Background: an optimization exercise with open tools, aiming at small area, a short achievable clock period and few clock cycles per item. Do not read the settings as production practice.
Where RTL was checked, it was by simulation tests only, not by an equivalence proof against the original.
Some runs may be left out. An edit can pass the tests and still lose a function that they never use.
The RTL of runs 9 to 11 was laid out without a check of its function.

### PDN straps and rails, run 1

Scale bar: 200 µm. Pins as bars on the die edge.
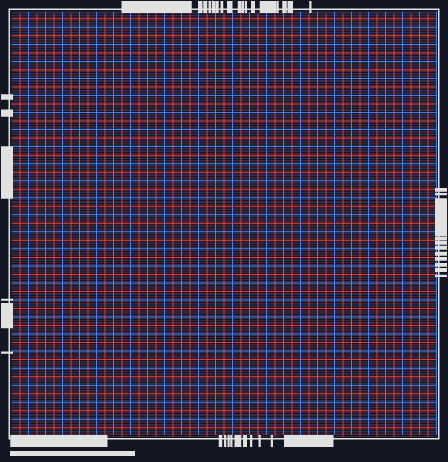
### Signal routing as the flow saved it, run 1

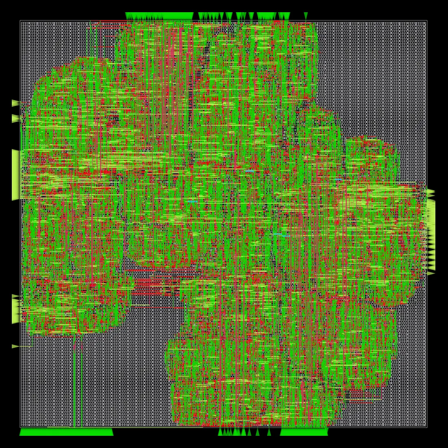
### Metal 3, run 1

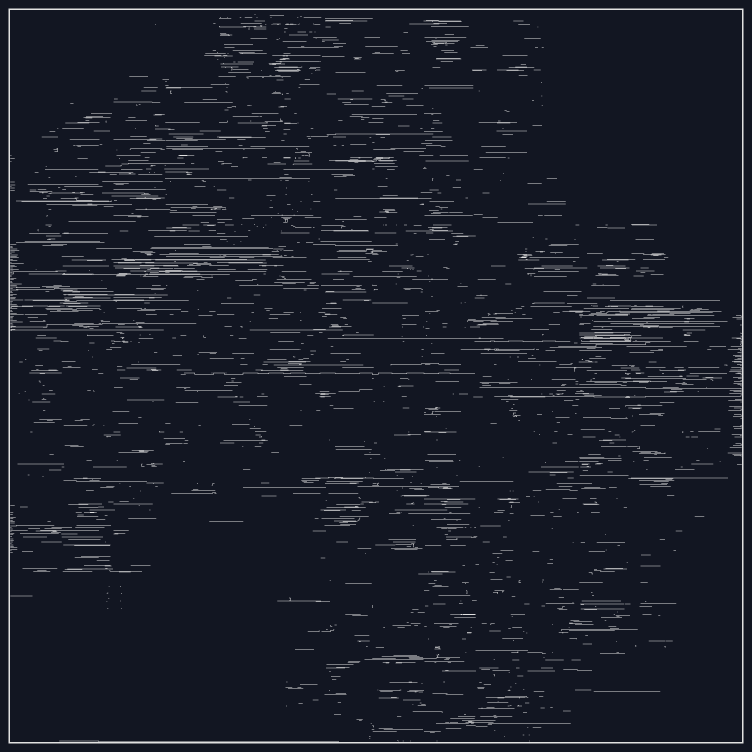
==> run.sh <==
#!/bin/bash
# synth_recipe.tcl (not shown) runs the flow's synth.tcl, then flattens the netlist and writes it again
# the make line also repeats each setting of config.mk as NAME=value (left out here)
make -C /OpenROAD-flow-scripts/flow DESIGN_CONFIG=/design/flow/config.mk WORK_HOME=/design/flow/orfs CLKGATE_MAP_FILE= SYNTH_SCRIPT=/design/flow/synth_recipe.tcl finish
==> config.mk <==
export PLATFORM = sky130hd
export DESIGN_NAME = interp_top
export DESIGN_NICKNAME = interp_top
export VERILOG_FILES = /design/flow/design.v
export SDC_FILE = /design/flow/constraint.sdc
export NUM_CORES = 4
export LEC_CHECK = 0
export CAP_MARGIN = 20
export CORE_MARGIN = 2
export CORE_UTILIZATION = 40
export PLACE_DENSITY = 0.6
export SLEW_MARGIN = 20
==> constraint.sdc <==
create_clock -name core_clock -period 33.0 [get_ports {clk}]
set_input_delay 6.6000 -clock core_clock [delete_from_list [all_inputs] [get_ports {clk}]]
set_output_delay 6.6000 -clock core_clock [all_outputs]
set_load 0.01 [all_outputs]
==> design.v <==
module interpolate_cal #(
  parameter  int unsigned HALF_SIZE = 16,  
  parameter  int unsigned DATA_SIZE = 32,  
  localparam [3:0] IDLE    = 4'b1111,
  localparam [3:0] X_MINUS = 4'b0000,
  localparam [3:0] X_DIV   = 4'b0001,
  localparam [3:0] X_MULT  = 4'b0010,
  localparam [3:0] X_ADD   = 4'b0011,
  localparam [3:0] Y_MINUS = 4'b0100,
  localparam [3:0] Y_DIV   = 4'b0101,
  localparam [3:0] Y_MULT  = 4'b0110,
  localparam [3:0] Y_ADD   = 4'b0111,
  localparam [3:0] Z_MINUS = 4'b1000,
  localparam [3:0] Z_DIV   = 4'b1001,
  localparam [3:0] Z_MULT  = 4'b1010,
  localparam [3:0] Z_ADD   = 4'b1011
) (
  input clk,
  input rstn,
  input en,
  input [0:7][DATA_SIZE-1:0] feat,
  input [0:8][DATA_SIZE-1:0] x,  
  input [0:8][DATA_SIZE-1:0] y,
  input [0:8][DATA_SIZE-1:0] z,
  output logic [DATA_SIZE-1:0] interpolated_feat,
  output logic done
);
logic m_done;
logic [DATA_SIZE-1:0] f01, f01_0, f01_1, f01_upper0, f01_lower, f01_upper1;
logic [DATA_SIZE-1:0] f23, f23_0, f23_1, f23_upper0, f23_lower, f23_upper1;
logic [DATA_SIZE-1:0] f45, f45_0, f45_1, f45_upper0, f45_lower, f45_upper1;
logic [DATA_SIZE-1:0] f67, f67_0, f67_1, f67_upper0, f67_lower, f67_upper1;
logic [DATA_SIZE-1:0] f0123, f0123_0, f0123_1, f0123_upper0, f0123_lower, f0123_upper1;
logic [DATA_SIZE-1:0] f4567, f4567_0, f4567_1, f4567_upper0, f4567_lower, f4567_upper1;
logic [DATA_SIZE-1:0] fout_0, fout_1, fout_upper0, fout_lower, fout_upper1;
logic [DATA_SIZE-1:0] m_f01, m_f01_0, m_f01_1, m_f01_upper0, m_f01_lower, m_f01_upper1;
logic [DATA_SIZE-1:0] m_f23, m_f23_0, m_f23_1, m_f23_upper0, m_f23_lower, m_f23_upper1;
logic [DATA_SIZE-1:0] m_f45, m_f45_0, m_f45_1, m_f45_upper0, m_f45_lower, m_f45_upper1;
logic [DATA_SIZE-1:0] m_f67, m_f67_0, m_f67_1, m_f67_upper0, m_f67_lower, m_f67_upper1;
logic [DATA_SIZE-1:0] m_f0123, m_f0123_0, m_f0123_1, m_f0123_upper0, m_f0123_lower, m_f0123_upper1;
logic [DATA_SIZE-1:0] m_f4567, m_f4567_0, m_f4567_1, m_f4567_upper0, m_f4567_lower, m_f4567_upper1;
logic [DATA_SIZE-1:0] m_fout_0, m_fout_1, m_fout_upper0, m_fout_lower, m_fout_upper1;
logic [DATA_SIZE-1:0] m_interpolated_feat;
logic [3:0] state, m_state;
always_ff @(posedge clk) begin
  state <= m_state;
  done <= m_done;
  f01 <= m_f01;
  f01_0 <= m_f01_0;
  f01_1 <= m_f01_1;
  f01_upper0 <= m_f01_upper0;
  f01_upper1 <= m_f01_upper1;
  f01_lower <= m_f01_lower;
  f23 <= m_f23;
  f23_0 <= m_f23_0;
  f23_1 <= m_f23_1;
  f23_upper0 <= m_f23_upper0;
  f23_upper1 <= m_f23_upper1;
  f23_lower <= m_f23_lower;
  f45 <= m_f45;
  f45_0 <= m_f45_0;
  f45_1 <= m_f45_1;
  f45_upper0 <= m_f45_upper0;
  f45_upper1 <= m_f45_upper1;
  f45_lower <= m_f45_lower;
  f67 <= m_f67;
  f67_0 <= m_f67_0;
  f67_1 <= m_f67_1;
  f67_upper0 <= m_f67_upper0;
  f67_upper1 <= m_f67_upper1;
  f67_lower <= m_f67_lower;
  f0123 <= m_f0123;
  f0123_0 <= m_f0123_0;
  f0123_1 <= m_f0123_1;
  f0123_upper0 <= m_f0123_upper0;
  f0123_upper1 <= m_f0123_upper1;
  f0123_lower <= m_f0123_lower;
  f4567 <= m_f4567;
  f4567_0 <= m_f4567_0;
  f4567_1 <= m_f4567_1;
  f4567_upper0 <= m_f4567_upper0;
  f4567_upper1 <= m_f4567_upper1;
  f4567_lower <= m_f4567_lower;
  interpolated_feat <= m_interpolated_feat;
  fout_0 <= m_fout_0;
  fout_1 <= m_fout_1;
  fout_upper0 <= m_fout_upper0;
  fout_upper1 <= m_fout_upper1;
  fout_lower <= m_fout_lower;
end
always_comb begin
  m_f01 = f01;
  m_f01_0 = f01_0;
  m_f01_1 = f01_1;
  m_f01_upper0 = f01_upper0;
  m_f01_upper1 = f01_upper1;
  m_f01_lower= f01_lower;
  m_f23 = f23;
  m_f23_0 = f23_0;
  m_f23_1 = f23_1;
  m_f23_upper0 = f23_upper0;
  m_f23_upper1 = f23_upper1;
  m_f23_lower= f23_lower;
  m_f45 = f45;
  m_f45_0 = f45_0;
  m_f45_1 = f45_1;
  m_f45_upper0 = f45_upper0;
  m_f45_upper1 = f45_upper1;
  m_f45_lower= f45_lower;
  m_f67 = f67;
  m_f67_0 = f67_0;
  m_f67_1 = f67_1;
  m_f67_upper0 = f67_upper0;
  m_f67_upper1 = f67_upper1;
  m_f67_lower= f67_lower;
  m_f0123 = f0123;
  m_f0123_0 = f0123_0;
  m_f0123_1 = f0123_1;
  m_f0123_upper0 = f0123_upper0;
  m_f0123_upper1 = f0123_upper1;
  m_f0123_lower= f0123_lower;
  m_f4567 = f4567;
  m_f4567_0 = f4567_0;
  m_f4567_1 = f4567_1;
  m_f4567_upper0 = f4567_upper0;
  m_f4567_upper1 = f4567_upper1;
  m_f4567_lower= f4567_lower;
  m_interpolated_feat = 0;
  m_fout_0 = fout_0;
  m_fout_1 = fout_1;
  m_fout_upper0 = fout_upper0;
  m_fout_upper1 = fout_upper1;
  m_fout_lower= fout_lower;
  m_done = done;
  unique case (state)
    IDLE: begin
      m_state = IDLE;
      m_done = 1'b0;
      if (en) begin
        m_state = X_MINUS;
      end
    end
    X_MINUS: begin
      m_state = X_DIV;
      m_f01_upper0 = x[8] - x[0];
      m_f01_upper1 = x[1] - x[8];
      m_f01_lower  = x[1] - x[0];
      m_f23_upper0 = x[8] - x[2];
      m_f23_upper1 = x[3] - x[8];
      m_f23_lower  = x[3] - x[2];
      m_f45_upper0 = x[8] - x[4];
      m_f45_upper1 = x[5] - x[8];
      m_f45_lower  = x[5] - x[4];
      m_f67_upper0 = x[8] - x[6];
      m_f67_upper1 = x[7] - x[8];
      m_f67_lower  = x[7] - x[6];
    end
    X_DIV: begin
      m_state = X_MULT;
      m_f01_0 = f01_upper0 / f01_lower;
      m_f01_1 = f01_upper1 / f01_lower;
      m_f23_0 = f23_upper0 / f23_lower;
      m_f23_1 = f23_upper1 / f23_lower;
      m_f45_0 = f45_upper0 / f45_lower;
      m_f45_1 = f45_upper1 / f45_lower;
      m_f67_0 = f67_upper0 / f67_lower;
      m_f67_1 = f67_upper1 / f67_lower;
    end
    X_MULT: begin
      m_state = X_ADD;
      m_f01_0 = f01_0 * feat[1];
      m_f01_1 = f01_0 * feat[0];
      m_f23_0 = f23_0 * feat[3];
      m_f23_1 = f23_0 * feat[2];
      m_f45_0 = f45_0 * feat[5];
      m_f45_1 = f45_0 * feat[4];
      m_f67_0 = f67_0 * feat[7];
      m_f67_1 = f67_0 * feat[6];
    end
    X_ADD: begin
      m_state = Y_MINUS;
      m_f01 = f01_0 + f01_1;
      m_f23 = f23_0 + f23_1;
      m_f45 = f45_0 + f45_1;
      m_f67 = f67_0 + f67_1;
    end
    Y_MINUS: begin
      m_state = Y_DIV;
      m_f0123_upper0 = y[8] - y[0];
      m_f0123_upper1 = y[2] - y[8];
      m_f0123_lower = y[2] - y[0];
      m_f4567_upper0 = y[8] - y[4];
      m_f4567_upper1 = y[6] - y[8];
      m_f4567_lower = y[6] - y[4];
    end
    Y_DIV: begin
      m_state = Y_MULT;
      m_f0123_0 = f0123_upper0 / f0123_lower;
      m_f0123_1 = f0123_upper1 / f0123_lower;
      m_f4567_0 = f4567_upper0 / f4567_lower;
      m_f4567_1 = f4567_upper1 / f4567_lower;
    end
    Y_MULT: begin
      m_state = Y_ADD;
      m_f0123_0 = f0123_0 * f01;
      m_f0123_1 = f0123_1 * f23;
      m_f4567_0 = f4567_0 * f45;
      m_f4567_1 = f4567_1 * f67;
    end
    Y_ADD: begin
      m_state = Z_MINUS;
      m_f0123 = f0123_0 + f0123_1;
      m_f4567 = f4567_0 + f4567_1;
    end
    Z_MINUS: begin
      m_state = Z_DIV;
      m_fout_upper0 = z[8] - z[0];
      m_fout_upper1 = z[4] - z[8];
      m_fout_lower  = z[4] - z[0];
    end
    Z_DIV: begin
      m_state = Z_MULT;
      m_fout_0 = fout_upper0 / fout_lower;
      m_fout_1 = fout_upper1 / fout_lower;
    end
    Z_MULT: begin
      m_state = Z_ADD;
      m_fout_0 = fout_0 * f0123;
      m_fout_1 = fout_1 * f4567;
    end
    Z_ADD: begin
      m_state = IDLE;
      m_interpolated_feat = fout_0 + fout_1;
      m_done = 1'b1;
    end
    default: begin
      m_state = IDLE;
    end
  endcase
  if (!rstn) begin
    m_state = IDLE;
    m_done = 1'b0;
  end
end
endmodule
module interp_top #(
  parameter  int unsigned W = 16
) (
  input              clk,
  input              rstn,
  input              en,
  input  [8*W-1:0]   feat,
  input  [9*W-1:0]   x,
  input  [9*W-1:0]   y,
  input  [9*W-1:0]   z,
  output [W-1:0]     interpolated_feat,
  output             done
);
logic [0:7][W-1:0] feat_arr;
logic [0:8][W-1:0] x_arr, y_arr, z_arr;
genvar g;
generate
  for (g = 0; g < 8; g = g + 1) begin : feat_unpack
    assign feat_arr[g] = feat[g*W +: W];
  end
  for (g = 0; g < 9; g = g + 1) begin : xyz_unpack
    assign x_arr[g] = x[g*W +: W];
    assign y_arr[g] = y[g*W +: W];
    assign z_arr[g] = z[g*W +: W];
  end
endgenerate
interpolate_cal #(
  .DATA_SIZE(W)
) INTERP (
  .clk               (clk),
  .rstn              (rstn),
  .en                (en),
  .feat              (feat_arr),
  .x                 (x_arr),
  .y                 (y_arr),
  .z                 (z_arr),
  .interpolated_feat (interpolated_feat),
  .done              (done)
);
endmodule
==> impl_metrics.py, run 1 <==
metrics = {
    "final_layout": {
        "multi_input_cells": 19180,
        "buf_share_pct": 3.35,
        "seq_area_um2": 20100,
        "num-clock-buffers": 124,
        "seq_share_pct": 10.0,
        "multi_input_area_um2": 153000,
        "biggestCellCategory": "multi-input combinational cells",
        "final_util_pct": 43.6,
        "synthToLayoutAreaGrowth_pct": 8.61,
        "seq_cells": 677,
        "fillers": 46227,
        "inverters": 2515,
        "multi_input_area_share_pct": 76.3,
        "num_antenna_cells": 61,
        "fin_area_um2": 200000,
        "signal_buffers": 742,
        "layout-drive-gt1-share_pct": 5.60,
        "final_cell_mix": "3028 x ha_1, 2530 x nand2_1, 2510 x inv_1",
        "final_common_cell": "ha_1",
        "layout.nets": 27959,
        "clkCellAreaFrac_pct": 1.73,
    },
    "place": {
        "gp_congestion": 0.923,
        "postPlaceCellArea_um2": 196000,
        "port_buffers": 419,
        "dp_hpwl_mm": 468,
    },
    "cts": {
        "tritoncts": "built",
        "worstSkewPairLatency_ns": 0.91,
        "cts-hold-fix-buffers": 0,
        "cts_buffer_depth": 4,
        "cts_max_level": 3,
        "clockRootBuffer": "clkbuf_16",
        "cts_sinks": 677,
        "cts_buffers": 104,
        "clk_pin_slew_ns": 0.07,
    },
    "route": {
        "dr.pass1.iters": 6,
        "routed_wl_mm": 587,
        "drc_errors": 0,
        "first_iter_violations": 11366,
        "avgRoutedWirePerCell_um": 19.9,
        "antenna_left": 0,
        "via_per_inst": 5.62,
    },
    "global_routing": {
        "grt_pass1_wl_mm": 910,
        "grt_overflow": 0,
        "grt_max_degree": 83,
        "antenna_found_initial": 95,
        "grt_pass1_vias": 161195,
        "grtUsageTotal_pct": 24.3,
    },
    "setup_path": {
        "path_class": "reg2reg",
        "slowest_stage": "a2111o_1",
        "path_delay_family": "compound AO/OA/AOI/OAI gates",
        "worstSetupStartpointType": "flop",
        "max_stage_delay_ns": 0.70,
        "crit_arrival_ns": 31.42,
        "worstSetupEndpointType": "flop",
        "crit_top_cell": "ha_1",
        "crit_required_ns": 33.53,
        "path_max_fanout": 19,
        "cp.buffers_inverters": 2,
    },
    "yosys": {
        "synth.distinct_cells": 92,
        "ys_warn_count": 1,
        "syn-cell-area_um2": 185000,
        "synth_nets": 27822,
        "synth_seq_area_share_pct": 10.9,
        "ys_async_sr_fraction_pct": 0,
        "ys_seq_elements": 677,
        "synthCells": 23083,
        "synth_edf_count": 656,
        "synth_flop_cell": "edfxtp_1",
        "postSynthAreaPerCell_um2": 7.99,
    },
    "sta": {
        "fin_tns_setup_ns": 0,
        "tightest_slew_ns": 1.12,
        "finClkSkew_ns": 0.102,
        "slew_violations": 0,
        "fin_crit_ns": 30.89,
        "max_freq_mhz": 32.4,
        "setup_viol": 0,
        "hold_violations": 0,
        "slew_headroom_pct": 25.6,
        "post-route-period-util_pct": 93.6,
    },
    "floorplanning": {
        "nWellTaps": 6149,
        "dieArea_um2": 467000,
        "start_util_pct": 40.2,
        "num_rows": 249,
        "io_pins": 580,
    },
    "hold_path": {
        "min_path_type": "reg2reg",
    },
    "outcome": {
        "outcome": "finished clean",
    },
    "flow_run": {
        "drv_cap": 0,
    },
}
Testbench counts for the RTL of run 1, summed over its fixed seeds: cycles 31,200, items 2,400.
Back to the opening pictures, 'PDN straps and rails':
| colour | net |
|---|---|
| blue | VDD |
| red | VSS |
met5 straps: 49
signal pins: 580
met4 straps: 50
met1 rails: 250
rows: 249
die height: 683 µm
Chip Width: 683 µm
Core ar.: 460000 µm²

Back to the opening pictures, 'Signal routing as the flow saved it':
met2 wire length: 270 mm
DR vias: 165836

Back to the opening pictures, 'Metal 3':
share of all routed wire: 5.1%
wire length on this layer: 29.9 mm
nets with wire on the layer: 1536

==> run 1: Yosys cell counts (553+ instances only) <==
cell type | n | share of area, %
a21o_1 | 553 | 2.2
inv_1 | 2511 | 5.1
o21ai_0 | 1064 | 2.9
nor2_1 | 1615 | 3.3
nor3_1 | 657 | 1.8
ha_1 | 3028 | 21
fa_1 | 1148 | 12
nand2_1 | 2531 | 5.1
and2_1 | 972 | 3.3
edfxtp_1 | 656 | 11
a21oi_1 | 1238 | 3.4
clkbuf_1 | 687 | 1.4
xnor2_1 | 1218 | 5.8
==> run 1: cell families after synthesis <==
logic type,count (synthesis),share of synthesized area (%)
compound gates,5229,18.7
xor+xnor,1737,8.24
fa+ha+maj,4176,33.0
buf+inv,3226,6.57
flops,677,10.9
mux,553,3.29
simple gates,7485,19.3
==> run 1: metrics by stage <==
step / hold WS [ns] / cells / setup WS [ns]
global placement: 0.527 / 29254 / 1.30
global route: 0.597 / 29503 / -0.00833
detailed placement: 0.537 / 29254 / 0.978
floorplan: 0.488 / 23083 / 4.84
finish: 0.548 / 29513 / 2.11
CTS: 0.552 / 29443 / 0.840
==> run 1: layer usage <==
metal,vias to the layer above,GRT usage (%),wire length (µm)
met5,-,0,57
met4,10,10.1,26900
met3,790,2.28,29900
met2,4072,40.8,270000
met1,79956,32.0,260000
li1,81008,-,-
==> run 1: path summary, 6_finish.rpt <==
| path | start | to | slack (ns) | cells past startpoint |
|---|---|---|---|---|
| worst max-delay path | INTERP.f01_lower[3] | INTERP.f01_0[0] | 2.11 | 108 |
| worst min-delay path | INTERP.state[0] | INTERP.state[0] | 0.55 | 1 |
| worst max register to register | INTERP.f01_lower[3] | INTERP.f01_0[0] | 2.11 | 108 |
| worst min register to register | INTERP.state[0] | INTERP.state[0] | 0.55 | 1 |
==> run 1: what timing repair did <==
item                                   in CTS  in global routing
endpoints found under the hold margin       0                  0
resized for setup                           0                 70
buffers inserted                            0                  5
setup endpoints to repair                   0                 13
### Cells coloured by class, run 1

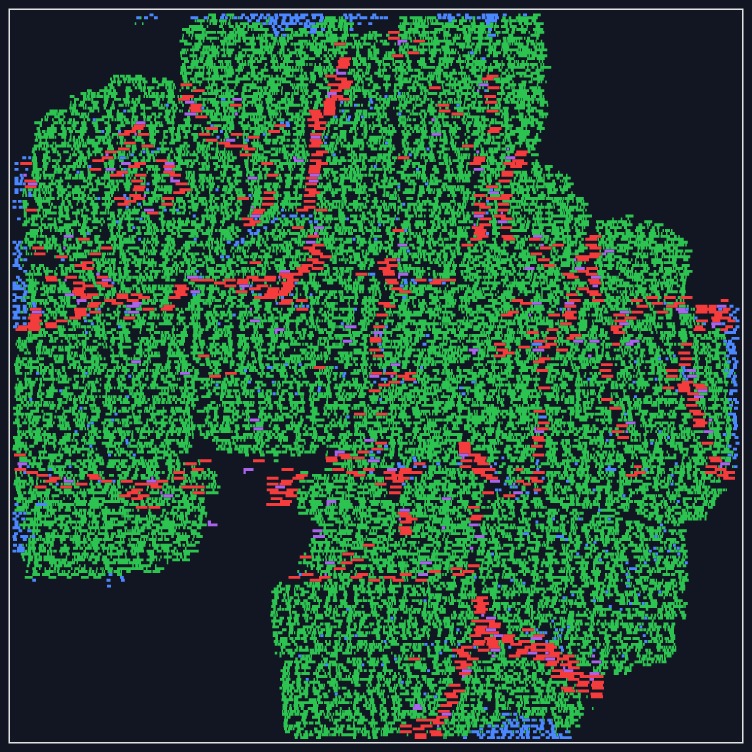

--- run 2 (changed files replaced; the others as in run 1) ---
==> design.v <==
module interpolate_cal #(
  parameter  int unsigned HALF_SIZE = 16,
  parameter  int unsigned DATA_SIZE = 16
) (
  input clk,
  input rstn,
  input en,
  input [0:7][DATA_SIZE-1:0] feat,
  input [0:8][DATA_SIZE-1:0] x,  
  input [0:8][DATA_SIZE-1:0] y,
  input [0:8][DATA_SIZE-1:0] z,
  output logic [DATA_SIZE-1:0] interpolated_feat,
  output logic done
);
localparam int W = DATA_SIZE;
logic         busy;         
logic [3:0]   op;           
logic [1:0]   cnt;          
logic         first;        
logic [W-1:0] r;            
logic [W-1:0] d;            
logic         p_valid, p_first, p_last;
logic [3:0]   p_nib;
logic [3:0]   p_op;
logic [W-1:0] p, m, a, b;
wire idle   = !busy && !p_valid;
wire start  = idle && en;
wire last   = busy && (cnt == 2'd0);
wire load   = start || (last && op != 4'd10);
wire [3:0] lop = busy ? op + 4'd1 : 4'd1;    
logic [W-1:0] n_a, n_b, d_a, d_b;
always_comb begin
  n_a = x[8]; n_b = x[0]; d_a = x[1]; d_b = x[0];
  case (lop)
    4'd1:  begin n_a = x[8]; n_b = x[0]; d_a = x[1]; d_b = x[0]; end
    4'd2:  begin n_a = y[8]; n_b = y[0]; d_a = y[2]; d_b = y[0]; end
    4'd3:  begin n_a = x[8]; n_b = x[2]; d_a = x[3]; d_b = x[2]; end
    4'd4:  begin n_a = y[2]; n_b = y[8]; d_a = y[2]; d_b = y[0]; end
    4'd5:  begin n_a = z[8]; n_b = z[0]; d_a = z[4]; d_b = z[0]; end
    4'd6:  begin n_a = x[8]; n_b = x[4]; d_a = x[5]; d_b = x[4]; end
    4'd7:  begin n_a = y[8]; n_b = y[4]; d_a = y[6]; d_b = y[4]; end
    4'd8:  begin n_a = x[8]; n_b = x[6]; d_a = x[7]; d_b = x[6]; end
    4'd9:  begin n_a = y[6]; n_b = y[8]; d_a = y[6]; d_b = y[4]; end
    4'd10: begin n_a = z[4]; n_b = z[8]; d_a = z[4]; d_b = z[0]; end
    default: ;
  endcase
end
wire [W-1:0] n_new = n_a - n_b;
wire [W-1:0] d_raw = d_a - d_b;
logic [W-1:0] d_norm;
logic [1:0]   k_norm;
always_comb begin
  if (d_raw[15:12] != 4'd0)     begin d_norm = d_raw;         k_norm = 2'd0; end
  else if (d_raw[11:8] != 4'd0) begin d_norm = d_raw << 4;    k_norm = 2'd1; end
  else if (d_raw[7:4] != 4'd0)  begin d_norm = d_raw << 8;    k_norm = 2'd2; end
  else                          begin d_norm = d_raw << 12;   k_norm = 2'd3; end
end
logic [W-1:0] rs [0:4];
logic [3:0]   nib;
always_comb begin
  rs[0] = r;
  for (int j = 0; j < 4; j++) begin
    logic [W+3:0] t;
    t = {4'd0, rs[j]} - ({4'd0, d} << (3 - j));
    nib[3-j] = ~t[W+3];
    rs[j+1]  = nib[3-j] ? t[W-1:0] : rs[j];
  end
end
always_ff @(posedge clk) begin
  if (!rstn) begin
    busy  <= 1'b0;
    op    <= 4'd1;
  end else if (load) begin
    busy  <= 1'b1;
    op    <= lop;
  end else if (last) begin
    busy  <= 1'b0;
  end
end
always_ff @(posedge clk) begin
  first <= load;
  if (load) begin
    r   <= n_new;
    d   <= d_norm;
    cnt <= k_norm;
  end else begin
    r   <= rs[4];
    d   <= d >> 4;
    cnt <= cnt - 2'd1;
  end
end
always_ff @(posedge clk) begin
  if (!rstn) begin
    p_valid <= 1'b0;
    done    <= 1'b0;
  end else begin
    p_valid <= busy;
    done    <= p_valid && p_last && p_op == 4'd10;
  end
  p_first <= first;
  p_last  <= last;
  p_nib   <= nib;
  p_op    <= op;
end
wire x_op  = (op == 4'd1) || (op == 4'd3) || (op == 4'd6) || (op == 4'd8);
wire [W-1:0] f_a = (op == 4'd1) ? feat[0] : (op == 4'd3) ? feat[2] :
                   (op == 4'd6) ? feat[4] : feat[6];
wire [W-1:0] f_b = (op == 4'd1) ? feat[1] : (op == 4'd3) ? feat[3] :
                   (op == 4'd6) ? feat[5] : feat[7];
wire p_src_p  = (p_op == 4'd2) || (p_op == 4'd4) || (p_op == 4'd7) || (p_op == 4'd9);
wire p_src_ap = (p_op == 4'd5) || (p_op == 4'd10);
wire [W-1:0] ap   = a + p;
wire [W-1:0] meff = (p_first && p_src_p)  ? p  :
                    (p_first && p_src_ap) ? ap : m;
wire [W-1:0] pbase = p_first ? '0 : (p << 4);
wire [W-1:0] p_new = pbase + (p_nib[3] ? (meff << 3) : '0)
                           + (p_nib[2] ? (meff << 2) : '0)
                           + (p_nib[1] ? (meff << 1) : '0)
                           + (p_nib[0] ? meff : '0);
always_ff @(posedge clk) begin
  if (p_valid) p <= p_new;
  if (busy && first && x_op)
    m <= f_a + f_b;
  else if (p_valid && p_first && (p_src_p || p_src_ap))
    m <= meff;
  if (p_valid && p_first && (p_op == 4'd3 || p_op == 4'd8)) a <= p;
  if (p_valid && p_first && p_op == 4'd6) b <= p;
end
assign interpolated_feat = b + p;
endmodule
module interp_top #(
  parameter  int unsigned W = 16
) (
  input              clk,
  input              rstn,
  input              en,
  input  [8*W-1:0]   feat,
  input  [9*W-1:0]   x,
  input  [9*W-1:0]   y,
  input  [9*W-1:0]   z,
  output [W-1:0]     interpolated_feat,
  output             done
);
logic [0:7][W-1:0] feat_arr;
logic [0:8][W-1:0] x_arr, y_arr, z_arr;
genvar g;
generate
  for (g = 0; g < 8; g = g + 1) begin : feat_unpack
    assign feat_arr[g] = feat[g*W +: W];
  end
  for (g = 0; g < 9; g = g + 1) begin : xyz_unpack
    assign x_arr[g] = x[g*W +: W];
    assign y_arr[g] = y[g*W +: W];
    assign z_arr[g] = z[g*W +: W];
  end
endgenerate
interpolate_cal #(
  .DATA_SIZE(W)
) INTERP (
  .clk               (clk),
  .rstn              (rstn),
  .en                (en),
  .feat              (feat_arr),
  .x                 (x_arr),
  .y                 (y_arr),
  .z                 (z_arr),
  .interpolated_feat (interpolated_feat),
  .done              (done)
);
endmodule
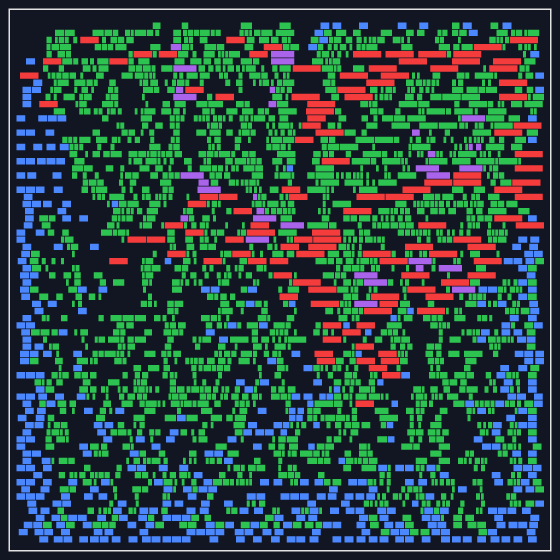
*Cells coloured by class, run 2*
| colour | class | cells |
|---|---|---|
| red | sequential cells | 116 |
| blue | remaining buffers and delay cells | 446 |
| green | remaining logic cells | 1881 |
| purple | clock drivers and dummy loads | 32 |

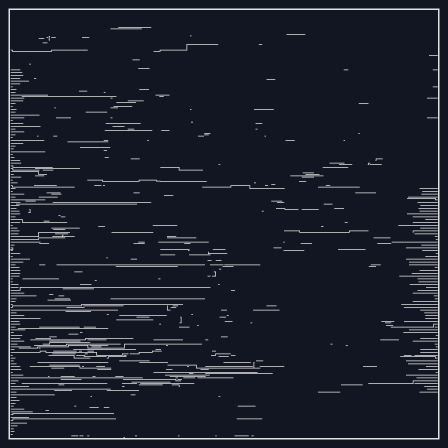
*Metal 3, run 2*
DR vias: 18078
final WL: 67.6 mm

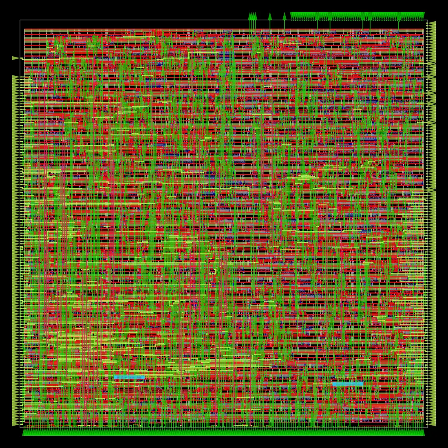
*Signal routing as the flow saved it, run 2*
WL per Instance: 22.5 µm
met1 WL: 27.3 mm

==> impl_metrics.py, run 2 <==
metrics = {
    "yosys": {
        "synth.area.top_cells": "edfxtp_1 12%, ha_1 12%, dfxtp_1 6.3%",
        "synth_top_family_by_area": "compound AO/OA/AOI/OAI gates",
        "synth.most_common_cell": "nand2_1",
        "netlist.area_leader.share_pct": 12.0,
        "ys_async_sr_fraction_pct": 0,
        "ys_seq_elements": 116,
        "synth_simple_gate_area_share_pct": 19.4,
        "synth_xor_area_share_pct": 5.98,
        "synth_top_area_cell": "edfxtp_1",
        "yosys.area_share.adder_pct": 17.3,
        "ys_warn_count": 2,
        "synth_compound_area_share_pct": 29.6,
        "postSynthAreaPerCell_um2": 7.74,
        "synth_nets": 2867,
        "synth_flop_cell": "edfxtp_1",
        "syn-cell-area_um2": 16300,
        "synth.distinct_cells": 84,
        "synth_seq_area_share_pct": 18.2,
        "synthCells": 2106,
        "synth_mux_area_share_pct": 4.07,
        "synth_edf_count": 65,
        "synth_common_cells": "214 x nand2_1, 199 x nor2_1, 152 x ha_1, 139 x o21ai_0, 125 x a21oi_1",
    },
    "final_layout": {
        "clkCellAreaFrac_pct": 2.69,
        "num-clock-buffers": 19,
        "synthToLayoutAreaGrowth_pct": 32.4,
        "final_cell_mix": "419 x clkdlybuf4s50_1, 214 x nand2_1, 195 x nor2_1",
        "layout-drive-gt1-share_pct": 4.69,
        "final_common_cell": "clkdlybuf4s50_1",
        "layout.nets": 3223,
        "num_antenna_cells": 11,
        "fillers": 3861,
        "inverters": 119,
        "stdcell_count": 3011,
        "seq_area_um2": 2970,
        "signal_buffers": 446,
        "multi_input_area_um2": 12500,
        "biggestCellCategory": "multi-input combinational cells",
        "seq_cells": 116,
        "buf_share_pct": 20.4,
        "seq_share_pct": 13.8,
        "multi_input_area_share_pct": 57.9,
        "multi_input_cells": 1762,
    },
    "sta": {
        "tightest_slew_ns": 1.01,
        "max_freq_mhz": 84.4,
        "setup_viol": 0,
        "grt_setup_unrepaired": "no",
        "slew_headroom_pct": 32.4,
        "hold_violations": 0,
        "post-route-period-util_pct": 35.9,
        "slew_violations": 0,
        "finClkSkew_ns": 0.0131,
        "fin_crit_ns": 11.85,
        "fin_tns_setup_ns": 0,
        "whs_ns": 0.354,
    },
    "cts": {
        "clockRootBuffer": "clkbuf_16",
        "cts_buffer_depth": 2,
        "clk_pin_slew_ns": 0.06,
        "worstSkewPairLatency_ns": 0.43,
        "post_cts_buffers": 0,
        "ctsResizeCount": 0,
        "cts_sinks": 116,
        "tritoncts": "built",
        "cts_buffers": 17,
        "cts_max_level": 4,
        "cts-hold-fix-buffers": 0,
    },
    "route": {
        "via_per_inst": 6.00,
        "dr.pass1.iters": 9,
        "antenna_left": 0,
        "drc_errors": 0,
        "first_iter_violations": 1520,
    },
    "setup_path": {
        "crit_arrival_ns": 12.14,
        "max_stage_delay_ns": 0.60,
        "slowest_stage": "and2_1",
        "worstSetupStartpointType": "flop",
        "crit_top_cell": "inv_1",
        "crit_required_ns": 33.29,
        "worstSetupEndpointType": "flop",
        "path_max_fanout": 17,
        "path_class": "reg2reg",
    },
    "global_routing": {
        "antenna_found_initial": 12,
        "grt_max_degree": 77,
        "grt_overflow": 0,
        "grt_pass1_wl_mm": 101,
        "grt_pass1_vias": 17514,
        "grtUsageTotal_pct": 31.2,
    },
    "floorplanning": {
        "io_pins": 580,
        "dieArea_um2": 42400,
        "nWellTaps": 525,
        "core_region_area_um2": 40000,
        "die_y_um": 206,
        "die_x_um": 206,
        "start_util_pct": 40.8,
        "num_rows": 73,
    },
    "outcome": {
        "outcome": "finished clean",
    },
    "flow_run": {
        "drv_cap": 0,
    },
    "place": {
        "place_inst": 2968,
        "dp_hpwl_mm": 54.3,
        "port_buffers": 419,
        "gp_congestion": 0.984,
    },
    "hold_path": {
        "min_path_type": "reg2reg",
    },
}
Testbench counts for the RTL of run 2, summed over its fixed seeds: cycles 65,649, items 2,400.
run 2: cell types whose count changed in the layout (fill, tap and decap cells not counted), moves of 480 or more:
| cell | change |
|---|---|
| ha_1 | -2877 |
| inv_1 | -2391 |
| nand2_1 | -2316 |
| nor2_1 | -1412 |
| xnor2_1 | -1150 |
| a21oi_1 | -1106 |
| fa_1 | -1102 |
| and2_1 | -947 |
| o21ai_0 | -915 |
| nor3_1 | -606 |
| edfxtp_1 | -591 |
| a21o_1 | -514 |
| o21a_1 | -505 |
| xor2_1 | -480 |
run 2: layer usage:
layer | share of wire (%) | wire length (µm) | global-route usage [%]
met1 | 40 | 27300 | 36.7
met2 | 49 | 32900 | 55.6
met3 | 6.8 | 4580 | 5.66
met4 | 4.2 | 2870 | 13.1
met5 | 0.040 | 27 | 0
run 2: final timing paths:
kind	slack [ns]	endpoint	cells past startpoint	startpoint
max reg2reg	21.15	INTERP.r[13]	39	INTERP.d[1]
min	0.35	INTERP.p_first	0	INTERP.first
min reg2reg	0.35	INTERP.p_first	0	INTERP.first
max	21.15	INTERP.r[13]	39	INTERP.d[1]
run 2: kinds of logic (layout without fill, tap and decap cells):
logic type | Yosys count | in the layout
buffers and inverters | 228 | 597
DFF | 116 | 116
muxes | 64 | 64
xor gates and xnor gates | 109 | 109
AOI/OAI and AO/OA | 707 | 707
other | 0 | 11
and+or+nand+nor | 684 | 684
adders and majority gates | 198 | 198
run 2: worst max-delay path: cells and delay by family (launching register included):
| family | cells | cell delay, ns |
|---|---|---|
| buf+inv | 6 | 1.82 |
| compound gates | 18 | 4.33 |
| simple gates | 8 | 2.23 |
| flops | 1 | 0.49 |
| fa+ha+maj | 4 | 1.54 |
| mux | 3 | 1.25 |
run 2: metrics by stage:
step | util, % | instance area [µm²] | setup slack [ns]
floorplan | - | 16300 | 23.07
global placement | 52.5 | 21000 | 21.54
detailed placement | 52.5 | 21000 | 21.36
CTS | 53.9 | 21600 | 21.30
global route | 53.9 | 21600 | 20.49
finish | 54.0 | 21600 | 21.15
### Nets reached from selected ports, run 2

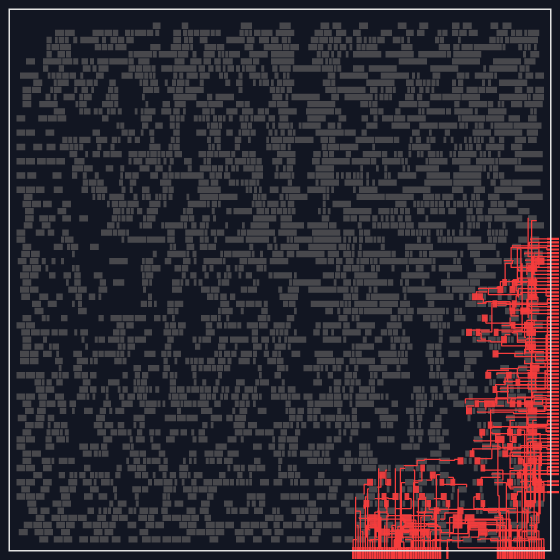

## Run 3: files that changed since run 2, shown whole
removed: run.sh
==> design.v <==
module interpolate_cal #(
  parameter  int unsigned HALF_SIZE = 16,
  parameter  int unsigned DATA_SIZE = 16
) (
  input clk,
  input rstn,
  input en,
  input [0:7][DATA_SIZE-1:0] feat,
  input [0:8][DATA_SIZE-1:0] x,  
  input [0:8][DATA_SIZE-1:0] y,
  input [0:8][DATA_SIZE-1:0] z,
  output logic [DATA_SIZE-1:0] interpolated_feat,
  output logic done
);
localparam int W = DATA_SIZE;
logic         busy;         
logic [3:0]   op;           
logic [1:0]   cnt;          
logic         first;        
logic [W-1:0] r;            
logic [W-1:0] d;            
logic         p_valid, p_last;
logic [3:0]   p_nib;
logic [3:0]   p_op;
logic [W-1:0] p, m, a, b;
wire idle   = !busy && !p_valid;
wire start  = idle && en;
wire last   = busy && (cnt == 2'd0);
wire load   = start || (last && op != 4'd10);
wire [3:0] lop = busy ? op + 4'd1 : 4'd1;    
logic [W-1:0] d_a, d_b, n_a, n_b;
always_comb begin
  d_a = x[1]; d_b = x[0];
  case (lop)
    4'd1:  begin d_a = x[1]; d_b = x[0]; end
    4'd2:  begin d_a = y[2]; d_b = y[0]; end
    4'd3:  begin d_a = x[3]; d_b = x[2]; end
    4'd4:  begin d_a = y[2]; d_b = y[0]; end
    4'd5:  begin d_a = z[4]; d_b = z[0]; end
    4'd6:  begin d_a = x[5]; d_b = x[4]; end
    4'd7:  begin d_a = y[6]; d_b = y[4]; end
    4'd8:  begin d_a = x[7]; d_b = x[6]; end
    4'd9:  begin d_a = y[6]; d_b = y[4]; end
    4'd10: begin d_a = z[4]; d_b = z[0]; end
    default: ;
  endcase
  case (lop)
    4'd2, 4'd7: n_a = y[8];
    4'd5:       n_a = z[8];
    4'd4, 4'd9, 4'd10: n_a = d_a;
    default:    n_a = x[8];
  endcase
  case (lop)
    4'd4, 4'd9: n_b = y[8];
    4'd10:      n_b = z[8];
    default:    n_b = d_b;
  endcase
end
wire [W-1:0] n_new = n_a - n_b;
wire [W-1:0] d_raw = d_a - d_b;
logic [W-1:0] d_norm;
logic [1:0]   k_norm;
always_comb begin
  if (d_raw[15:12] != 4'd0)     begin d_norm = d_raw;         k_norm = 2'd0; end
  else if (d_raw[11:8] != 4'd0) begin d_norm = d_raw << 4;    k_norm = 2'd1; end
  else if (d_raw[7:4] != 4'd0)  begin d_norm = d_raw << 8;    k_norm = 2'd2; end
  else                          begin d_norm = d_raw << 12;   k_norm = 2'd3; end
end
logic [W-1:0] rs [0:4];
logic [3:0]   nib;
always_comb begin
  rs[0] = r;
  for (int j = 0; j < 4; j++) begin
    logic [W+3:0] t;
    t = {4'd0, rs[j]} - ({4'd0, d} << (3 - j));
    nib[3-j] = ~t[W+3];
    rs[j+1]  = nib[3-j] ? t[W-1:0] : rs[j];
  end
end
always_ff @(posedge clk) begin
  if (!rstn) begin
    busy  <= 1'b0;
    op    <= 4'd1;
  end else if (load) begin
    busy  <= 1'b1;
    op    <= lop;
  end else if (last) begin
    busy  <= 1'b0;
  end
end
always_ff @(posedge clk) begin
  first <= load;
  if (load) begin
    r   <= n_new;
    d   <= d_norm;
    cnt <= k_norm;
  end else begin
    r   <= rs[4];
    d   <= d >> 4;
    cnt <= cnt - 2'd1;
  end
end
always_ff @(posedge clk) begin
  if (!rstn) begin
    p_valid <= 1'b0;
    done    <= 1'b0;
  end else begin
    p_valid <= busy;
    done    <= p_valid && p_last && p_op == 4'd10;
  end
  p_last  <= last;
  p_nib   <= nib;
  p_op    <= op;
end
wire x_op  = (op == 4'd1) || (op == 4'd3) || (op == 4'd6) || (op == 4'd8);
wire [W-1:0] f_a = (op == 4'd1) ? feat[0] : (op == 4'd3) ? feat[2] :
                   (op == 4'd6) ? feat[4] : feat[6];
wire [W-1:0] f_b = (op == 4'd1) ? feat[1] : (op == 4'd3) ? feat[3] :
                   (op == 4'd6) ? feat[5] : feat[7];
wire add_a = p_last && (p_op == 4'd4 || p_op == 4'd9);
wire add_b = p_last && (p_op == 4'd10);
wire [W-1:0] addend = add_a ? a : add_b ? b : '0;
wire [W-1:0] p_new = (p << 4) + addend
                   + (p_nib[3] ? (m << 3) : '0)
                   + (p_nib[2] ? (m << 2) : '0)
                   + (p_nib[1] ? (m << 1) : '0)
                   + (p_nib[0] ? m : '0);
wire to_m = p_op == 4'd1 || p_op == 4'd3 || p_op == 4'd4 ||
            p_op == 4'd6 || p_op == 4'd8 || p_op == 4'd9;
always_ff @(posedge clk) begin
  if (start)
    p <= '0;
  else if (p_valid)
    p <= (p_last && p_op != 4'd10) ? '0 : p_new;
  if (busy && first && x_op)
    m <= f_a + f_b;
  else if (p_valid && p_last && to_m)
    m <= p_new;
  if (p_valid && p_last && (p_op == 4'd2 || p_op == 4'd7)) a <= p_new;
  if (p_valid && p_last && p_op == 4'd5) b <= p_new;
end
assign interpolated_feat = p;
endmodule
module interp_top #(
  parameter  int unsigned W = 16
) (
  input              clk,
  input              rstn,
  input              en,
  input  [8*W-1:0]   feat,
  input  [9*W-1:0]   x,
  input  [9*W-1:0]   y,
  input  [9*W-1:0]   z,
  output [W-1:0]     interpolated_feat,
  output             done
);
logic [0:7][W-1:0] feat_arr;
logic [0:8][W-1:0] x_arr, y_arr, z_arr;
genvar g;
generate
  for (g = 0; g < 8; g = g + 1) begin : feat_unpack
    assign feat_arr[g] = feat[g*W +: W];
  end
  for (g = 0; g < 9; g = g + 1) begin : xyz_unpack
    assign x_arr[g] = x[g*W +: W];
    assign y_arr[g] = y[g*W +: W];
    assign z_arr[g] = z[g*W +: W];
  end
endgenerate
interpolate_cal #(
  .DATA_SIZE(W)
) INTERP (
  .clk               (clk),
  .rstn              (rstn),
  .en                (en),
  .feat              (feat_arr),
  .x                 (x_arr),
  .y                 (y_arr),
  .z                 (z_arr),
  .interpolated_feat (interpolated_feat),
  .done              (done)
);
endmodule
==> flow/run.sh <==
#!/bin/bash
set -euo pipefail
export BUFFER_PORTS_ARGS="-buffer_cell sky130_fd_sc_hd__buf_1"
bash standard.sh > standard_flow.log 2>&1
==> standard.sh <==
#!/bin/bash
# synth_recipe.tcl (not shown) runs the flow's synth.tcl, then flattens the netlist and writes it again
# the make line also repeats each setting of config.mk as NAME=value (left out here)
make -C /OpenROAD-flow-scripts/flow DESIGN_CONFIG=/design/flow/config.mk WORK_HOME=/design/flow/orfs CLKGATE_MAP_FILE= SYNTH_SCRIPT=/design/flow/synth_recipe.tcl "${@:-finish}"
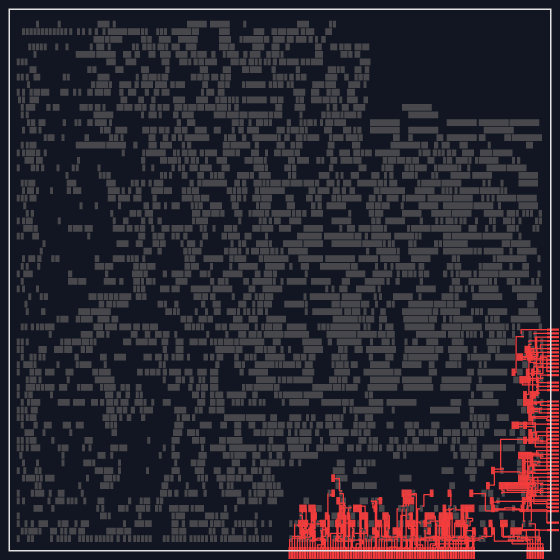
*Nets reached from selected ports, run 3*
| colour | port | direction | end cells | buffers | wire |
|---|---|---|---|---|---|
| red | feat | input | 100 | 128 | 2110 µm |
PortBufs: 419
Ports: 580

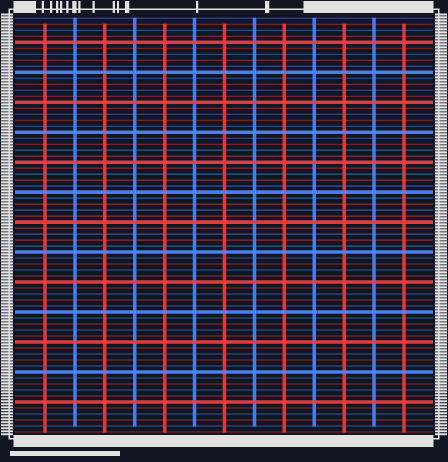
*PDN straps and rails, run 3*
Scale bar: 50 µm. Pins as bars on the die edge.
| colour | net |
|---|---|
| blue | VDD |
| red | VSS |
met1 rails: 70
rows: 69
signal pins: 580
met4 straps: 13

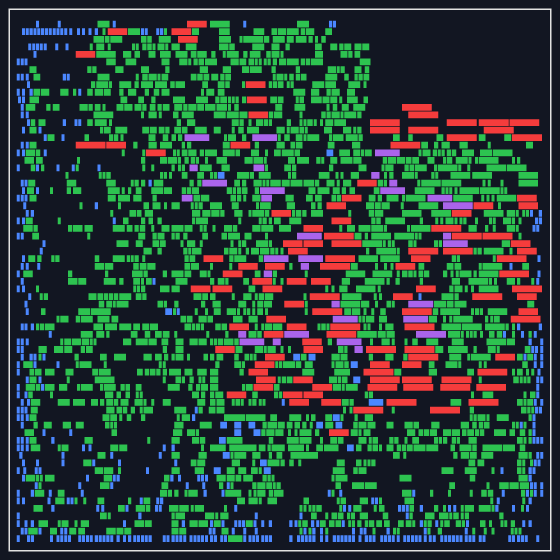
*Cells coloured by class, run 3*
| colour | class | cells |
|---|---|---|
| red | sequential cells | 115 |
| blue | remaining buffers and delay cells | 441 |
| purple | clock drivers and dummy loads | 32 |
| green | remaining logic cells | 1603 |

==> impl_metrics.py, run 3 <==
metrics = {
    "route": {
        "avgRoutedWirePerCell_um": 22.6,
        "num_vias": 15825,
        "routed_wl_mm": 60.2,
        "first_iter_violations": 1182,
        "via_per_inst": 5.94,
        "drc_errors": 0,
        "antenna_left": 0,
    },
    "outcome": {
        "outcome": "finished clean",
    },
    "place": {
        "gp_congestion": 1.02,
        "place_ws_ns": 21.02,
    },
    "sta": {
        "grt_setup_unrepaired": "no",
        "hold_violations": 0,
        "post-route-period-util_pct": 36.8,
        "max_freq_mhz": 82.4,
        "slew_headroom_pct": 32.8,
        "tightest_slew_ns": 1.01,
        "finClkSkew_ns": 0.0214,
        "setup_ws_ns": 20.86,
        "slew_violations": 0,
    },
    "setup_path": {
        "max_stage_delay_ns": 0.86,
        "cp.buffers_inverters": 6,
        "crit_required_ns": 33.35,
        "r2r_cells": 37,
        "path_delay_family": "compound AO/OA/AOI/OAI gates",
        "worstSetupEndpointType": "flop",
        "worstSetupStartpointType": "flop",
        "crit_arrival_ns": 12.49,
        "regToRegSetupSlack_ns": 20.86,
        "timing.rr.start": "INTERP.d[1]",
        "rr_endpoint": "INTERP.r[11]",
        "path_max_fanout": 20,
        "path_class": "reg2reg",
    },
    "global_routing": {
        "grt_max_degree": 43,
        "grt_pass1_wl_mm": 91.2,
        "globalRouteMet1Util_pct": 34.4,
        "grt_overflow": 0,
        "met3_usage_pct": 6.30,
    },
    "yosys": {
        "synth_common_cells": "250 x nand2_1, 125 x ha_1, 121 x nor2_1, 109 x inv_1, 108 x a21oi_1",
        "synth_top_area_cell": "ha_1",
        "netlist.area_leader.share_pct": 10.8,
        "ys_async_sr_fraction_pct": 0,
        "synth.area.top_cells": "ha_1 11%, edfxtp_1 10%, dfxtp_1 9.1%",
        "synthCells": 1810,
        "syn-cell-area_um2": 14500,
        "ys_seq_elements": 115,
        "postSynthAreaPerCell_um2": 7.99,
        "synth_nets": 2555,
        "synth.distinct_cells": 82,
        "ys_warn_count": 2,
        "synth.most_common_cell": "nand2_1",
    },
    "final_layout": {
        "final_common_cell": "buf_1",
        "layout.nets": 2923,
        "final_cell_mix": "419 x buf_1, 250 x nand2_1, 125 x ha_1",
        "fillers": 3595,
        "final_util_pct": 48.2,
        "synthToLayoutAreaGrowth_pct": 18.6,
    },
    "hold_path": {
        "min_path_type": "reg2reg",
        "holdPathStages": 2,
        "min_from": "INTERP.d[4]",
        "holdPathEnd": "INTERP.d[0]",
    },
    "floorplanning": {
        "start_util_pct": 40.7,
        "core_region_area_um2": 35600,
        "die_x_um": 194,
        "dieArea_um2": 37700,
    },
    "cts": {
        "cts_buffer_depth": 2,
        "cts-hold-fix-buffers": 0,
        "worstSkewPairLatency_ns": 0.44,
        "cts_buffers": 17,
        "cts_max_level": 4,
        "cts_sinks": 115,
        "clockRootBuffer": "clkbuf_16",
        "tritoncts": "built",
    },
}
Testbench counts for the RTL of run 3, summed over its fixed seeds: cycles 65,649, items 2,400.
[run 3: cell count changes after synthesis, sizes merged, moves of 15 or more]
cell	previous run	this run
a21oi	128	108
a221oi	2	37
a22oi	81	57
dfxtp	51	66
edfxtp	65	49
ha	152	125
mux2i	45	9
nand2	215	250
nand3	69	35
nor2	199	121
o21ai	142	88
[run 3: per-layer routing]
layer / wire, µm / up-vias
li1: - / 7530
met1: 22600 / 7491
met2: 28800 / 672
met3: 4010 / 124
met4: 4720 / 8
met5: 42 / -
[run 3: logic make-up (layout without fill, tap and decap cells)]
group	Yosys count	in the layout	share of synthesized area, %
XOR/XNOR	100	100	6.29
AND/OR/NAND/NOR	582	582	18.5
adder cells (fa/ha/maj)	182	182	18.7
AO/OA/AOI/OAI	598	598	29.5
buffers and inverters	203	584	5.38
other	0	10	0
flip-flops	115	115	19.3
multiplexers	30	30	2.28
[run 3: per-stage QoR]
stage / instance area [µm²] / std cells / hold slack, ns
after floorplan: 14500 / 1810 / 0.360
after global placement: 16500 / 2619 / 0.441
after detailed placement: 16500 / 2620 / 0.447
after CTS: 17100 / 2652 / 0.451
after global routing: 17100 / 2655 / 0.473
final: 17100 / 2662 / 0.444
[run 3: worst max path at each step]
stage,start,to,slack (ns),depth (start not counted)
final,INTERP.d[1],INTERP.r[11],20.86,37
after floorplan,y[32],INTERP.d[4],22.62,16
after CTS,INTERP.d[1],INTERP.r[11],20.96,37
after global placement,INTERP.d[1],INTERP.r[0],21.09,36
after global routing,INTERP.d[1],INTERP.r[11],20.03,36
after detailed placement,INTERP.d[1],INTERP.r[11],21.02,37
[run 3: worst register-to-register path, delay by kind of cell, from the launching register on]
family	cells	cell delay, ns
compound gates	16	4.48
fa+ha+maj	4	1.53
mux	3	1.17
buf+inv	6	2.08
flops	1	0.61
simple gates	8	2.19
[run 3: layout make-up]
cell class,instances,area (µm²),share of cell area [%]
timing repair buffer,441,1750,10.2
clock inverter,15,181,1.06
sequential,115,2790,16.3
clock buffer,17,425,2.48
antenna,10,25.0,0.146
inverter,111,417,2.43
tap,461,577,3.36
multi-input combinational,1492,11000,64.1
### Signal routing as the flow saved it, run 3

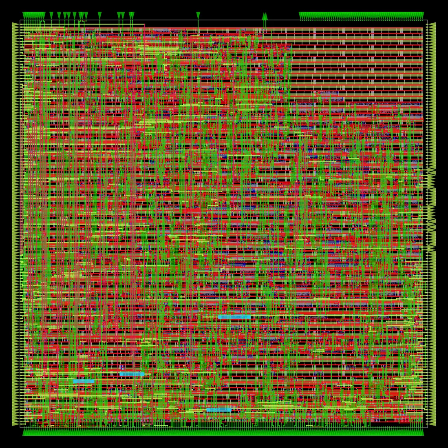

==> run 4: a larger rewrite; changed files in full <==
==> design.v <==
module interp_add #(
  parameter int N    = 16,
  parameter int ARCH = 1
) (
  input  [N-1:0] a,
  input  [N-1:0] b,
  input          ci,
  output [N-1:0] s,
  output         co
);
  logic [N:0] g0, p0, g, pp;
  always_comb begin
    g0[0] = ci; p0[0] = 1'b0;
    for (int i = 0; i < N; i++) begin
      g0[i+1] = a[i] & b[i];
      p0[i+1] = a[i] ^ b[i];
    end
    g = g0; pp = p0;
    if (ARCH == 0) begin
      for (int i = 1; i <= N; i++) g[i] = g0[i] | (p0[i] & g[i-1]);
    end else if (ARCH == 2) begin
      for (int l = 1; l <= N; l = l * 2) begin
        for (int i = N; i >= l; i--) begin
          g[i]  = g[i] | (pp[i] & g[i-l]);
          pp[i] = pp[i] & pp[i-l];
        end
      end
    end else begin
      for (int l = 1; 2 * l <= N + 1; l = l * 2) begin
        for (int i = 2 * l - 1; i <= N; i += 2 * l) begin
          g[i]  = g[i] | (pp[i] & g[i-l]);
          pp[i] = pp[i] & pp[i-l];
        end
      end
      for (int l = 16; l >= 1; l = l / 2) begin
        for (int i = 3 * l - 1; i <= N; i += 2 * l) begin
          g[i]  = g[i] | (pp[i] & g[i-l]);
          pp[i] = pp[i] & pp[i-l];
        end
      end
    end
  end
  for (genvar i = 0; i < N; i++) begin : sum
    assign s[i] = p0[i+1] ^ g[i];
  end
  assign co = g[N];
endmodule
module interpolate_cal #(
  parameter  int unsigned HALF_SIZE = 16,
  parameter  int unsigned DATA_SIZE = 16
) (
  input clk,
  input rstn,
  input en,
  input [0:7][DATA_SIZE-1:0] feat,
  input [0:8][DATA_SIZE-1:0] x,  
  input [0:8][DATA_SIZE-1:0] y,
  input [0:8][DATA_SIZE-1:0] z,
  output logic [DATA_SIZE-1:0] interpolated_feat,
  output logic done
);
localparam int W = DATA_SIZE;
logic         busy;         
logic [3:0]   op;           
logic [1:0]   cnt;          
logic         first;        
logic [W-1:0] r;            
logic [W-1:0] d;            
logic         p_valid;      
logic [3:0]   p_nib;        
logic [W-1:0] p, m, a, b;
logic [W-1:0] d_norm;
logic [1:0]   k_norm;
always_comb begin
  if (d[15:12] != 4'd0)     begin d_norm = d;         k_norm = 2'd0; end
  else if (d[11:8] != 4'd0) begin d_norm = d << 4;    k_norm = 2'd1; end
  else if (d[7:4] != 4'd0)  begin d_norm = d << 8;    k_norm = 2'd2; end
  else                      begin d_norm = d << 12;   k_norm = 2'd3; end
end
wire [W-1:0] dv   = first ? d_norm : d;
wire [1:0]   left = first ? k_norm : cnt;
wire idle   = !busy && !p_valid;
wire start  = idle && en;
wire last   = busy && (left == 2'd0);
wire load   = start || (last && op != 4'd10);
wire [3:0] lop = busy ? op + 4'd1 : 4'd1;    
logic [W-1:0] d_a, d_b, n_a, n_b;
always_comb begin
  d_a = x[1]; d_b = x[0];
  case (lop)
    4'd1:  begin d_a = x[1]; d_b = x[0]; end
    4'd2:  begin d_a = y[2]; d_b = y[0]; end
    4'd3:  begin d_a = x[3]; d_b = x[2]; end
    4'd4:  begin d_a = y[2]; d_b = y[0]; end
    4'd5:  begin d_a = z[4]; d_b = z[0]; end
    4'd6:  begin d_a = x[5]; d_b = x[4]; end
    4'd7:  begin d_a = y[6]; d_b = y[4]; end
    4'd8:  begin d_a = x[7]; d_b = x[6]; end
    4'd9:  begin d_a = y[6]; d_b = y[4]; end
    4'd10: begin d_a = z[4]; d_b = z[0]; end
    default: ;
  endcase
  case (lop)
    4'd2, 4'd7: n_a = y[8];
    4'd5:       n_a = z[8];
    4'd4, 4'd9, 4'd10: n_a = d_a;
    default:    n_a = x[8];
  endcase
  case (lop)
    4'd4, 4'd9: n_b = y[8];
    4'd10:      n_b = z[8];
    default:    n_b = d_b;
  endcase
end
wire [W-1:0] n_new, d_new;
interp_add #(W, 1) u_nsub (.a(n_a), .b(~n_b), .ci(1'b1), .s(n_new), .co());
interp_add #(W, 1) u_dsub (.a(d_a), .b(~d_b), .ci(1'b1), .s(d_new), .co());
logic [W-1:0] rs [0:4];
logic [3:0]   nib;
assign rs[0] = r;
for (genvar j = 0; j < 4; j++) begin : step
  localparam int S = 3 - j;
  wire [W-1:0] dsh  = dv << S;
  wire         fits = (S == 0) ? 1'b1 : ~|dv[W-1 -: (S == 0 ? 1 : S)];
  wire [W-1:0] diff;
  wire         nb;
  interp_add #(W, 2) u_sub (.a(rs[j]), .b(~dsh), .ci(1'b1), .s(diff), .co(nb));
  assign nib[S]  = nb & fits;
  assign rs[j+1] = nib[S] ? diff : rs[j];
end
always_ff @(posedge clk) begin
  if (!rstn) begin
    busy  <= 1'b0;
    op    <= 4'd1;
  end else if (load) begin
    busy  <= 1'b1;
    op    <= lop;
  end else if (last) begin
    busy  <= 1'b0;
  end
end
always_ff @(posedge clk) begin
  first <= load;
  if (load) begin
    r   <= n_new;
    d   <= d_new;
  end else begin
    r   <= rs[4];
    d   <= dv >> 4;
  end
  cnt <= left - 2'd1;
end
always_ff @(posedge clk) begin
  if (!rstn) begin
    p_valid <= 1'b0;
    done    <= 1'b0;
  end else begin
    p_valid <= busy;
    done    <= p_valid && !busy;
  end
  p_nib   <= nib;
end
wire x_op  = (op == 4'd1) || (op == 4'd3) || (op == 4'd6) || (op == 4'd8);
wire [W-1:0] f_a = (op == 4'd1) ? feat[0] : (op == 4'd3) ? feat[2] :
                   (op == 4'd6) ? feat[4] : feat[6];
wire [W-1:0] f_b = (op == 4'd1) ? feat[1] : (op == 4'd3) ? feat[3] :
                   (op == 4'd6) ? feat[5] : feat[7];
wire [W-1:0] f_sum;
interp_add #(W, 1) u_fadd (.a(f_a), .b(f_b), .ci(1'b0), .s(f_sum), .co());
wire p_fin  = first || !busy;                               
wire add_a  = first && (op == 4'd5 || op == 4'd10);         
wire add_b  = !busy;                                        
wire [W-1:0] addend = add_a ? a : add_b ? b : '0;
wire [W-1:0] p_new = (p << 4) + addend
                   + (p_nib[3] ? (m << 3) : '0)
                   + (p_nib[2] ? (m << 2) : '0)
                   + (p_nib[1] ? (m << 1) : '0)
                   + (p_nib[0] ? m : '0);
always_ff @(posedge clk) begin
  if (start)
    p <= '0;
  else if (p_valid)
    p <= (p_fin && busy) ? '0 : p_new;
  if (busy && first)
    m <= x_op ? f_sum : p_new;
  if (p_valid && first && (op == 4'd3 || op == 4'd8)) a <= p_new;   
  if (p_valid && first && op == 4'd6) b <= p_new;                    
end
assign interpolated_feat = p;
endmodule
module interp_top #(
  parameter  int unsigned W = 16
) (
  input              clk,
  input              rstn,
  input              en,
  input  [8*W-1:0]   feat,
  input  [9*W-1:0]   x,
  input  [9*W-1:0]   y,
  input  [9*W-1:0]   z,
  output [W-1:0]     interpolated_feat,
  output             done
);
logic [0:7][W-1:0] feat_arr;
logic [0:8][W-1:0] x_arr, y_arr, z_arr;
genvar g;
generate
  for (g = 0; g < 8; g = g + 1) begin : feat_unpack
    assign feat_arr[g] = feat[g*W +: W];
  end
  for (g = 0; g < 9; g = g + 1) begin : xyz_unpack
    assign x_arr[g] = x[g*W +: W];
    assign y_arr[g] = y[g*W +: W];
    assign z_arr[g] = z[g*W +: W];
  end
endgenerate
interpolate_cal #(
  .DATA_SIZE(W)
) INTERP (
  .clk               (clk),
  .rstn              (rstn),
  .en                (en),
  .feat              (feat_arr),
  .x                 (x_arr),
  .y                 (y_arr),
  .z                 (z_arr),
  .interpolated_feat (interpolated_feat),
  .done              (done)
);
endmodule
==> flow/run.sh <==
#!/bin/bash
set -euo pipefail
export BUFFER_PORTS_ARGS="-buffer_cell sky130_fd_sc_hd__buf_1"
export SETUP_SLACK_MARGIN=22
bash standard.sh > standard_flow.log 2>&1
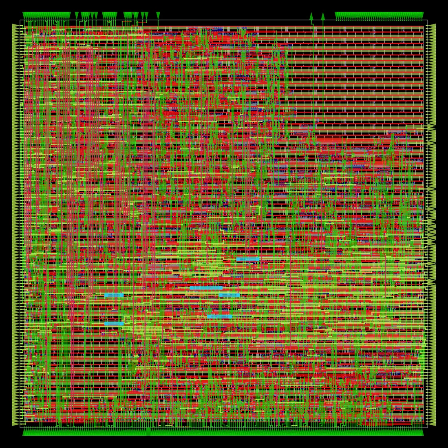
*Signal routing as the flow saved it, run 4*
Total Routing Usage GR: 31.8%
final WL: 61.2 mm
top layer in use: met5
DR vias: 15458

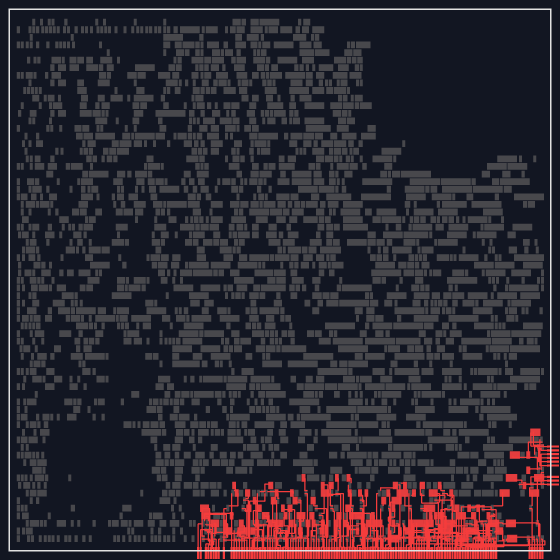
*Nets reached from selected ports, run 4*
| colour | port | direction | end cells | buffers | wire |
|---|---|---|---|---|---|
| red | feat | input | 112 | 128 | 2380 µm |

==> impl_metrics.py, run 4 <==
metrics = {
    "yosys": {
        "synth.most_common_cell": "nand2_1",
        "netlist.area_leader.share_pct": 10.7,
        "ys_seq_elements": 110,
        "synth.area.top_cells": "ha_1 11%, edfxtp_1 10%, fa_1 9.9%",
        "syn-cell-area_um2": 14300,
        "synth_top_area_cell": "ha_1",
        "synth_nets": 2523,
        "synth.distinct_cells": 97,
        "synth_flop_cell": "dfxtp_1",
        "synth_common_cells": "197 x nand2_1, 159 x a21oi_1, 129 x nor2_1, 123 x ha_1, 123 x inv_1",
        "synth_edf_count": 49,
        "synthCells": 1766,
        "postSynthAreaPerCell_um2": 8.12,
        "synth_seq_area_share_pct": 18.8,
        "ys_warn_count": 5,
        "ys_async_sr_fraction_pct": 0,
    },
    "sta": {
        "slew_headroom_pct": 31.4,
        "grt_setup_unrepaired": "no",
        "whs_ns": 0.445,
        "max_freq_mhz": 96.0,
        "hold_violations": 0,
        "tightest_slew_ns": 1.03,
        "post-route-period-util_pct": 31.6,
        "setup_viol": 0,
        "fin_tns_setup_ns": 0,
        "fin_crit_ns": 10.41,
        "finClkSkew_ns": 0.0280,
        "slew_violations": 0,
    },
    "floorplanning": {
        "io_pins": 580,
        "start_util_pct": 40.4,
        "dieArea_um2": 37400,
        "num_rows": 69,
    },
    "global_routing": {
        "antenna_found_initial": 33,
        "grt_pass1_vias": 15148,
        "grt_overflow": 0,
        "grt_pass1_wl_mm": 90.9,
        "grt_max_degree": 64,
    },
    "route": {
        "avgRoutedWirePerCell_um": 23.3,
        "first_iter_violations": 1225,
        "antenna_left": 0,
        "via_per_inst": 5.88,
        "drc_errors": 0,
        "dr.pass1.iters": 8,
    },
    "cts": {
        "worstSkewPairLatency_ns": 0.37,
        "cts_buffers": 9,
        "tritoncts": "built",
        "clk_pin_slew_ns": 0.09,
        "cts_buffer_depth": 2,
        "clockRootBuffer": "clkbuf_16",
        "cts_max_level": 3,
        "cts_sinks": 110,
    },
    "final_layout": {
        "final_cell_mix": "419 x buf_1, 196 x nand2_1, 157 x a21oi_1",
        "layout-drive-gt1-share_pct": 7.09,
        "layout.nets": 2896,
        "final_util_pct": 47.9,
        "final_common_cell": "buf_1",
        "synthToLayoutAreaGrowth_pct": 18.5,
    },
    "outcome": {
        "outcome": "finished clean",
    },
    "hold_path": {
        "min_path_type": "reg2reg",
    },
    "setup_path": {
        "path_max_fanout": 18,
        "path_class": "reg2reg",
        "path_delay_family": "compound AO/OA/AOI/OAI gates",
        "worstSetupEndpointType": "flop",
        "crit_arrival_ns": 10.67,
        "cp.buffers_inverters": 7,
        "slowest_stage": "or3b_2",
        "worstSetupStartpointType": "flop",
        "crit_required_ns": 33.26,
        "max_stage_delay_ns": 0.55,
    },
    "place": {
        "port_buffers": 419,
        "gp_congestion": 1.04,
        "dp_hpwl_mm": 49.7,
    },
    "flow_run": {
        "drv_cap": 0,
    },
}
Testbench counts for the RTL of run 4, summed over its fixed seeds: cycles 65,649, items 2,400.
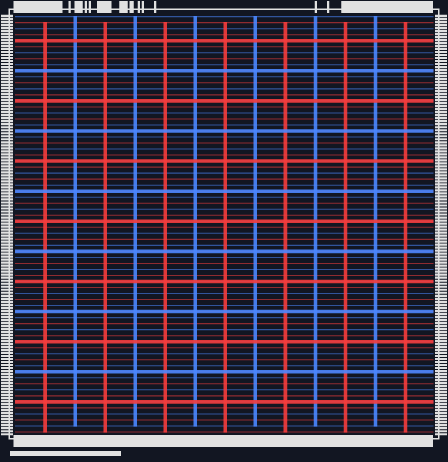
*PDN straps and rails, run 4*
Scale bar: 50 µm. Pins as bars on the die edge.
Chip Width: 193 µm
Core ar.: 35500 µm²

[run 4: worst reg2reg max path: cells and delay by family, from the launching register on]
family,cells,cell delay (ns)
compound gates,23,4.61
fa+ha+maj,4,1.41
buf+inv,7,1.00
flops,1,0.41
mux,3,0.99
simple gates,10,1.91
[run 4: repair_timing]
action,4_1_cts,5_1_grt
hold buffers,0,0
setup endpoints to repair,18,18
pin swaps,2,8
buffers inserted,3,10
cloned,1,0
gates resized for setup,17,10
[run 4: path summary, 6_finish.rpt]
kind	start	endpoint	slack (ns)	depth (start not counted)
worst max-delay path	INTERP.first	INTERP.r[4]	22.59	47
worst min-delay path	INTERP.cnt[0]	INTERP.cnt[0]	0.44	1
worst max register to register	INTERP.first	INTERP.r[4]	22.59	47
worst min register to register	INTERP.cnt[0]	INTERP.cnt[0]	0.44	1
[run 4: kinds of logic after synthesis]
| logic type | synth area share (%) |
|---|---|
| XOR/XNOR | 5.86 |
| flip-flops | 18.8 |
| AO/OA/AOI/OAI | 25.6 |
| multiplexers | 4.27 |
| adder cells (fa/ha/maj) | 20.7 |
| buffers and inverters | 6.20 |
| AND/OR/NAND/NOR | 18.6 |
[run 4: layout make-up]
class | count | area (µm²)
timing repair inverter | 1 | 5.00
clock buffer | 10 | 250
antenna | 26 | 65.1
timing repair buffer | 463 | 1930
tap | 461 | 577
fill | 3586 | 18500
multi-input combinational | 1428 | 10900
sequential | 110 | 2690
clock inverter | 6 | 68.8
inverter | 126 | 484
[run 4: metrics by stage]
step                      cells  area [µm²]  setup WS, ns
after floorplan            1766       14300         23.00
after CTS                  2593       16800         22.08
final                      2631       17000         22.59
after global placement     2573       16400         19.76
after detailed placement   2573       16400         19.64
after global routing       2607       16900         21.99
[run 4: metal layers]
metal  GRT usage, %  vias up  part of all wire [%]
met2           50.2      750                    44
li1               -     7227                     -
met1           37.9     7310                    38
met3           9.64      159                    11
met4           19.6       12                   7.2
met5              0        -                 0.091
### Cells coloured by class, run 4

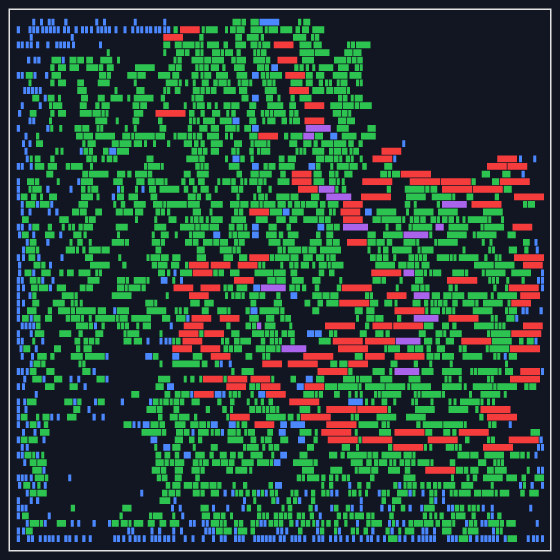

==> run 4 -> run 5 <==
==> flow/run.sh (replaced) <==
#!/bin/bash
set -euo pipefail
export BUFFER_PORTS_ARGS="-buffer_cell sky130_fd_sc_hd__buf_1"
export SETUP_SLACK_MARGIN=24
bash standard.sh > standard_flow.log 2>&1
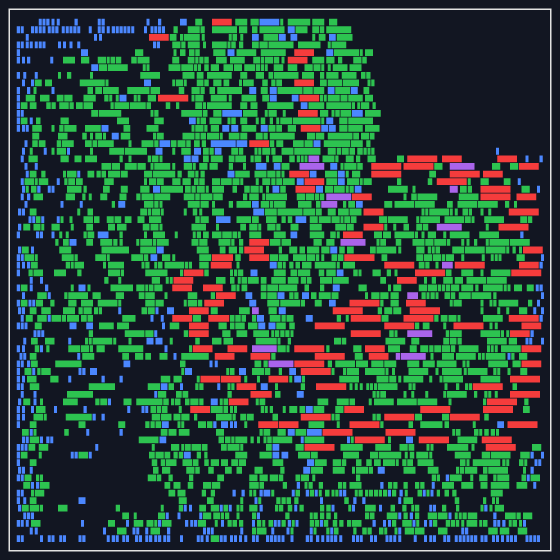
*Cells coloured by class, run 5*
| colour | class | cells |
|---|---|---|
| purple | clock drivers and dummy loads | 16 |
| red | sequential cells | 110 |
| blue | remaining buffers and delay cells | 530 |
| green | remaining logic cells | 1556 |
Seq/total area: 14.5%
cell area after layout: 18600 µm²

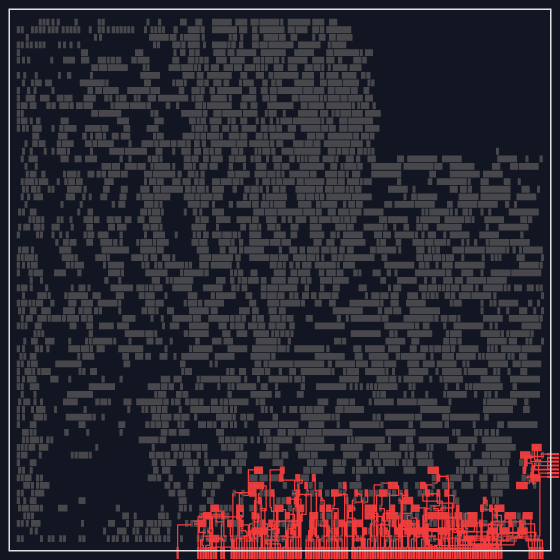
*Nets reached from selected ports, run 5*
| colour | port | direction | end cells | buffers | wire |
|---|---|---|---|---|---|
| red | feat | input | 112 | 128 | 2480 µm |

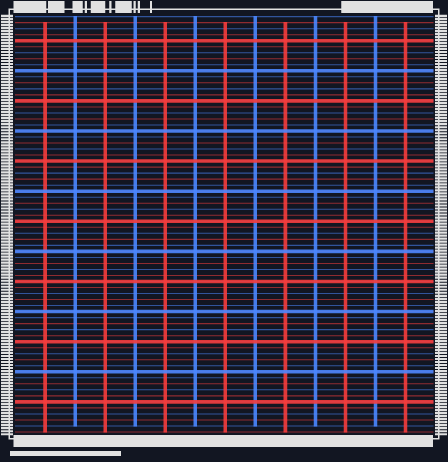
*PDN straps and rails, run 5*
Scale bar: 50 µm. Pins as bars on the die edge.
| colour | net |
|---|---|
| red | VSS |
| blue | VDD |
met4 straps: 13
signal pins: 580
met1 rails: 70
rows: 69
die height: 193 µm

==> impl_metrics.py, run 5 <==
metrics = {
    "outcome": {
        "outcome": "finished clean",
    },
    "global_routing": {
        "grt_pass1_vias": 15337,
        "grt_max_degree": 65,
        "grtUsageTotal_pct": 32.0,
        "antenna_found_initial": 35,
        "grt_pass1_wl_mm": 91.5,
    },
    "cts": {
        "cts_buffer_depth": 2,
        "cts_max_level": 3,
        "clockRootBuffer": "clkbuf_16",
        "worstSkewPairLatency_ns": 0.37,
        "cts_sinks": 110,
        "cts-hold-fix-buffers": 0,
        "clk_pin_slew_ns": 0.09,
        "cts_buffers": 9,
        "tritoncts": "built",
    },
    "yosys": {
        "ys_async_sr_fraction_pct": 0,
        "synth_edf_count": 49,
        "synth_common_cells": "197 x nand2_1, 159 x a21oi_1, 129 x nor2_1, 123 x ha_1, 123 x inv_1",
        "synth.distinct_cells": 97,
        "synth.area.top_cells": "ha_1 11%, edfxtp_1 10%, fa_1 9.9%",
        "synth.most_common_cell": "nand2_1",
        "netlist.area_leader.share_pct": 10.7,
        "postSynthAreaPerCell_um2": 8.12,
        "synth_seq_area_share_pct": 18.8,
        "synthCells": 1766,
        "synth_nets": 2523,
        "ys_warn_count": 5,
        "synth_top_area_cell": "ha_1",
    },
    "final_layout": {
        "seq_area_um2": 2700,
        "stdcell_count": 2702,
        "final_util_pct": 52.5,
        "layout.nets": 2964,
        "multi_input_area_um2": 12000,
        "synthToLayoutAreaGrowth_pct": 29.7,
        "fillers": 3423,
        "final_cell_mix": "419 x buf_1, 188 x nand2_1, 133 x a21oi_1",
    },
    "setup_path": {
        "crit_arrival_ns": 9.88,
        "timing.rr.start": "INTERP.d[13]",
        "path_class": "in2reg",
        "max_stage_delay_ns": 0.51,
        "r2r_cells": 43,
        "rr_endpoint": "INTERP.r[15]",
        "regToRegSetupSlack_ns": 23.60,
        "slowest_stage": "a222oi_1",
        "crit_required_ns": 33.25,
        "worstSetupStartpointType": "primary input",
        "startpoint": "y[98]",
    },
    "route": {
        "first_iter_violations": 1629,
        "routed_wl_mm": 62.7,
        "drc_errors": 0,
        "dr.pass1.iters": 8,
        "antenna_left": 0,
    },
    "sta": {
        "finClkSkew_ns": 0.0162,
        "setup_viol": 0,
        "hold_violations": 0,
        "grt_setup_unrepaired": "yes",
        "slew_violations": 0,
        "slew_headroom_pct": 34.1,
        "setup_ws_ns": 23.37,
        "fin_tns_setup_ns": 0,
        "tightest_slew_ns": 0.988,
        "fin_crit_ns": 9.64,
    },
    "place": {
        "dp_hpwl_mm": 49.3,
        "place_ws_ns": 20.85,
        "port_buffers": 419,
        "place_inst": 2571,
    },
    "floorplanning": {
        "die_x_um": 193,
        "core_region_area_um2": 35500,
        "dieArea_um2": 37400,
        "num_rows": 69,
        "io_pins": 580,
    },
    "flow_run": {
        "drv_cap": 0,
    },
    "hold_path": {
        "min_from": "INTERP.cnt[0]",
        "min_path_type": "reg2reg",
    },
}
-- run 5: cell counts after synthesis --
No cell type changed its count.
-- run 5: logic make-up (layout without fill, tap and decap cells) --
logic type | Yosys count | count (layout) | share of synthesized area [%]
AND/OR/NAND/NOR | 552 | 552 | 18.6
AO/OA/AOI/OAI | 530 | 530 | 25.6
buffers and inverters | 228 | 674 | 6.20
adder cells (fa/ha/maj) | 195 | 195 | 20.7
flip-flops | 110 | 110 | 18.8
XOR/XNOR | 96 | 96 | 5.86
multiplexers | 55 | 55 | 4.27
other | 0 | 29 | 0
-- run 5: worst max-delay path by stage --
stage              endpoint  slack [ns]
3_5_place_dp    INTERP.r[5]       20.85
6_report       INTERP.r[14]       23.37
3_3_place_gp    INTERP.r[5]       20.97
4_1_cts        INTERP.r[13]       23.28
5_1_grt        INTERP.r[13]       23.21
2_1_floorplan  INTERP.r[13]       23.54
-- run 5: critical path: cells and delay by family --
family,cells,cell delay (ns)
compound gates,10,2.14
fa+ha+maj,2,0.54
buf+inv,1,0.23
xor+xnor,1,0.13
simple gates,2,0.22
-- run 5: timing repair --
item | 4_1_cts | 5_1_grt
resized for setup | 101 | 77
hold endpoints to repair | 0 | 0
cloned | 1 | 2
endpoints found under the setup margin | 34 | 34
pin swaps | 78 | 71
buffers inserted | 64 | 18
-- run 5: per-stage QoR --
step | instance area (µm²) | hold slack (ns)
final | 18600 | 0.441
after CTS | 18000 | 0.437
after detailed placement | 16700 | 0.425
after global routing | 18600 | 0.475
after floorplan | 14700 | 0.407
after global placement | 16700 | 0.420
-- run 5: layout make-up --
class | instances | area share [%]
repair buffers | 530 | 13.4
repair inverters | 2 | 0.0739
well taps | 461 | 3.10
flip-flops and latches | 110 | 14.5
multi-input cells | 1428 | 64.3
clock buffers | 9 | 1.21
inverters | 126 | 2.68
diodes | 29 | 0.390
clock inverters | 7 | 0.383
-- run 5: per-layer routing --
layer / up-vias / global-route usage (%) / wire, µm
met5: - / 0 / 66
met4: 10 / 19.1 / 4170
met3: 148 / 8.70 / 6410
met2: 798 / 50.8 / 28100
met1: 7601 / 38.9 / 24000
li1: 7382 / - / -
### Signal routing as the flow saved it, run 5

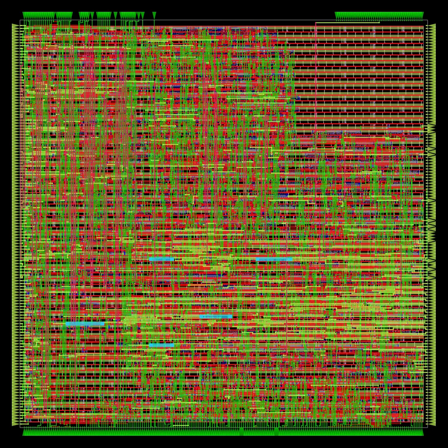

==> run 5 -> run 6 <==
==> flow/run.sh (replaced) <==
#!/bin/bash
set -euo pipefail
export BUFFER_PORTS_ARGS="-buffer_cell sky130_fd_sc_hd__buf_1"
bash standard.sh > standard_flow.log 2>&1
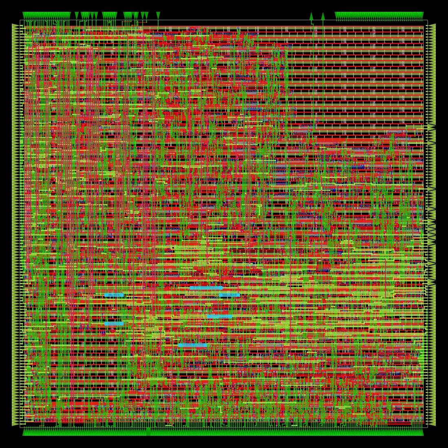
*Signal routing as the flow saved it, run 6*
final WL: 61.1 mm
met1 WL: 23.4 mm

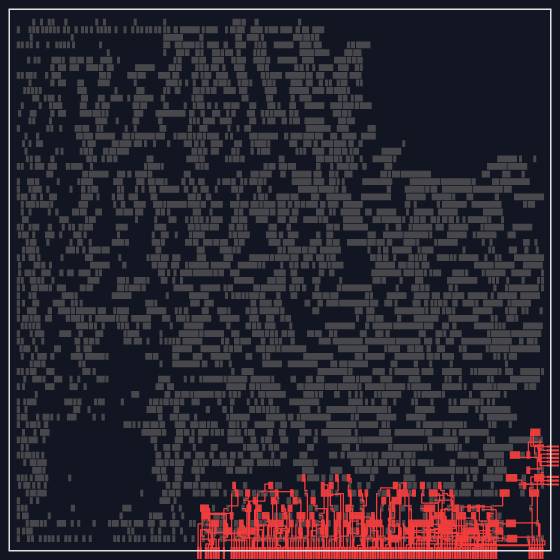
*Nets reached from selected ports, run 6*
| colour | port | direction | end cells | buffers | wire |
|---|---|---|---|---|---|
| red | feat | input | 112 | 128 | 2360 µm |

==> impl_metrics.py, run 6 <==
metrics = {
    "outcome": {
        "outcome": "finished clean",
    },
    "floorplanning": {
        "start_util_pct": 40.4,
        "dieArea_um2": 37400,
        "num_rows": 69,
        "io_pins": 580,
        "die_x_um": 193,
        "die_y_um": 193,
        "core_region_area_um2": 35500,
    },
    "cts": {
        "clockRootBuffer": "clkbuf_16",
        "cts_max_level": 3,
        "clk_pin_slew_ns": 0.09,
        "cts-hold-fix-buffers": 0,
        "tritoncts": "built",
        "worstSkewPairLatency_ns": 0.37,
        "cts_sinks": 110,
        "cts_buffer_depth": 2,
        "ctsResizeCount": 0,
        "post_cts_buffers": 0,
        "cts_buffers": 9,
    },
    "yosys": {
        "netlist.area_leader.share_pct": 10.7,
        "synth_flop_cell": "dfxtp_1",
        "synth_common_cells": "197 x nand2_1, 159 x a21oi_1, 129 x nor2_1, 123 x ha_1, 123 x inv_1",
        "ys_seq_elements": 110,
        "synth_nets": 2523,
        "synth_top_area_cell": "ha_1",
        "ys_warn_count": 5,
        "postSynthAreaPerCell_um2": 8.12,
        "synth_edf_count": 49,
        "ys_async_sr_fraction_pct": 0,
        "synth.area.top_cells": "ha_1 11%, edfxtp_1 10%, fa_1 9.9%",
        "synth.distinct_cells": 97,
        "synthCells": 1766,
        "syn-cell-area_um2": 14300,
        "synth_seq_area_share_pct": 18.8,
        "synth.most_common_cell": "nand2_1",
    },
    "sta": {
        "finClkSkew_ns": 0.0280,
        "slew_violations": 0,
        "whs_ns": 0.447,
        "setup_ws_ns": 19.57,
        "max_freq_mhz": 74.4,
        "hold_violations": 0,
        "slew_headroom_pct": 30.9,
        "setup_viol": 0,
        "fin_tns_setup_ns": 0,
        "grt_setup_unrepaired": "no",
        "fin_crit_ns": 13.43,
        "post-route-period-util_pct": 40.7,
        "tightest_slew_ns": 1.04,
    },
    "global_routing": {
        "grt_overflow": 0,
        "antenna_found_initial": 33,
        "grt_pass1_vias": 15095,
        "grt_max_degree": 64,
        "grtUsageTotal_pct": 31.6,
        "grt_pass1_wl_mm": 90.6,
    },
    "final_layout": {
        "final_common_cell": "buf_1",
        "layout-drive-gt1-share_pct": 5.63,
        "fin_area_um2": 16800,
        "final_util_pct": 47.3,
        "layout.nets": 2882,
        "final_cell_mix": "419 x buf_1, 197 x nand2_1, 159 x a21oi_1",
        "synthToLayoutAreaGrowth_pct": 16.9,
    },
    "setup_path": {
        "path_class": "reg2reg",
        "worstSetupStartpointType": "flop",
        "crit_required_ns": 33.23,
        "worstSetupEndpointType": "flop",
        "r2r_cells": 44,
        "path_max_fanout": 20,
        "slowest_stage": "o41ai_1",
        "max_stage_delay_ns": 0.72,
        "crit_top_cell": "a21oi_1",
        "crit_arrival_ns": 13.66,
    },
    "route": {
        "dr.pass1.iters": 9,
        "via_per_inst": 5.90,
        "first_iter_violations": 1298,
        "avgRoutedWirePerCell_um": 23.4,
        "antenna_left": 0,
        "drc_errors": 0,
    },
    "hold_path": {
        "min_path_type": "reg2reg",
        "holdPathStages": 1,
    },
    "place": {
        "dp_hpwl_mm": 49.7,
        "port_buffers": 419,
        "place_ws_ns": 19.64,
        "gp_congestion": 1.04,
        "postPlaceCellArea_um2": 16400,
    },
    "flow_run": {
        "drv_cap": 0,
    },
}
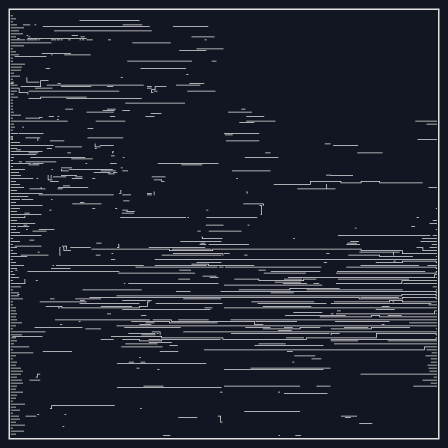
*Metal 3, run 6*
met3 Use GR: 9.31%
DR vias: 15419

==> run 6: changes by cell type in the layout (fill, tap and decap cells not counted), sizes merged <==
cell / previous run / this run
buf: 529 / 450
clkinvlp: 3 / 0
diode: 29 / 23
clkinv: 4 / 5
inv: 128 / 127
==> run 6: worst paths after layout <==
| kind | start | to | slack [ns] |
|---|---|---|---|
| worst min register to register | INTERP.cnt[0] | INTERP.cnt[0] | 0.45 |
| worst max register to register | INTERP.first | INTERP.r[3] | 19.57 |
| worst min-delay path | INTERP.cnt[0] | INTERP.cnt[0] | 0.45 |
| worst max-delay path | INTERP.first | INTERP.r[3] | 19.57 |
==> run 6: layer usage <==
layer | wire length, µm | vias up | track usage (%)
met5 | 58 | - | 0
met2 | 26800 | 769 | 50.0
met3 | 6460 | 168 | 9.31
met1 | 23400 | 7285 | 37.7
li1 | - | 7185 | -
met4 | 4420 | 12 | 19.8
==> run 6: cells by family after synthesis <==
logic type / share of synthesized area [%]
XOR/XNOR: 5.86
multiplexers: 4.27
buffers and inverters: 6.20
AND/OR/NAND/NOR: 18.6
adder cells (fa/ha/maj): 20.7
AO/OA/AOI/OAI: 25.6
flip-flops: 18.8
==> run 6: area by class of cell <==
cell class,instances,area (µm²)
antenna,23,57.6
clock buffer,10,250
clock inverter,6,68.8
fill,3603,18700
inverter,126,473
multi-input combinational,1428,10800
sequential,110,2690
tap,461,577
timing repair buffer,450,1820
==> run 6: through the flow <==
stage,instances
2_1_floorplan,1766
3_3_place_gp,2573
3_5_place_dp,2573
4_1_cts,2589
5_1_grt,2593
6_report,2614
==> run 6: worst max-delay path: cells and delay by family, from the launching register on <==
kind	cells	cell delay, ns
adders and majority gates	4	1.28
buffers and inverters	7	1.97
DFF	1	0.39
and+or+nand+nor	8	2.43
AOI/OAI and AO/OA	23	6.51
muxes	2	0.67
### Cells coloured by class, run 6

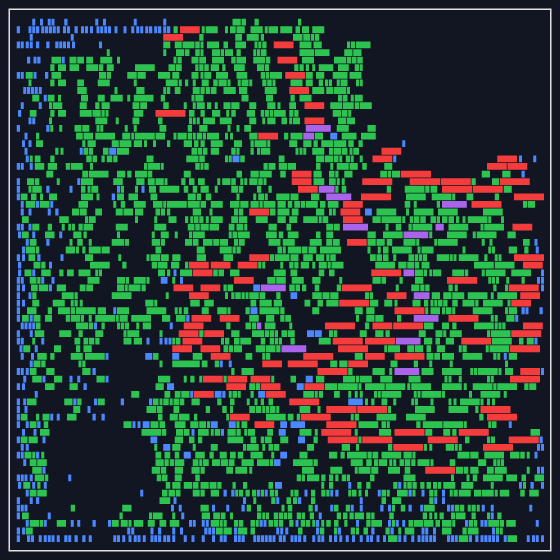

==> run 6 -> run 7 <==
==> flow/run.sh (replaced) <==
#!/bin/bash
set -euo pipefail
export BUFFER_PORTS_ARGS="-buffer_cell sky130_fd_sc_hd__buf_1"
export SETUP_SLACK_MARGIN=23
bash standard.sh > standard_flow.log 2>&1
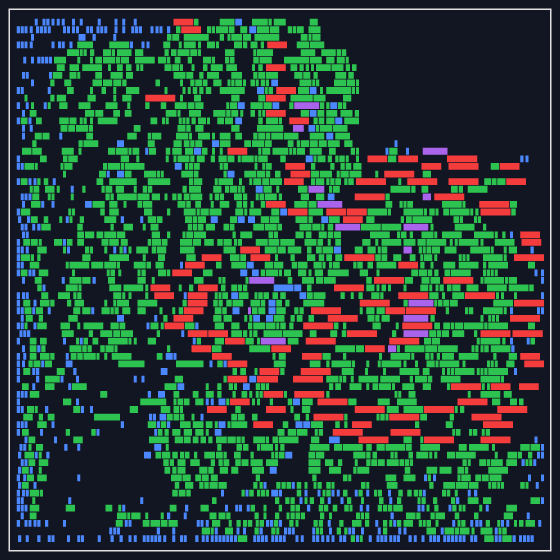
*Cells coloured by class, run 7*
| colour | class | cells |
|---|---|---|
| red | sequential cells | 110 |
| purple | clock drivers and dummy loads | 16 |
| blue | remaining buffers and delay cells | 482 |
| green | remaining logic cells | 1555 |

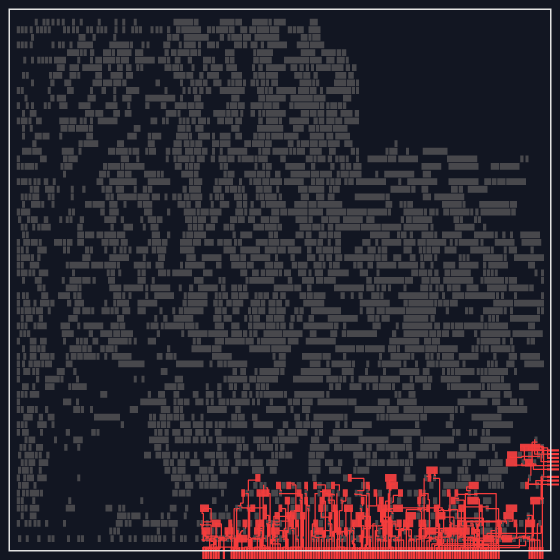
*Nets reached from selected ports, run 7*
| colour | port | direction | end cells | buffers | wire |
|---|---|---|---|---|---|
| red | feat | input | 112 | 128 | 2370 µm |

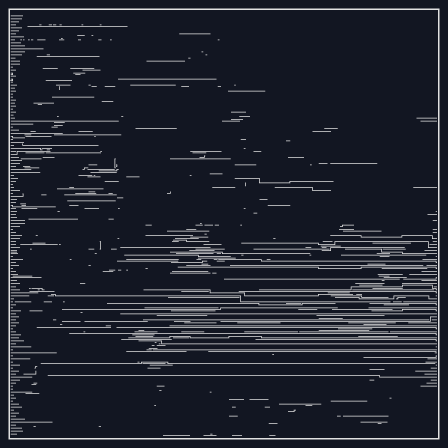
*Metal 3, run 7*
main direction: horizontal
wire length on this layer: 6570 µm
share of all routed wire: 11%
met3 Use GR: 8.18%
DR vias: 15500
final WL: 61.5 mm

==> impl_metrics.py, run 7 <==
metrics = {
    "route": {
        "antenna_left": 0,
        "dr.pass1.iters": 9,
        "highest_layer": "met5",
        "met3WireLength_mm": 6.57,
        "via_per_inst": 5.84,
        "routed-wl-met2_mm": 27.9,
        "met1_length_mm": 22.5,
        "drc_errors": 0,
        "avgRoutedWirePerCell_um": 23.2,
        "first_iter_violations": 1431,
    },
    "outcome": {
        "outcome": "finished clean",
    },
    "setup_path": {
        "crit_arrival_ns": 10.12,
        "crit_top_cell": "nor2_1",
        "timing.rr.start": "INTERP.d[13]",
        "crit_required_ns": 33.26,
        "path_class": "in2reg",
        "crit_chain": "buf_1 -> a222oi_1 -> nand2_1 -> a221oi_2 -> nor2_1 -> a221o_1 -> inv_1 -> ha_1 -> nor3_1 -> nor2_1 -> o41ai_2 -> buf_4 -> o21a_4 -> o2bb2ai_4 -> o21a_1 -> fa_2 -> xor2_1 -> nor2_1 -> a221o_1",
        "slowest_stage": "a221oi_2",
        "regToRegSetupSlack_ns": 23.34,
        "path_max_fanout": 3,
        "rr_endpoint": "INTERP.r[4]",
        "max_stage_delay_ns": 0.36,
        "worstSetupStartpointType": "primary input",
        "r2r_cells": 46,
        "worstSetupEndpointType": "flop",
    },
    "yosys": {
        "ys_warn_count": 5,
        "ys_async_sr_fraction_pct": 0,
        "synthCells": 1766,
        "postSynthAreaPerCell_um2": 8.12,
        "synth_compound_area_share_pct": 25.6,
        "synth_edf_count": 49,
        "synth_simple_gate_area_share_pct": 18.6,
        "synth.distinct_cells": 97,
        "synth_mux_area_share_pct": 4.27,
        "synth.most_common_cell": "nand2_1",
        "synth_common_cells": "197 x nand2_1, 159 x a21oi_1, 129 x nor2_1, 123 x ha_1, 123 x inv_1",
        "synth.area.top_cells": "ha_1 11%, edfxtp_1 10%, fa_1 9.9%",
        "synth_seq_area_share_pct": 18.8,
        "synth_xor_area_share_pct": 5.86,
        "syn-cell-area_um2": 14300,
        "ys_seq_elements": 110,
        "yosys.area_share.adder_pct": 20.7,
        "synth_top_area_cell": "ha_1",
        "netlist.area_leader.share_pct": 10.7,
        "synth_top_family_by_area": "compound AO/OA/AOI/OAI gates",
        "synth_flop_cell": "dfxtp_1",
        "synth_nets": 2523,
    },
    "hold_path": {
        "min_from": "INTERP.cnt[0]",
        "min_path_type": "reg2reg",
        "holdPathStages": 1,
        "holdPathEnd": "INTERP.cnt[0]",
    },
    "floorplanning": {
        "start_util_pct": 40.4,
        "dieArea_um2": 37400,
        "num_rows": 69,
        "die_x_um": 193,
        "io_pins": 580,
        "die_y_um": 193,
        "core_region_area_um2": 35500,
    },
    "sta": {
        "tightest_slew_ns": 1.04,
        "setup_viol": 0,
        "slew_headroom_pct": 30.3,
        "post-route-period-util_pct": 29.9,
        "finClkSkew_ns": 0.0173,
        "fin_tns_setup_ns": 0,
        "fin_crit_ns": 9.87,
        "max_freq_mhz": 101,
        "hold_violations": 0,
        "grt_setup_unrepaired": "yes",
        "slew_violations": 0,
        "whs_ns": 0.433,
    },
    "final_layout": {
        "final_cell_mix": "419 x buf_1, 195 x nand2_1, 152 x a21oi_1",
        "layout.nets": 2915,
        "layout-drive-gt1-share_pct": 9.62,
        "synthToLayoutAreaGrowth_pct": 21.7,
        "final_common_cell": "buf_1",
        "stdcell_count": 2653,
    },
    "place": {
        "dp_hpwl_mm": 49.7,
        "place_inst": 2569,
        "port_buffers": 419,
        "gp_congestion": 1.00,
    },
    "flow_run": {
        "drv_cap": 0,
    },
    "cts": {
        "tritoncts": "built",
        "cts_buffer_depth": 2,
        "clockRootBuffer": "clkbuf_16",
        "cts-hold-fix-buffers": 0,
        "cts_buffers": 9,
        "cts_max_level": 3,
        "worstSkewPairLatency_ns": 0.37,
        "cts_sinks": 110,
        "clk_pin_slew_ns": 0.09,
    },
    "global_routing": {
        "globalRouteMet1Util_pct": 36.8,
        "grt_max_degree": 64,
        "grt.busiest_layer": "met2",
        "grt_overflow": 0,
        "grtUsageTotal_pct": 31.4,
        "antenna_found_initial": 38,
        "met2_usage_pct": 51.1,
        "grt_pass1_vias": 14927,
        "grt_pass1_wl_mm": 89.2,
    },
}
run 7: cell counts after synthesis:
No cell type changed its count.
run 7: per-stage QoR:
step	setup slack [ns]	instance area [µm²]	utilization [%]
after floorplan	23.09	14400	-
after global placement	19.61	16300	46.1
after detailed placement	19.50	16300	46.1
after CTS	23.01	17000	47.8
after global routing	22.95	17400	49.0
final	23.13	17500	49.2
run 7: worst max-delay path: cells and delay by family:
kind | cells | cell delay (ns)
xor gates and xnor gates | 1 | 0.15
and+or+nand+nor | 5 | 0.61
buffers and inverters | 3 | 0.30
AOI/OAI and AO/OA | 8 | 1.92
adders and majority gates | 2 | 0.53
run 7: repair_timing:
| item | in CTS | in global routing |
|---|---|---|
| buffers inserted | 15 | 22 |
| gates resized for setup | 39 | 44 |
| setup endpoints to repair | 24 | 22 |
| gates cloned | 1 | 0 |
| pin swaps | 12 | 24 |
run 7: cell type report:
| cell class | count | area (µm²) |
|---|---|---|
| clock buffers | 10 | 250 |
| repair buffers | 482 | 2060 |
| flip-flops and latches | 110 | 2690 |
| multi-input cells | 1428 | 11200 |
| fillers | 3533 | 18000 |
| clock inverters | 6 | 57.6 |
| well taps | 461 | 577 |
| repair inverters | 1 | 7.51 |
| diodes | 29 | 72.6 |
| inverters | 126 | 489 |
run 7: worst max-delay path by stage:
stage | from | end | slack [ns]
global route | INTERP.d[13] | INTERP.r[15] | 22.95
detailed placement | INTERP.first | INTERP.r[13] | 19.50
floorplan | INTERP.d[9] | INTERP.r[5] | 23.09
finish | x[37] | INTERP.r[14] | 23.13
CTS | INTERP.first | INTERP.r[5] | 23.01
global placement | INTERP.first | INTERP.r[13] | 19.61
run 7: logic make-up (layout without fill, tap and decap cells):
logic type / after synthesis / in the layout
compound gates: 530 / 530
flops: 110 / 110
mux: 55 / 55
buf+inv: 228 / 625
fa+ha+maj: 195 / 195
other cells: 0 / 29
simple gates: 552 / 552
xor+xnor: 96 / 96
==> run 7 -> run 8 <==
--- a/config.mk
+++ b/config.mk
@@ -9,4 +9,4 @@
 export CORE_MARGIN = 2
-export CORE_UTILIZATION = 40
-export PLACE_DENSITY = 0.6
+export CORE_UTILIZATION = 65
+export PLACE_DENSITY = 0.8
 export SLEW_MARGIN = 20
==> impl_metrics.py, run 8 <==
metrics = {
    "yosys": {
        "synth.distinct_cells": 97,
        "syn-cell-area_um2": 14300,
        "synth.most_common_cell": "nand2_1",
        "synth_seq_area_share_pct": 18.8,
        "ys_warn_count": 5,
        "synthCells": 1766,
        "ys_seq_elements": 110,
        "ys_async_sr_fraction_pct": 0,
        "netlist.area_leader.share_pct": 10.7,
        "synth_common_cells": "197 x nand2_1, 159 x a21oi_1, 129 x nor2_1, 123 x ha_1, 123 x inv_1",
        "synth_flop_cell": "dfxtp_1",
        "synth_top_area_cell": "ha_1",
        "synth_edf_count": 49,
        "synth.area.top_cells": "ha_1 11%, edfxtp_1 10%, fa_1 9.9%",
        "postSynthAreaPerCell_um2": 8.12,
        "synth_nets": 2523,
    },
    "floorplanning": {
        "die_y_um": 153,
        "die_x_um": 153,
        "num_rows": 54,
        "start_util_pct": 65.9,
    },
    "outcome": {
        "outcome": "did not finish",
        "stop_stage": "I/O pin placement",
        "firstError": "[ERROR PPL-0024] Number of IO pins (580) exceeds maximum number of available positions (544). Increase the die perimeter from 610.28um to 788.80um.",
    },
}
[run 8: cell counts after synthesis]
No cell type changed its count.
[run 8: cell families after synthesis]
group | after synthesis | synth area share, %
and+or+nand+nor | 552 | 18.6
AOI/OAI and AO/OA | 530 | 25.6
buffers and inverters | 228 | 6.20
adders and majority gates | 195 | 20.7
DFF | 110 | 18.8
xor gates and xnor gates | 96 | 5.86
muxes | 55 | 4.27
==> run 8 -> run 9 <==
--- a/design.v
+++ b/design.v
@@ -71,15 +71,14 @@
 logic [W-1:0] p, m, a, b;
-logic [W-1:0] d_norm;
-logic [1:0]   k_norm;
+logic [W-1:0] dv;
 always_comb begin
-  if (d[15:12] != 4'd0)     begin d_norm = d;         k_norm = 2'd0; end
-  else if (d[11:8] != 4'd0) begin d_norm = d << 4;    k_norm = 2'd1; end
-  else if (d[7:4] != 4'd0)  begin d_norm = d << 8;    k_norm = 2'd2; end
-  else                      begin d_norm = d << 12;   k_norm = 2'd3; end
-end
-wire [W-1:0] dv   = first ? d_norm : d;
-wire [1:0]   left = first ? k_norm : cnt;
+  case (cnt)
+    2'd0: dv = d;
+    2'd1: dv = d << 4;
+    2'd2: dv = d << 8;
+    default: dv = d << 12;
+  endcase
+end
 wire idle   = !busy && !p_valid;
 wire start  = idle && en;
-wire last   = busy && (left == 2'd0);
+wire last   = busy && (cnt == 2'd0);
 wire load   = start || (last && op != 4'd10);
@@ -117,2 +116,5 @@
 interp_add #(W, 1) u_dsub (.a(d_a), .b(~d_b), .ci(1'b1), .s(d_new), .co());
+wire [1:0] k_new = (d_new[15:12] != 4'd0) ? 2'd0 :
+                   (d_new[11:8]  != 4'd0) ? 2'd1 :
+                   (d_new[7:4]   != 4'd0) ? 2'd2 : 2'd3;
 logic [W-1:0] rs [0:4];
@@ -146,7 +148,7 @@
     d   <= d_new;
+    cnt <= k_new;
   end else begin
     r   <= rs[4];
-    d   <= dv >> 4;
-  end
-  cnt <= left - 2'd1;
+    cnt <= cnt - 2'd1;
+  end
 end
--- a/config.mk
+++ b/config.mk
@@ -9,4 +9,4 @@
 export CORE_MARGIN = 2
-export CORE_UTILIZATION = 65
-export PLACE_DENSITY = 0.8
+export CORE_UTILIZATION = 40
+export PLACE_DENSITY = 0.6
 export SLEW_MARGIN = 20
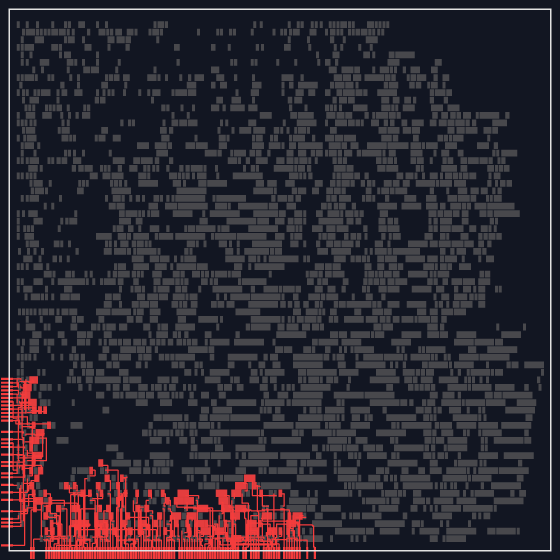
*Nets reached from selected ports, run 9*

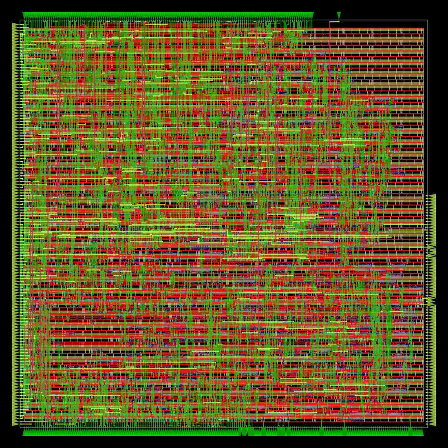
*Signal routing as the flow saved it, run 9*
WL per Instance: 22.7 µm
final WL: 59.9 mm
metal3 WL: 4.12 mm
met1 WL: 26.4 mm
met2 wire length: 27.6 mm

==> impl_metrics.py, run 9 <==
metrics = {
    "outcome": {
        "outcome": "finished clean",
    },
    "floorplanning": {
        "io_pins": 580,
        "die_x_um": 194,
        "core_region_area_um2": 35700,
        "num_rows": 69,
        "start_util_pct": 40.6,
        "dieArea_um2": 37800,
        "die_y_um": 194,
    },
    "hold_path": {
        "holdPathEnd": "INTERP.p[13]",
        "min_from": "INTERP.p[13]",
        "holdPathStages": 1,
        "min_path_type": "reg2reg",
    },
    "final_layout": {
        "layout-drive-gt1-share_pct": 8.09,
        "synthToLayoutAreaGrowth_pct": 19.4,
        "layout.nets": 2922,
        "final_common_cell": "buf_1",
        "final_cell_mix": "418 x buf_1, 217 x nand2_1, 133 x a21oi_1",
        "final_util_pct": 48.5,
        "stdcell_count": 2636,
    },
    "yosys": {
        "ys_warn_count": 5,
        "synth.most_common_cell": "nand2_1",
        "synth_nets": 2541,
        "synth_seq_area_share_pct": 19.7,
        "postSynthAreaPerCell_um2": 8.15,
        "synth_mux_area_share_pct": 3.71,
        "ys_seq_elements": 110,
        "synth_edf_count": 65,
        "synth_common_cells": "220 x nand2_1, 140 x a21oi_1, 134 x inv_1, 129 x ha_1, 109 x o21ai_0",
        "synthCells": 1778,
        "synth_top_family_by_area": "compound AO/OA/AOI/OAI gates",
        "synth_xor_area_share_pct": 5.55,
        "synth.area.top_cells": "edfxtp_1 13%, ha_1 11%, fa_1 9.8%",
        "netlist.area_leader.share_pct": 13.5,
        "synth_simple_gate_area_share_pct": 17.8,
        "synth_flop_cell": "edfxtp_1",
        "synth.distinct_cells": 87,
        "ys_async_sr_fraction_pct": 0,
        "syn-cell-area_um2": 14500,
        "synth_compound_area_share_pct": 25.9,
        "yosys.area_share.adder_pct": 21.0,
        "synth_top_area_cell": "edfxtp_1",
    },
    "cts": {
        "cts_sinks": 110,
        "cts_buffer_depth": 2,
        "cts_max_level": 3,
        "tritoncts": "built",
        "cts-hold-fix-buffers": 0,
        "cts_buffers": 9,
        "clk_pin_slew_ns": 0.09,
        "clockRootBuffer": "clkbuf_16",
        "worstSkewPairLatency_ns": 0.38,
    },
    "sta": {
        "max_freq_mhz": 100,
        "fin_crit_ns": 9.95,
        "finClkSkew_ns": 0.0199,
        "fin_tns_setup_ns": 0,
        "tightest_slew_ns": 1.09,
        "hold_violations": 0,
        "post-route-period-util_pct": 30.2,
        "grt_setup_unrepaired": "yes",
        "setup_viol": 0,
        "slew_violations": 0,
        "slew_headroom_pct": 27.0,
        "whs_ns": 0.477,
    },
    "global_routing": {
        "grt_pass1_wl_mm": 88.5,
        "grt_max_degree": 63,
        "grt_pass1_vias": 14758,
        "grtUsageTotal_pct": 30.6,
        "antenna_found_initial": 11,
        "grt_overflow": 0,
    },
    "route": {
        "first_iter_violations": 1349,
        "via_per_inst": 5.87,
        "antenna_left": 0,
        "num_vias": 15484,
        "dr.pass1.iters": 20,
        "drc_errors": 0,
    },
    "place": {
        "gp_congestion": 1.04,
        "port_buffers": 419,
        "dp_hpwl_mm": 48.9,
        "place_inst": 2576,
    },
    "setup_path": {
        "crit_top_cell": "a221oi_2",
        "regToRegSetupSlack_ns": 23.22,
        "crit_chain": "buf_2 -> a222oi_1 -> nand4_1 -> o21ai_2 -> nor2_1 -> a221oi_2 -> ha_1 -> o21ai_1 -> a21oi_1 -> o41a_1 -> a211oi_2 -> nand2_1 -> a41oi_2 -> fa_1 -> a221oi_2",
        "rr_endpoint": "INTERP.r[13]",
        "crit_arrival_ns": 10.23,
        "max_stage_delay_ns": 0.49,
        "crit_required_ns": 33.28,
        "r2r_cells": 41,
        "timing.rr.start": "INTERP.cnt[0]",
        "path_class": "in2reg",
        "path_max_fanout": 2,
        "slowest_stage": "a222oi_1",
        "worstSetupEndpointType": "flop",
        "worstSetupStartpointType": "primary input",
    },
    "flow_run": {
        "drv_cap": 0,
    },
}
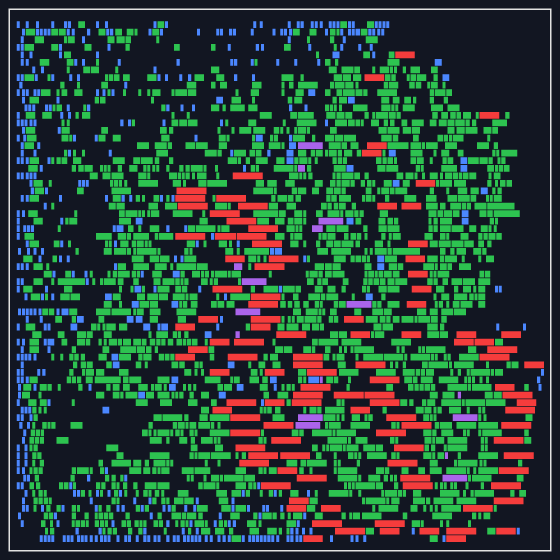
*Cells coloured by class, run 9*
| colour | class | cells |
|---|---|---|
| blue | remaining buffers and delay cells | 470 |
| green | remaining logic cells | 1568 |
| red | sequential cells | 110 |
| purple | clock drivers and dummy loads | 16 |

-- run 9: changes by cell type after synthesis, moves of 15 or more --
cell	delta
a21oi_1	-19
edfxtp_1	+16
nor2_1	-29
o21ai_0	+35
a41oi_1	+17
o21a_1	-16
a22oi_1	-16
dfxtp_1	-16
a221oi_1	-15
nand2_1	+23
-- run 9: final cells by class --
cell class | instances | area (µm²)
Fill cell | 3582 | 18400
Multi-Input combinational cell | 1430 | 11100
Sequential cell | 110 | 2850
Timing Repair Buffer | 470 | 1960
Tap cell | 461 | 577
Inverter | 138 | 527
Clock buffer | 12 | 236
Clock inverter | 4 | 32.5
Antenna cell | 11 | 27.5
-- run 9: worst max path at each step --
stage                   from            to  depth (start not counted)
6_report               x[98]  INTERP.r[13]                         15
5_1_grt               x[115]  INTERP.r[13]                         13
4_1_cts                x[98]  INTERP.r[13]                         15
3_5_place_dp   INTERP.cnt[0]   INTERP.r[3]                         40
3_3_place_gp   INTERP.cnt[0]   INTERP.r[3]                         40
2_1_floorplan  INTERP.cnt[0]  INTERP.r[13]                         47
-- run 9: worst max-delay path, delay by kind of cell --
family | cells | cell delay, ns
adders and majority gates | 2 | 0.78
buffers and inverters | 1 | 0.16
and+or+nand+nor | 3 | 0.40
AOI/OAI and AO/OA | 9 | 2.28
-- run 9: stage by stage --
| step | area, µm² | setup WS, ns |
|---|---|---|
| global placement | 16400 | 20.73 |
| CTS | 17000 | 23.02 |
| global route | 17300 | 22.87 |
| floorplan | 14500 | 23.10 |
| finish | 17300 | 23.05 |
| detailed placement | 16400 | 20.56 |
-- run 9: what timing repair did --
action	4_1_cts	5_1_grt
gates cloned	2	0
pin swaps	18	30
buffers inserted	15	15
setup endpoints to repair	20	22
resized for setup	45	26
-- run 9: routing by layer --
layer	vias to the layer above	GRT usage [%]	wire (µm)
li1	7291	-	-
met1	7483	42.2	26400
met2	633	49.4	27600
met3	77	4.44	4120
met4	0	9.94	1810
met5	-	0	0
### Metal 3, run 9

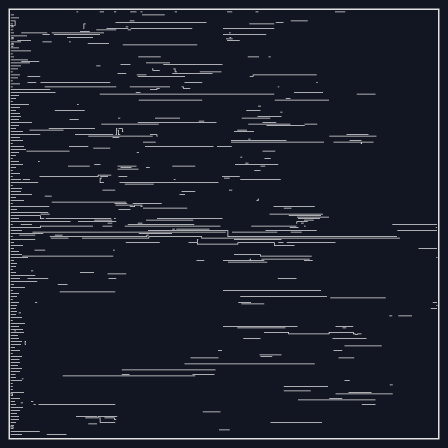

==> run 9 -> run 10 <==
--- a/design.v
+++ b/design.v
@@ -71,5 +71,13 @@
 logic [W-1:0] p, m, a, b;
+logic [1:0] k_norm;
+always_comb begin
+  if (d[15:12] != 4'd0)     k_norm = 2'd0;
+  else if (d[11:8] != 4'd0) k_norm = 2'd1;
+  else if (d[7:4] != 4'd0)  k_norm = 2'd2;
+  else                      k_norm = 2'd3;
+end
+wire [1:0]   left = first ? k_norm : cnt;    
 logic [W-1:0] dv;
 always_comb begin
-  case (cnt)
+  case (left)
     2'd0: dv = d;
@@ -82,3 +90,3 @@
 wire start  = idle && en;
-wire last   = busy && (cnt == 2'd0);
+wire last   = busy && (left == 2'd0);
 wire load   = start || (last && op != 4'd10);
@@ -101,12 +109,15 @@
   endcase
+  n_a = x[8]; n_b = x[0];
   case (lop)
-    4'd2, 4'd7: n_a = y[8];
-    4'd5:       n_a = z[8];
-    4'd4, 4'd9, 4'd10: n_a = d_a;
-    default:    n_a = x[8];
-  endcase
-  case (lop)
-    4'd4, 4'd9: n_b = y[8];
-    4'd10:      n_b = z[8];
-    default:    n_b = d_b;
+    4'd1:  begin n_a = x[8]; n_b = x[0]; end
+    4'd2:  begin n_a = y[8]; n_b = y[0]; end
+    4'd3:  begin n_a = x[8]; n_b = x[2]; end
+    4'd4:  begin n_a = y[2]; n_b = y[8]; end
+    4'd5:  begin n_a = z[8]; n_b = z[0]; end
+    4'd6:  begin n_a = x[8]; n_b = x[4]; end
+    4'd7:  begin n_a = y[8]; n_b = y[4]; end
+    4'd8:  begin n_a = x[8]; n_b = x[6]; end
+    4'd9:  begin n_a = y[6]; n_b = y[8]; end
+    4'd10: begin n_a = z[4]; n_b = z[8]; end
+    default: ;
   endcase
@@ -116,5 +127,2 @@
 interp_add #(W, 1) u_dsub (.a(d_a), .b(~d_b), .ci(1'b1), .s(d_new), .co());
-wire [1:0] k_new = (d_new[15:12] != 4'd0) ? 2'd0 :
-                   (d_new[11:8]  != 4'd0) ? 2'd1 :
-                   (d_new[7:4]   != 4'd0) ? 2'd2 : 2'd3;
 logic [W-1:0] rs [0:4];
@@ -148,7 +156,6 @@
     d   <= d_new;
-    cnt <= k_new;
   end else begin
     r   <= rs[4];
-    cnt <= cnt - 2'd1;
-  end
+  end
+  cnt <= left - 2'd1;
 end
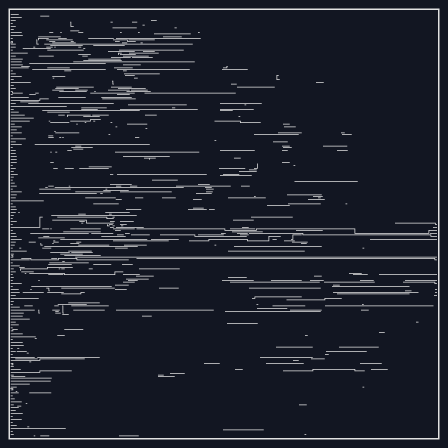
*Metal 3, run 10*
wire length on this layer: 5300 µm
nets with wire on the layer: 406
main direction: horizontal
final WL: 63.0 mm
DR vias: 16432
met3 Use GR: 5.24%

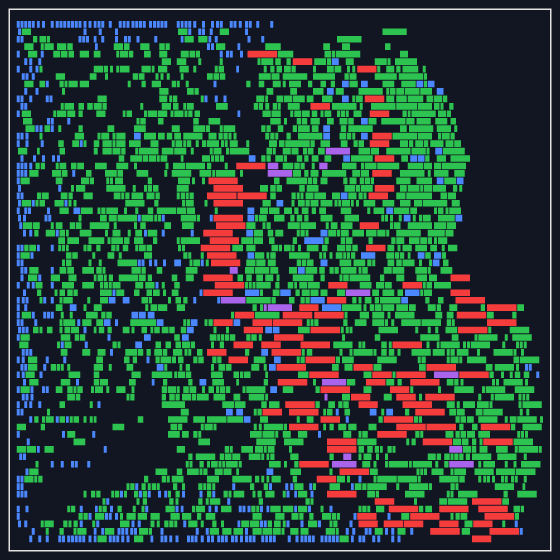
*Cells coloured by class, run 10*
Core ar.: 36600 µm²
Seq/total area: 15.5%
cell area after layout: 18500 µm²

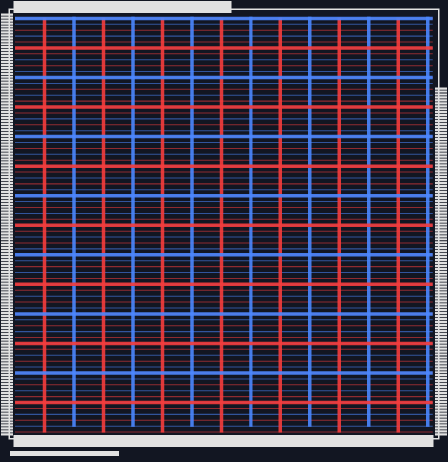
*PDN straps and rails, run 10*
Scale bar: 50 µm. Pins as bars on the die edge.
Chip Width: 197 µm
die height: 197 µm

==> impl_metrics.py, run 10 <==
metrics = {
    "sta": {
        "post-route-period-util_pct": 29.9,
        "max_freq_mhz": 101,
        "setup_ws_ns": 23.14,
        "slew_headroom_pct": 40.5,
        "fin_tns_setup_ns": 0,
        "setup_viol": 0,
        "fin_crit_ns": 9.86,
        "grt_setup_unrepaired": "no",
        "finClkSkew_ns": 0.0140,
        "hold_violations": 0,
        "slew_violations": 0,
        "tightest_slew_ns": 0.893,
        "whs_ns": 0.466,
    },
    "final_layout": {
        "buf_share_pct": 11.8,
        "final_common_cell": "buf_1",
        "clkCellAreaFrac_pct": 1.54,
        "fillers": 3636,
        "layout-drive-gt1-share_pct": 10.9,
        "multi_input_area_share_pct": 64.6,
        "seq_area_um2": 2850,
        "final_cell_mix": "419 x buf_1, 202 x nand2_1, 144 x inv_1",
        "seq_cells": 110,
        "layout.nets": 2977,
        "num_antenna_cells": 23,
        "synthToLayoutAreaGrowth_pct": 23.9,
        "num-clock-buffers": 12,
        "multi_input_cells": 1451,
        "inverters": 150,
        "multi_input_area_um2": 11900,
    },
    "route": {
        "antenna_left": 0,
        "via_per_inst": 6.06,
        "avgRoutedWirePerCell_um": 23.3,
        "dr.pass1.iters": 10,
        "first_iter_violations": 2004,
        "drc_errors": 0,
    },
    "hold_path": {
        "holdPathEnd": "INTERP.p[15]",
        "holdPathStages": 2,
        "min_path_type": "reg2reg",
    },
    "global_routing": {
        "grt_pass1_wl_mm": 90.8,
        "antenna_found_initial": 23,
        "grt_overflow": 0,
        "grt_max_degree": 63,
        "grtUsageTotal_pct": 30.8,
        "grt_pass1_vias": 15202,
    },
    "yosys": {
        "synth_nets": 2573,
        "synth_flop_cell": "edfxtp_1",
        "ys_async_sr_fraction_pct": 0,
        "synth_common_cells": "210 x nand2_1, 148 x inv_1, 129 x ha_1, 119 x a21oi_1, 119 x nor2_1",
        "ys_warn_count": 5,
        "postSynthAreaPerCell_um2": 8.23,
        "synth.most_common_cell": "nand2_1",
        "ys_seq_elements": 110,
        "netlist.area_leader.share_pct": 13.1,
        "synthCells": 1810,
        "synth.area.top_cells": "edfxtp_1 13%, ha_1 11%, fa_1 9.5%",
        "syn-cell-area_um2": 14900,
        "synth_top_area_cell": "edfxtp_1",
    },
    "setup_path": {
        "path_max_fanout": 3,
        "regToRegSetupSlack_ns": 23.18,
        "startpoint": "z[5]",
        "path_class": "in2reg",
        "crit_required_ns": 33.28,
        "crit_arrival_ns": 10.14,
        "rr_endpoint": "INTERP.r[5]",
        "r2r_cells": 44,
        "worstSetupEndpointType": "flop",
        "timing.rr.start": "INTERP.d[9]",
        "worstSetupStartpointType": "primary input",
    },
    "cts": {
        "cts_sinks": 110,
        "cts_max_level": 3,
        "clockRootBuffer": "clkbuf_16",
        "clk_pin_slew_ns": 0.08,
        "cts_buffer_depth": 2,
        "cts_buffers": 9,
        "worstSkewPairLatency_ns": 0.37,
    },
    "place": {
        "gp_congestion": 1.01,
        "dp_hpwl_mm": 49.6,
        "port_buffers": 419,
        "place_ws_ns": 20.36,
    },
    "floorplanning": {
        "start_util_pct": 40.7,
        "num_rows": 70,
        "dieArea_um2": 38800,
        "io_pins": 580,
        "nWellTaps": 468,
    },
    "outcome": {
        "outcome": "finished clean",
    },
    "flow_run": {
        "drv_cap": 0,
    },
}
[run 10: cell count changes in the layout (fill, tap and decap cells not counted), sizes merged, moves of 12 or more]
| cell | delta |
|---|---|
| a222oi | +41 |
| a31oi | +30 |
| o21ai | -25 |
| buf | +21 |
| mux2i | +21 |
| nor2 | +20 |
| a21oi | -17 |
| a41oi | -17 |
| nor2b | +14 |
| o2bb2ai | +13 |
| diode | +12 |
[run 10: cells by family after synthesis]
kind of cell	synth area share, %
DFF	19.1
muxes	5.40
adders and majority gates	20.4
and+or+nand+nor	17.1
buffers and inverters	6.53
xor gates and xnor gates	5.16
AOI/OAI and AO/OA	26.3
[run 10: metal layers]
| layer | GRT usage [%] | share of wire, % |
|---|---|---|
| met5 | 0 | 0.032 |
| met4 | 13.1 | 4.5 |
| met3 | 5.24 | 8.4 |
| met2 | 50.3 | 47 |
| met1 | 40.3 | 40 |
[run 10: per-stage QoR]
stage | util [%] | area [µm²] | instances
after floorplan | - | 14900 | 1810
after global placement | 46.3 | 16900 | 2626
after detailed placement | 46.3 | 16900 | 2626
after CTS | 47.7 | 17500 | 2659
after global routing | 50.3 | 18400 | 2702
final | 50.4 | 18500 | 2710
[run 10: worst max path at each step]
| stage | end | slack (ns) |
|---|---|---|
| detailed placement | INTERP.r[7] | 20.36 |
| global placement | INTERP.r[7] | 20.56 |
| finish | INTERP.r[14] | 23.14 |
| floorplan | INTERP.r[5] | 23.30 |
| CTS | INTERP.r[7] | 23.00 |
| global route | INTERP.r[5] | 22.90 |
[run 10: worst max-delay path, cell delays in order]
cell and delay (ns):
buf_1 0.15, nor2b_1 0.15, a21oi_1 0.05, o2bb2ai_1 0.18
a222oi_1 0.12, a31oi_2 0.45, inv_1 0.09, ha_1 0.29
o21a_1 0.13, nor2_1 0.05, a211oi_2 0.23, nor2_1 0.08
a211o_1 0.33, o21a_1 0.24, fa_1 0.41, xnor2_2 0.25
o21ai_0 0.13, a21oi_1 0.21
[run 10: repair_timing]
action,4_1_cts,5_1_grt
pin swaps,10,33
resized for setup,27,119
hold buffers,0,0
gates cloned,1,0
setup endpoints to repair,20,22
buffers inserted,16,28
### Signal routing as the flow saved it, run 10

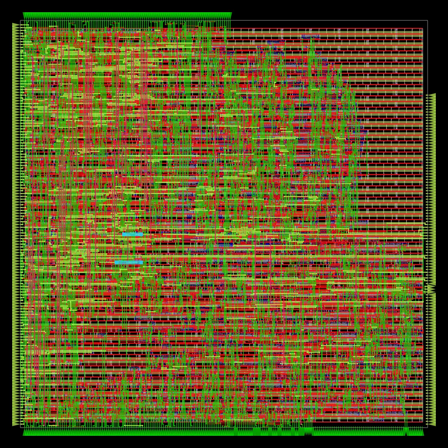

==> run 10 -> run 11 <==
--- a/design.v
+++ b/design.v
@@ -136,3 +136,3 @@
   wire         nb;
-  interp_add #(W, 2) u_sub (.a(rs[j]), .b(~dsh), .ci(1'b1), .s(diff), .co(nb));
+  interp_add #(W, 1) u_sub (.a(rs[j]), .b(~dsh), .ci(1'b1), .s(diff), .co(nb));
   assign nib[S]  = nb & fits;
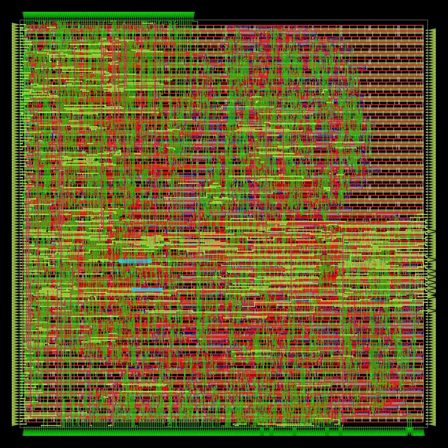
*Signal routing as the flow saved it, run 11*
Total Routing Usage GR: 32.0%
final WL: 63.2 mm
DR vias: 15738
metal3 WL: 5.93 mm

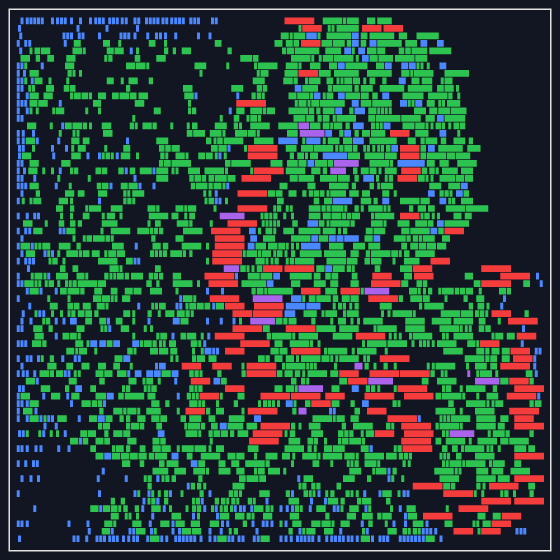
*Cells coloured by class, run 11*
# rows: 70
Post-Route Utilization: 50.8%

==> impl_metrics.py, run 11 <==
metrics = {
    "sta": {
        "hold_violations": 0,
        "setup_viol": 0,
        "max_freq_mhz": 87.3,
        "slew_violations": 0,
        "grt_setup_unrepaired": "yes",
        "tightest_slew_ns": 1.08,
        "whs_ns": 0.485,
        "slew_headroom_pct": 27.6,
        "fin_tns_setup_ns": 0,
        "post-route-period-util_pct": 34.7,
        "fin_crit_ns": 11.46,
        "finClkSkew_ns": 0.0184,
    },
    "floorplanning": {
        "die_y_um": 196,
        "core_region_area_um2": 36400,
        "dieArea_um2": 38300,
        "io_pins": 580,
        "start_util_pct": 40.3,
        "die_x_um": 196,
    },
    "cts": {
        "cts_max_level": 3,
        "worstSkewPairLatency_ns": 0.38,
        "clockRootBuffer": "clkbuf_16",
        "cts_sinks": 110,
        "clk_pin_slew_ns": 0.08,
        "cts_buffers": 9,
        "cts_buffer_depth": 2,
        "tritoncts": "built",
    },
    "final_layout": {
        "fin_area_um2": 18500,
        "stdcell_count": 2687,
        "fillers": 3543,
        "layout-drive-gt1-share_pct": 11.8,
        "final_cell_mix": "419 x buf_1, 246 x nand2_1, 143 x inv_1",
        "final_common_cell": "buf_1",
        "layout.nets": 2972,
        "synthToLayoutAreaGrowth_pct": 25.8,
    },
    "global_routing": {
        "antenna_found_initial": 31,
        "grt_pass1_wl_mm": 92.1,
        "grt_overflow": 0,
        "grt_pass1_vias": 14904,
        "grt_max_degree": 67,
    },
    "place": {
        "place_inst": 2578,
        "port_buffers": 419,
        "dp_hpwl_mm": 50.8,
        "postPlaceCellArea_um2": 17000,
        "gp_congestion": 1.00,
    },
    "yosys": {
        "netlist.area_leader.share_pct": 13.6,
        "synth_edf_count": 65,
        "synthCells": 1762,
        "synth_mux_area_share_pct": 4.98,
        "synth_top_area_cell": "fa_1",
        "synth_flop_cell": "edfxtp_1",
        "synth.most_common_cell": "nand2_1",
        "yosys.area_share.adder_pct": 24.3,
        "postSynthAreaPerCell_um2": 8.34,
        "synth_simple_gate_area_share_pct": 17.3,
        "synth.area.top_cells": "fa_1 14%, edfxtp_1 13%, ha_1 11%",
        "ys_async_sr_fraction_pct": 0,
        "ys_seq_elements": 110,
        "synth_compound_area_share_pct": 23.0,
        "synth.distinct_cells": 82,
        "synth_seq_area_share_pct": 19.4,
        "syn-cell-area_um2": 14700,
        "ys_warn_count": 4,
        "synth_top_family_by_area": "adder cells",
        "synth_common_cells": "255 x nand2_1, 146 x inv_1, 125 x ha_1, 111 x nor2_1, 100 x fa_1",
        "synth_nets": 2550,
        "synth_xor_area_share_pct": 4.65,
    },
    "setup_path": {
        "max_stage_delay_ns": 0.57,
        "path_class": "reg2reg",
        "crit_arrival_ns": 11.71,
        "slowest_stage": "or4_4",
        "path_max_fanout": 7,
        "cp.buffers_inverters": 10,
        "worstSetupStartpointType": "flop",
        "path_delay_family": "compound AO/OA/AOI/OAI gates",
        "crit_required_ns": 33.26,
        "worstSetupEndpointType": "flop",
    },
    "route": {
        "first_iter_violations": 1901,
        "antenna_left": 0,
        "dr.pass1.iters": 10,
        "via_per_inst": 5.86,
        "drc_errors": 0,
        "avgRoutedWirePerCell_um": 23.5,
    },
    "outcome": {
        "outcome": "finished clean",
    },
    "hold_path": {
        "min_path_type": "reg2reg",
    },
    "flow_run": {
        "drv_cap": 0,
    },
}
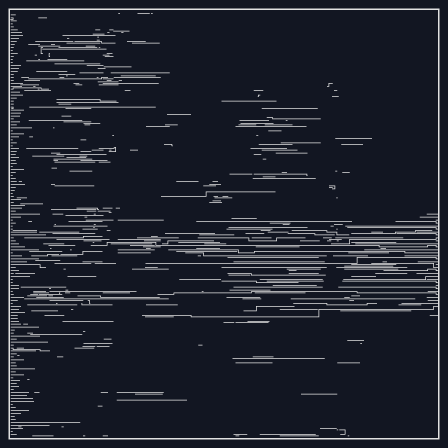
*Metal 3, run 11*
nets with wire on the layer: 402
wire length on this layer: 5930 µm
share of all routed wire: 9.4%
main direction: horizontal

run 11: cell types whose count changed in the layout (fill, tap and decap cells not counted), sizes merged, moves of 15 or more:
cell     previous run  this run
a21oi             123        92
nand3              39        55
nand2             210       256
buf               491       508
a31oi              37         6
a222oi             88        64
fa                 71       100
nor2b              29        10
nor3               32        17
o2bb2ai            16         1
run 11: final timing paths:
kind           startpoint  slack (ns)      endpoint  cells after the start
min reg2reg  INTERP.p[12]        0.49  INTERP.p[12]                      1
max reg2reg   INTERP.d[9]       21.54   INTERP.r[7]                     57
min          INTERP.p[12]        0.49  INTERP.p[12]                      1
max           INTERP.d[9]       21.54   INTERP.r[7]                     57
run 11: metrics by stage:
stage | worst slack (ns) | utilization, %
floorplan | 21.95 | -
global placement | 20.15 | 46.6
detailed placement | 19.98 | 46.6
CTS | 21.55 | 49.5
global route | 21.15 | 50.6
finish | 21.54 | 50.8
run 11: layout make-up:
type / count / area [µm²] / area share (%)
multi-input cells: 1406 / 11700 / 63.2
flip-flops and latches: 110 / 2850 / 15.4
repair buffers: 509 / 2390 / 12.9
well taps: 468 / 586 / 3.17
inverters: 148 / 584 / 3.16
clock buffers: 9 / 225 / 1.22
clock inverters: 7 / 95.1 / 0.514
diodes: 30 / 75.1 / 0.406
run 11: what timing repair did:
item / 4_1_cts / 5_1_grt
setup endpoints to repair: 19 / 23
gates cloned: 2 / 1
gates resized for setup: 65 / 49
buffers inserted: 41 / 18
pin swaps: 42 / 28
hold buffers: 0 / 0
run 11: metal layers:
metal	global-route usage [%]	vias up	part of all wire [%]
li1	-	7244	-
met1	43.7	7583	41
met2	51.5	809	46
met3	5.81	98	9.4
met4	10.3	4	3.0
met5	0	-	0.041

## port drivers added, routing unchanged
No port has a modelled driver above. Below, the same layouts with a new extraction and two added sets of constraints. Step 1 sets driving cells, clkbuf_16 on the clock port and buf_2 on the other inputs (assumed; they add their load-dependent delay and slew). Step 2 times the ports against the registers' clock, not the clock port: input delays grow and output delays shrink by t, the midpoint of the rising clock arrivals with the driver on. Three values: no drivers, after step 1, after step 2; two values: the first two.
| run | shift t [ns] | setup slack, ns | worst setup path after step 2 | pins driven straight from the clock port |
|---|---|---|---|---|
| run 1 | 0.972 | 2.107 / 2.107 / 2.107 | register to register | 1 |
| run 2 | 0.480 | 21.147 / 21.147 / 21.147 | register to register | 1 |
| run 3 | 0.479 | 20.863 / 20.863 / 20.863 | register to register | 1 |
| run 4 | 0.400 | 22.586 / 22.586 / 22.337 | input to register | 1 |
| run 5 | 0.406 | 23.365 / 23.366 / 22.960 | input to register | 1 |
| run 6 | 0.400 | 19.566 / 19.566 / 19.566 | register to register | 1 |
| run 7 | 0.402 | 23.134 / 23.069 / 22.667 | input to register | 1 |
| run 9 | 0.411 | 23.048 / 23.068 / 22.657 | input to register | 1 |
| run 10 | 0.406 | 23.137 / 23.013 / 22.606 | input to register | 1 |
| run 11 | 0.417 | 21.545 / 21.545 / 21.545 | register to register | 1 |
After both steps setup and hold are still met in every run listed. The setup slack of run 10, which loses most, moves by -0.124 ns with the drivers and by -0.531 ns with both steps.
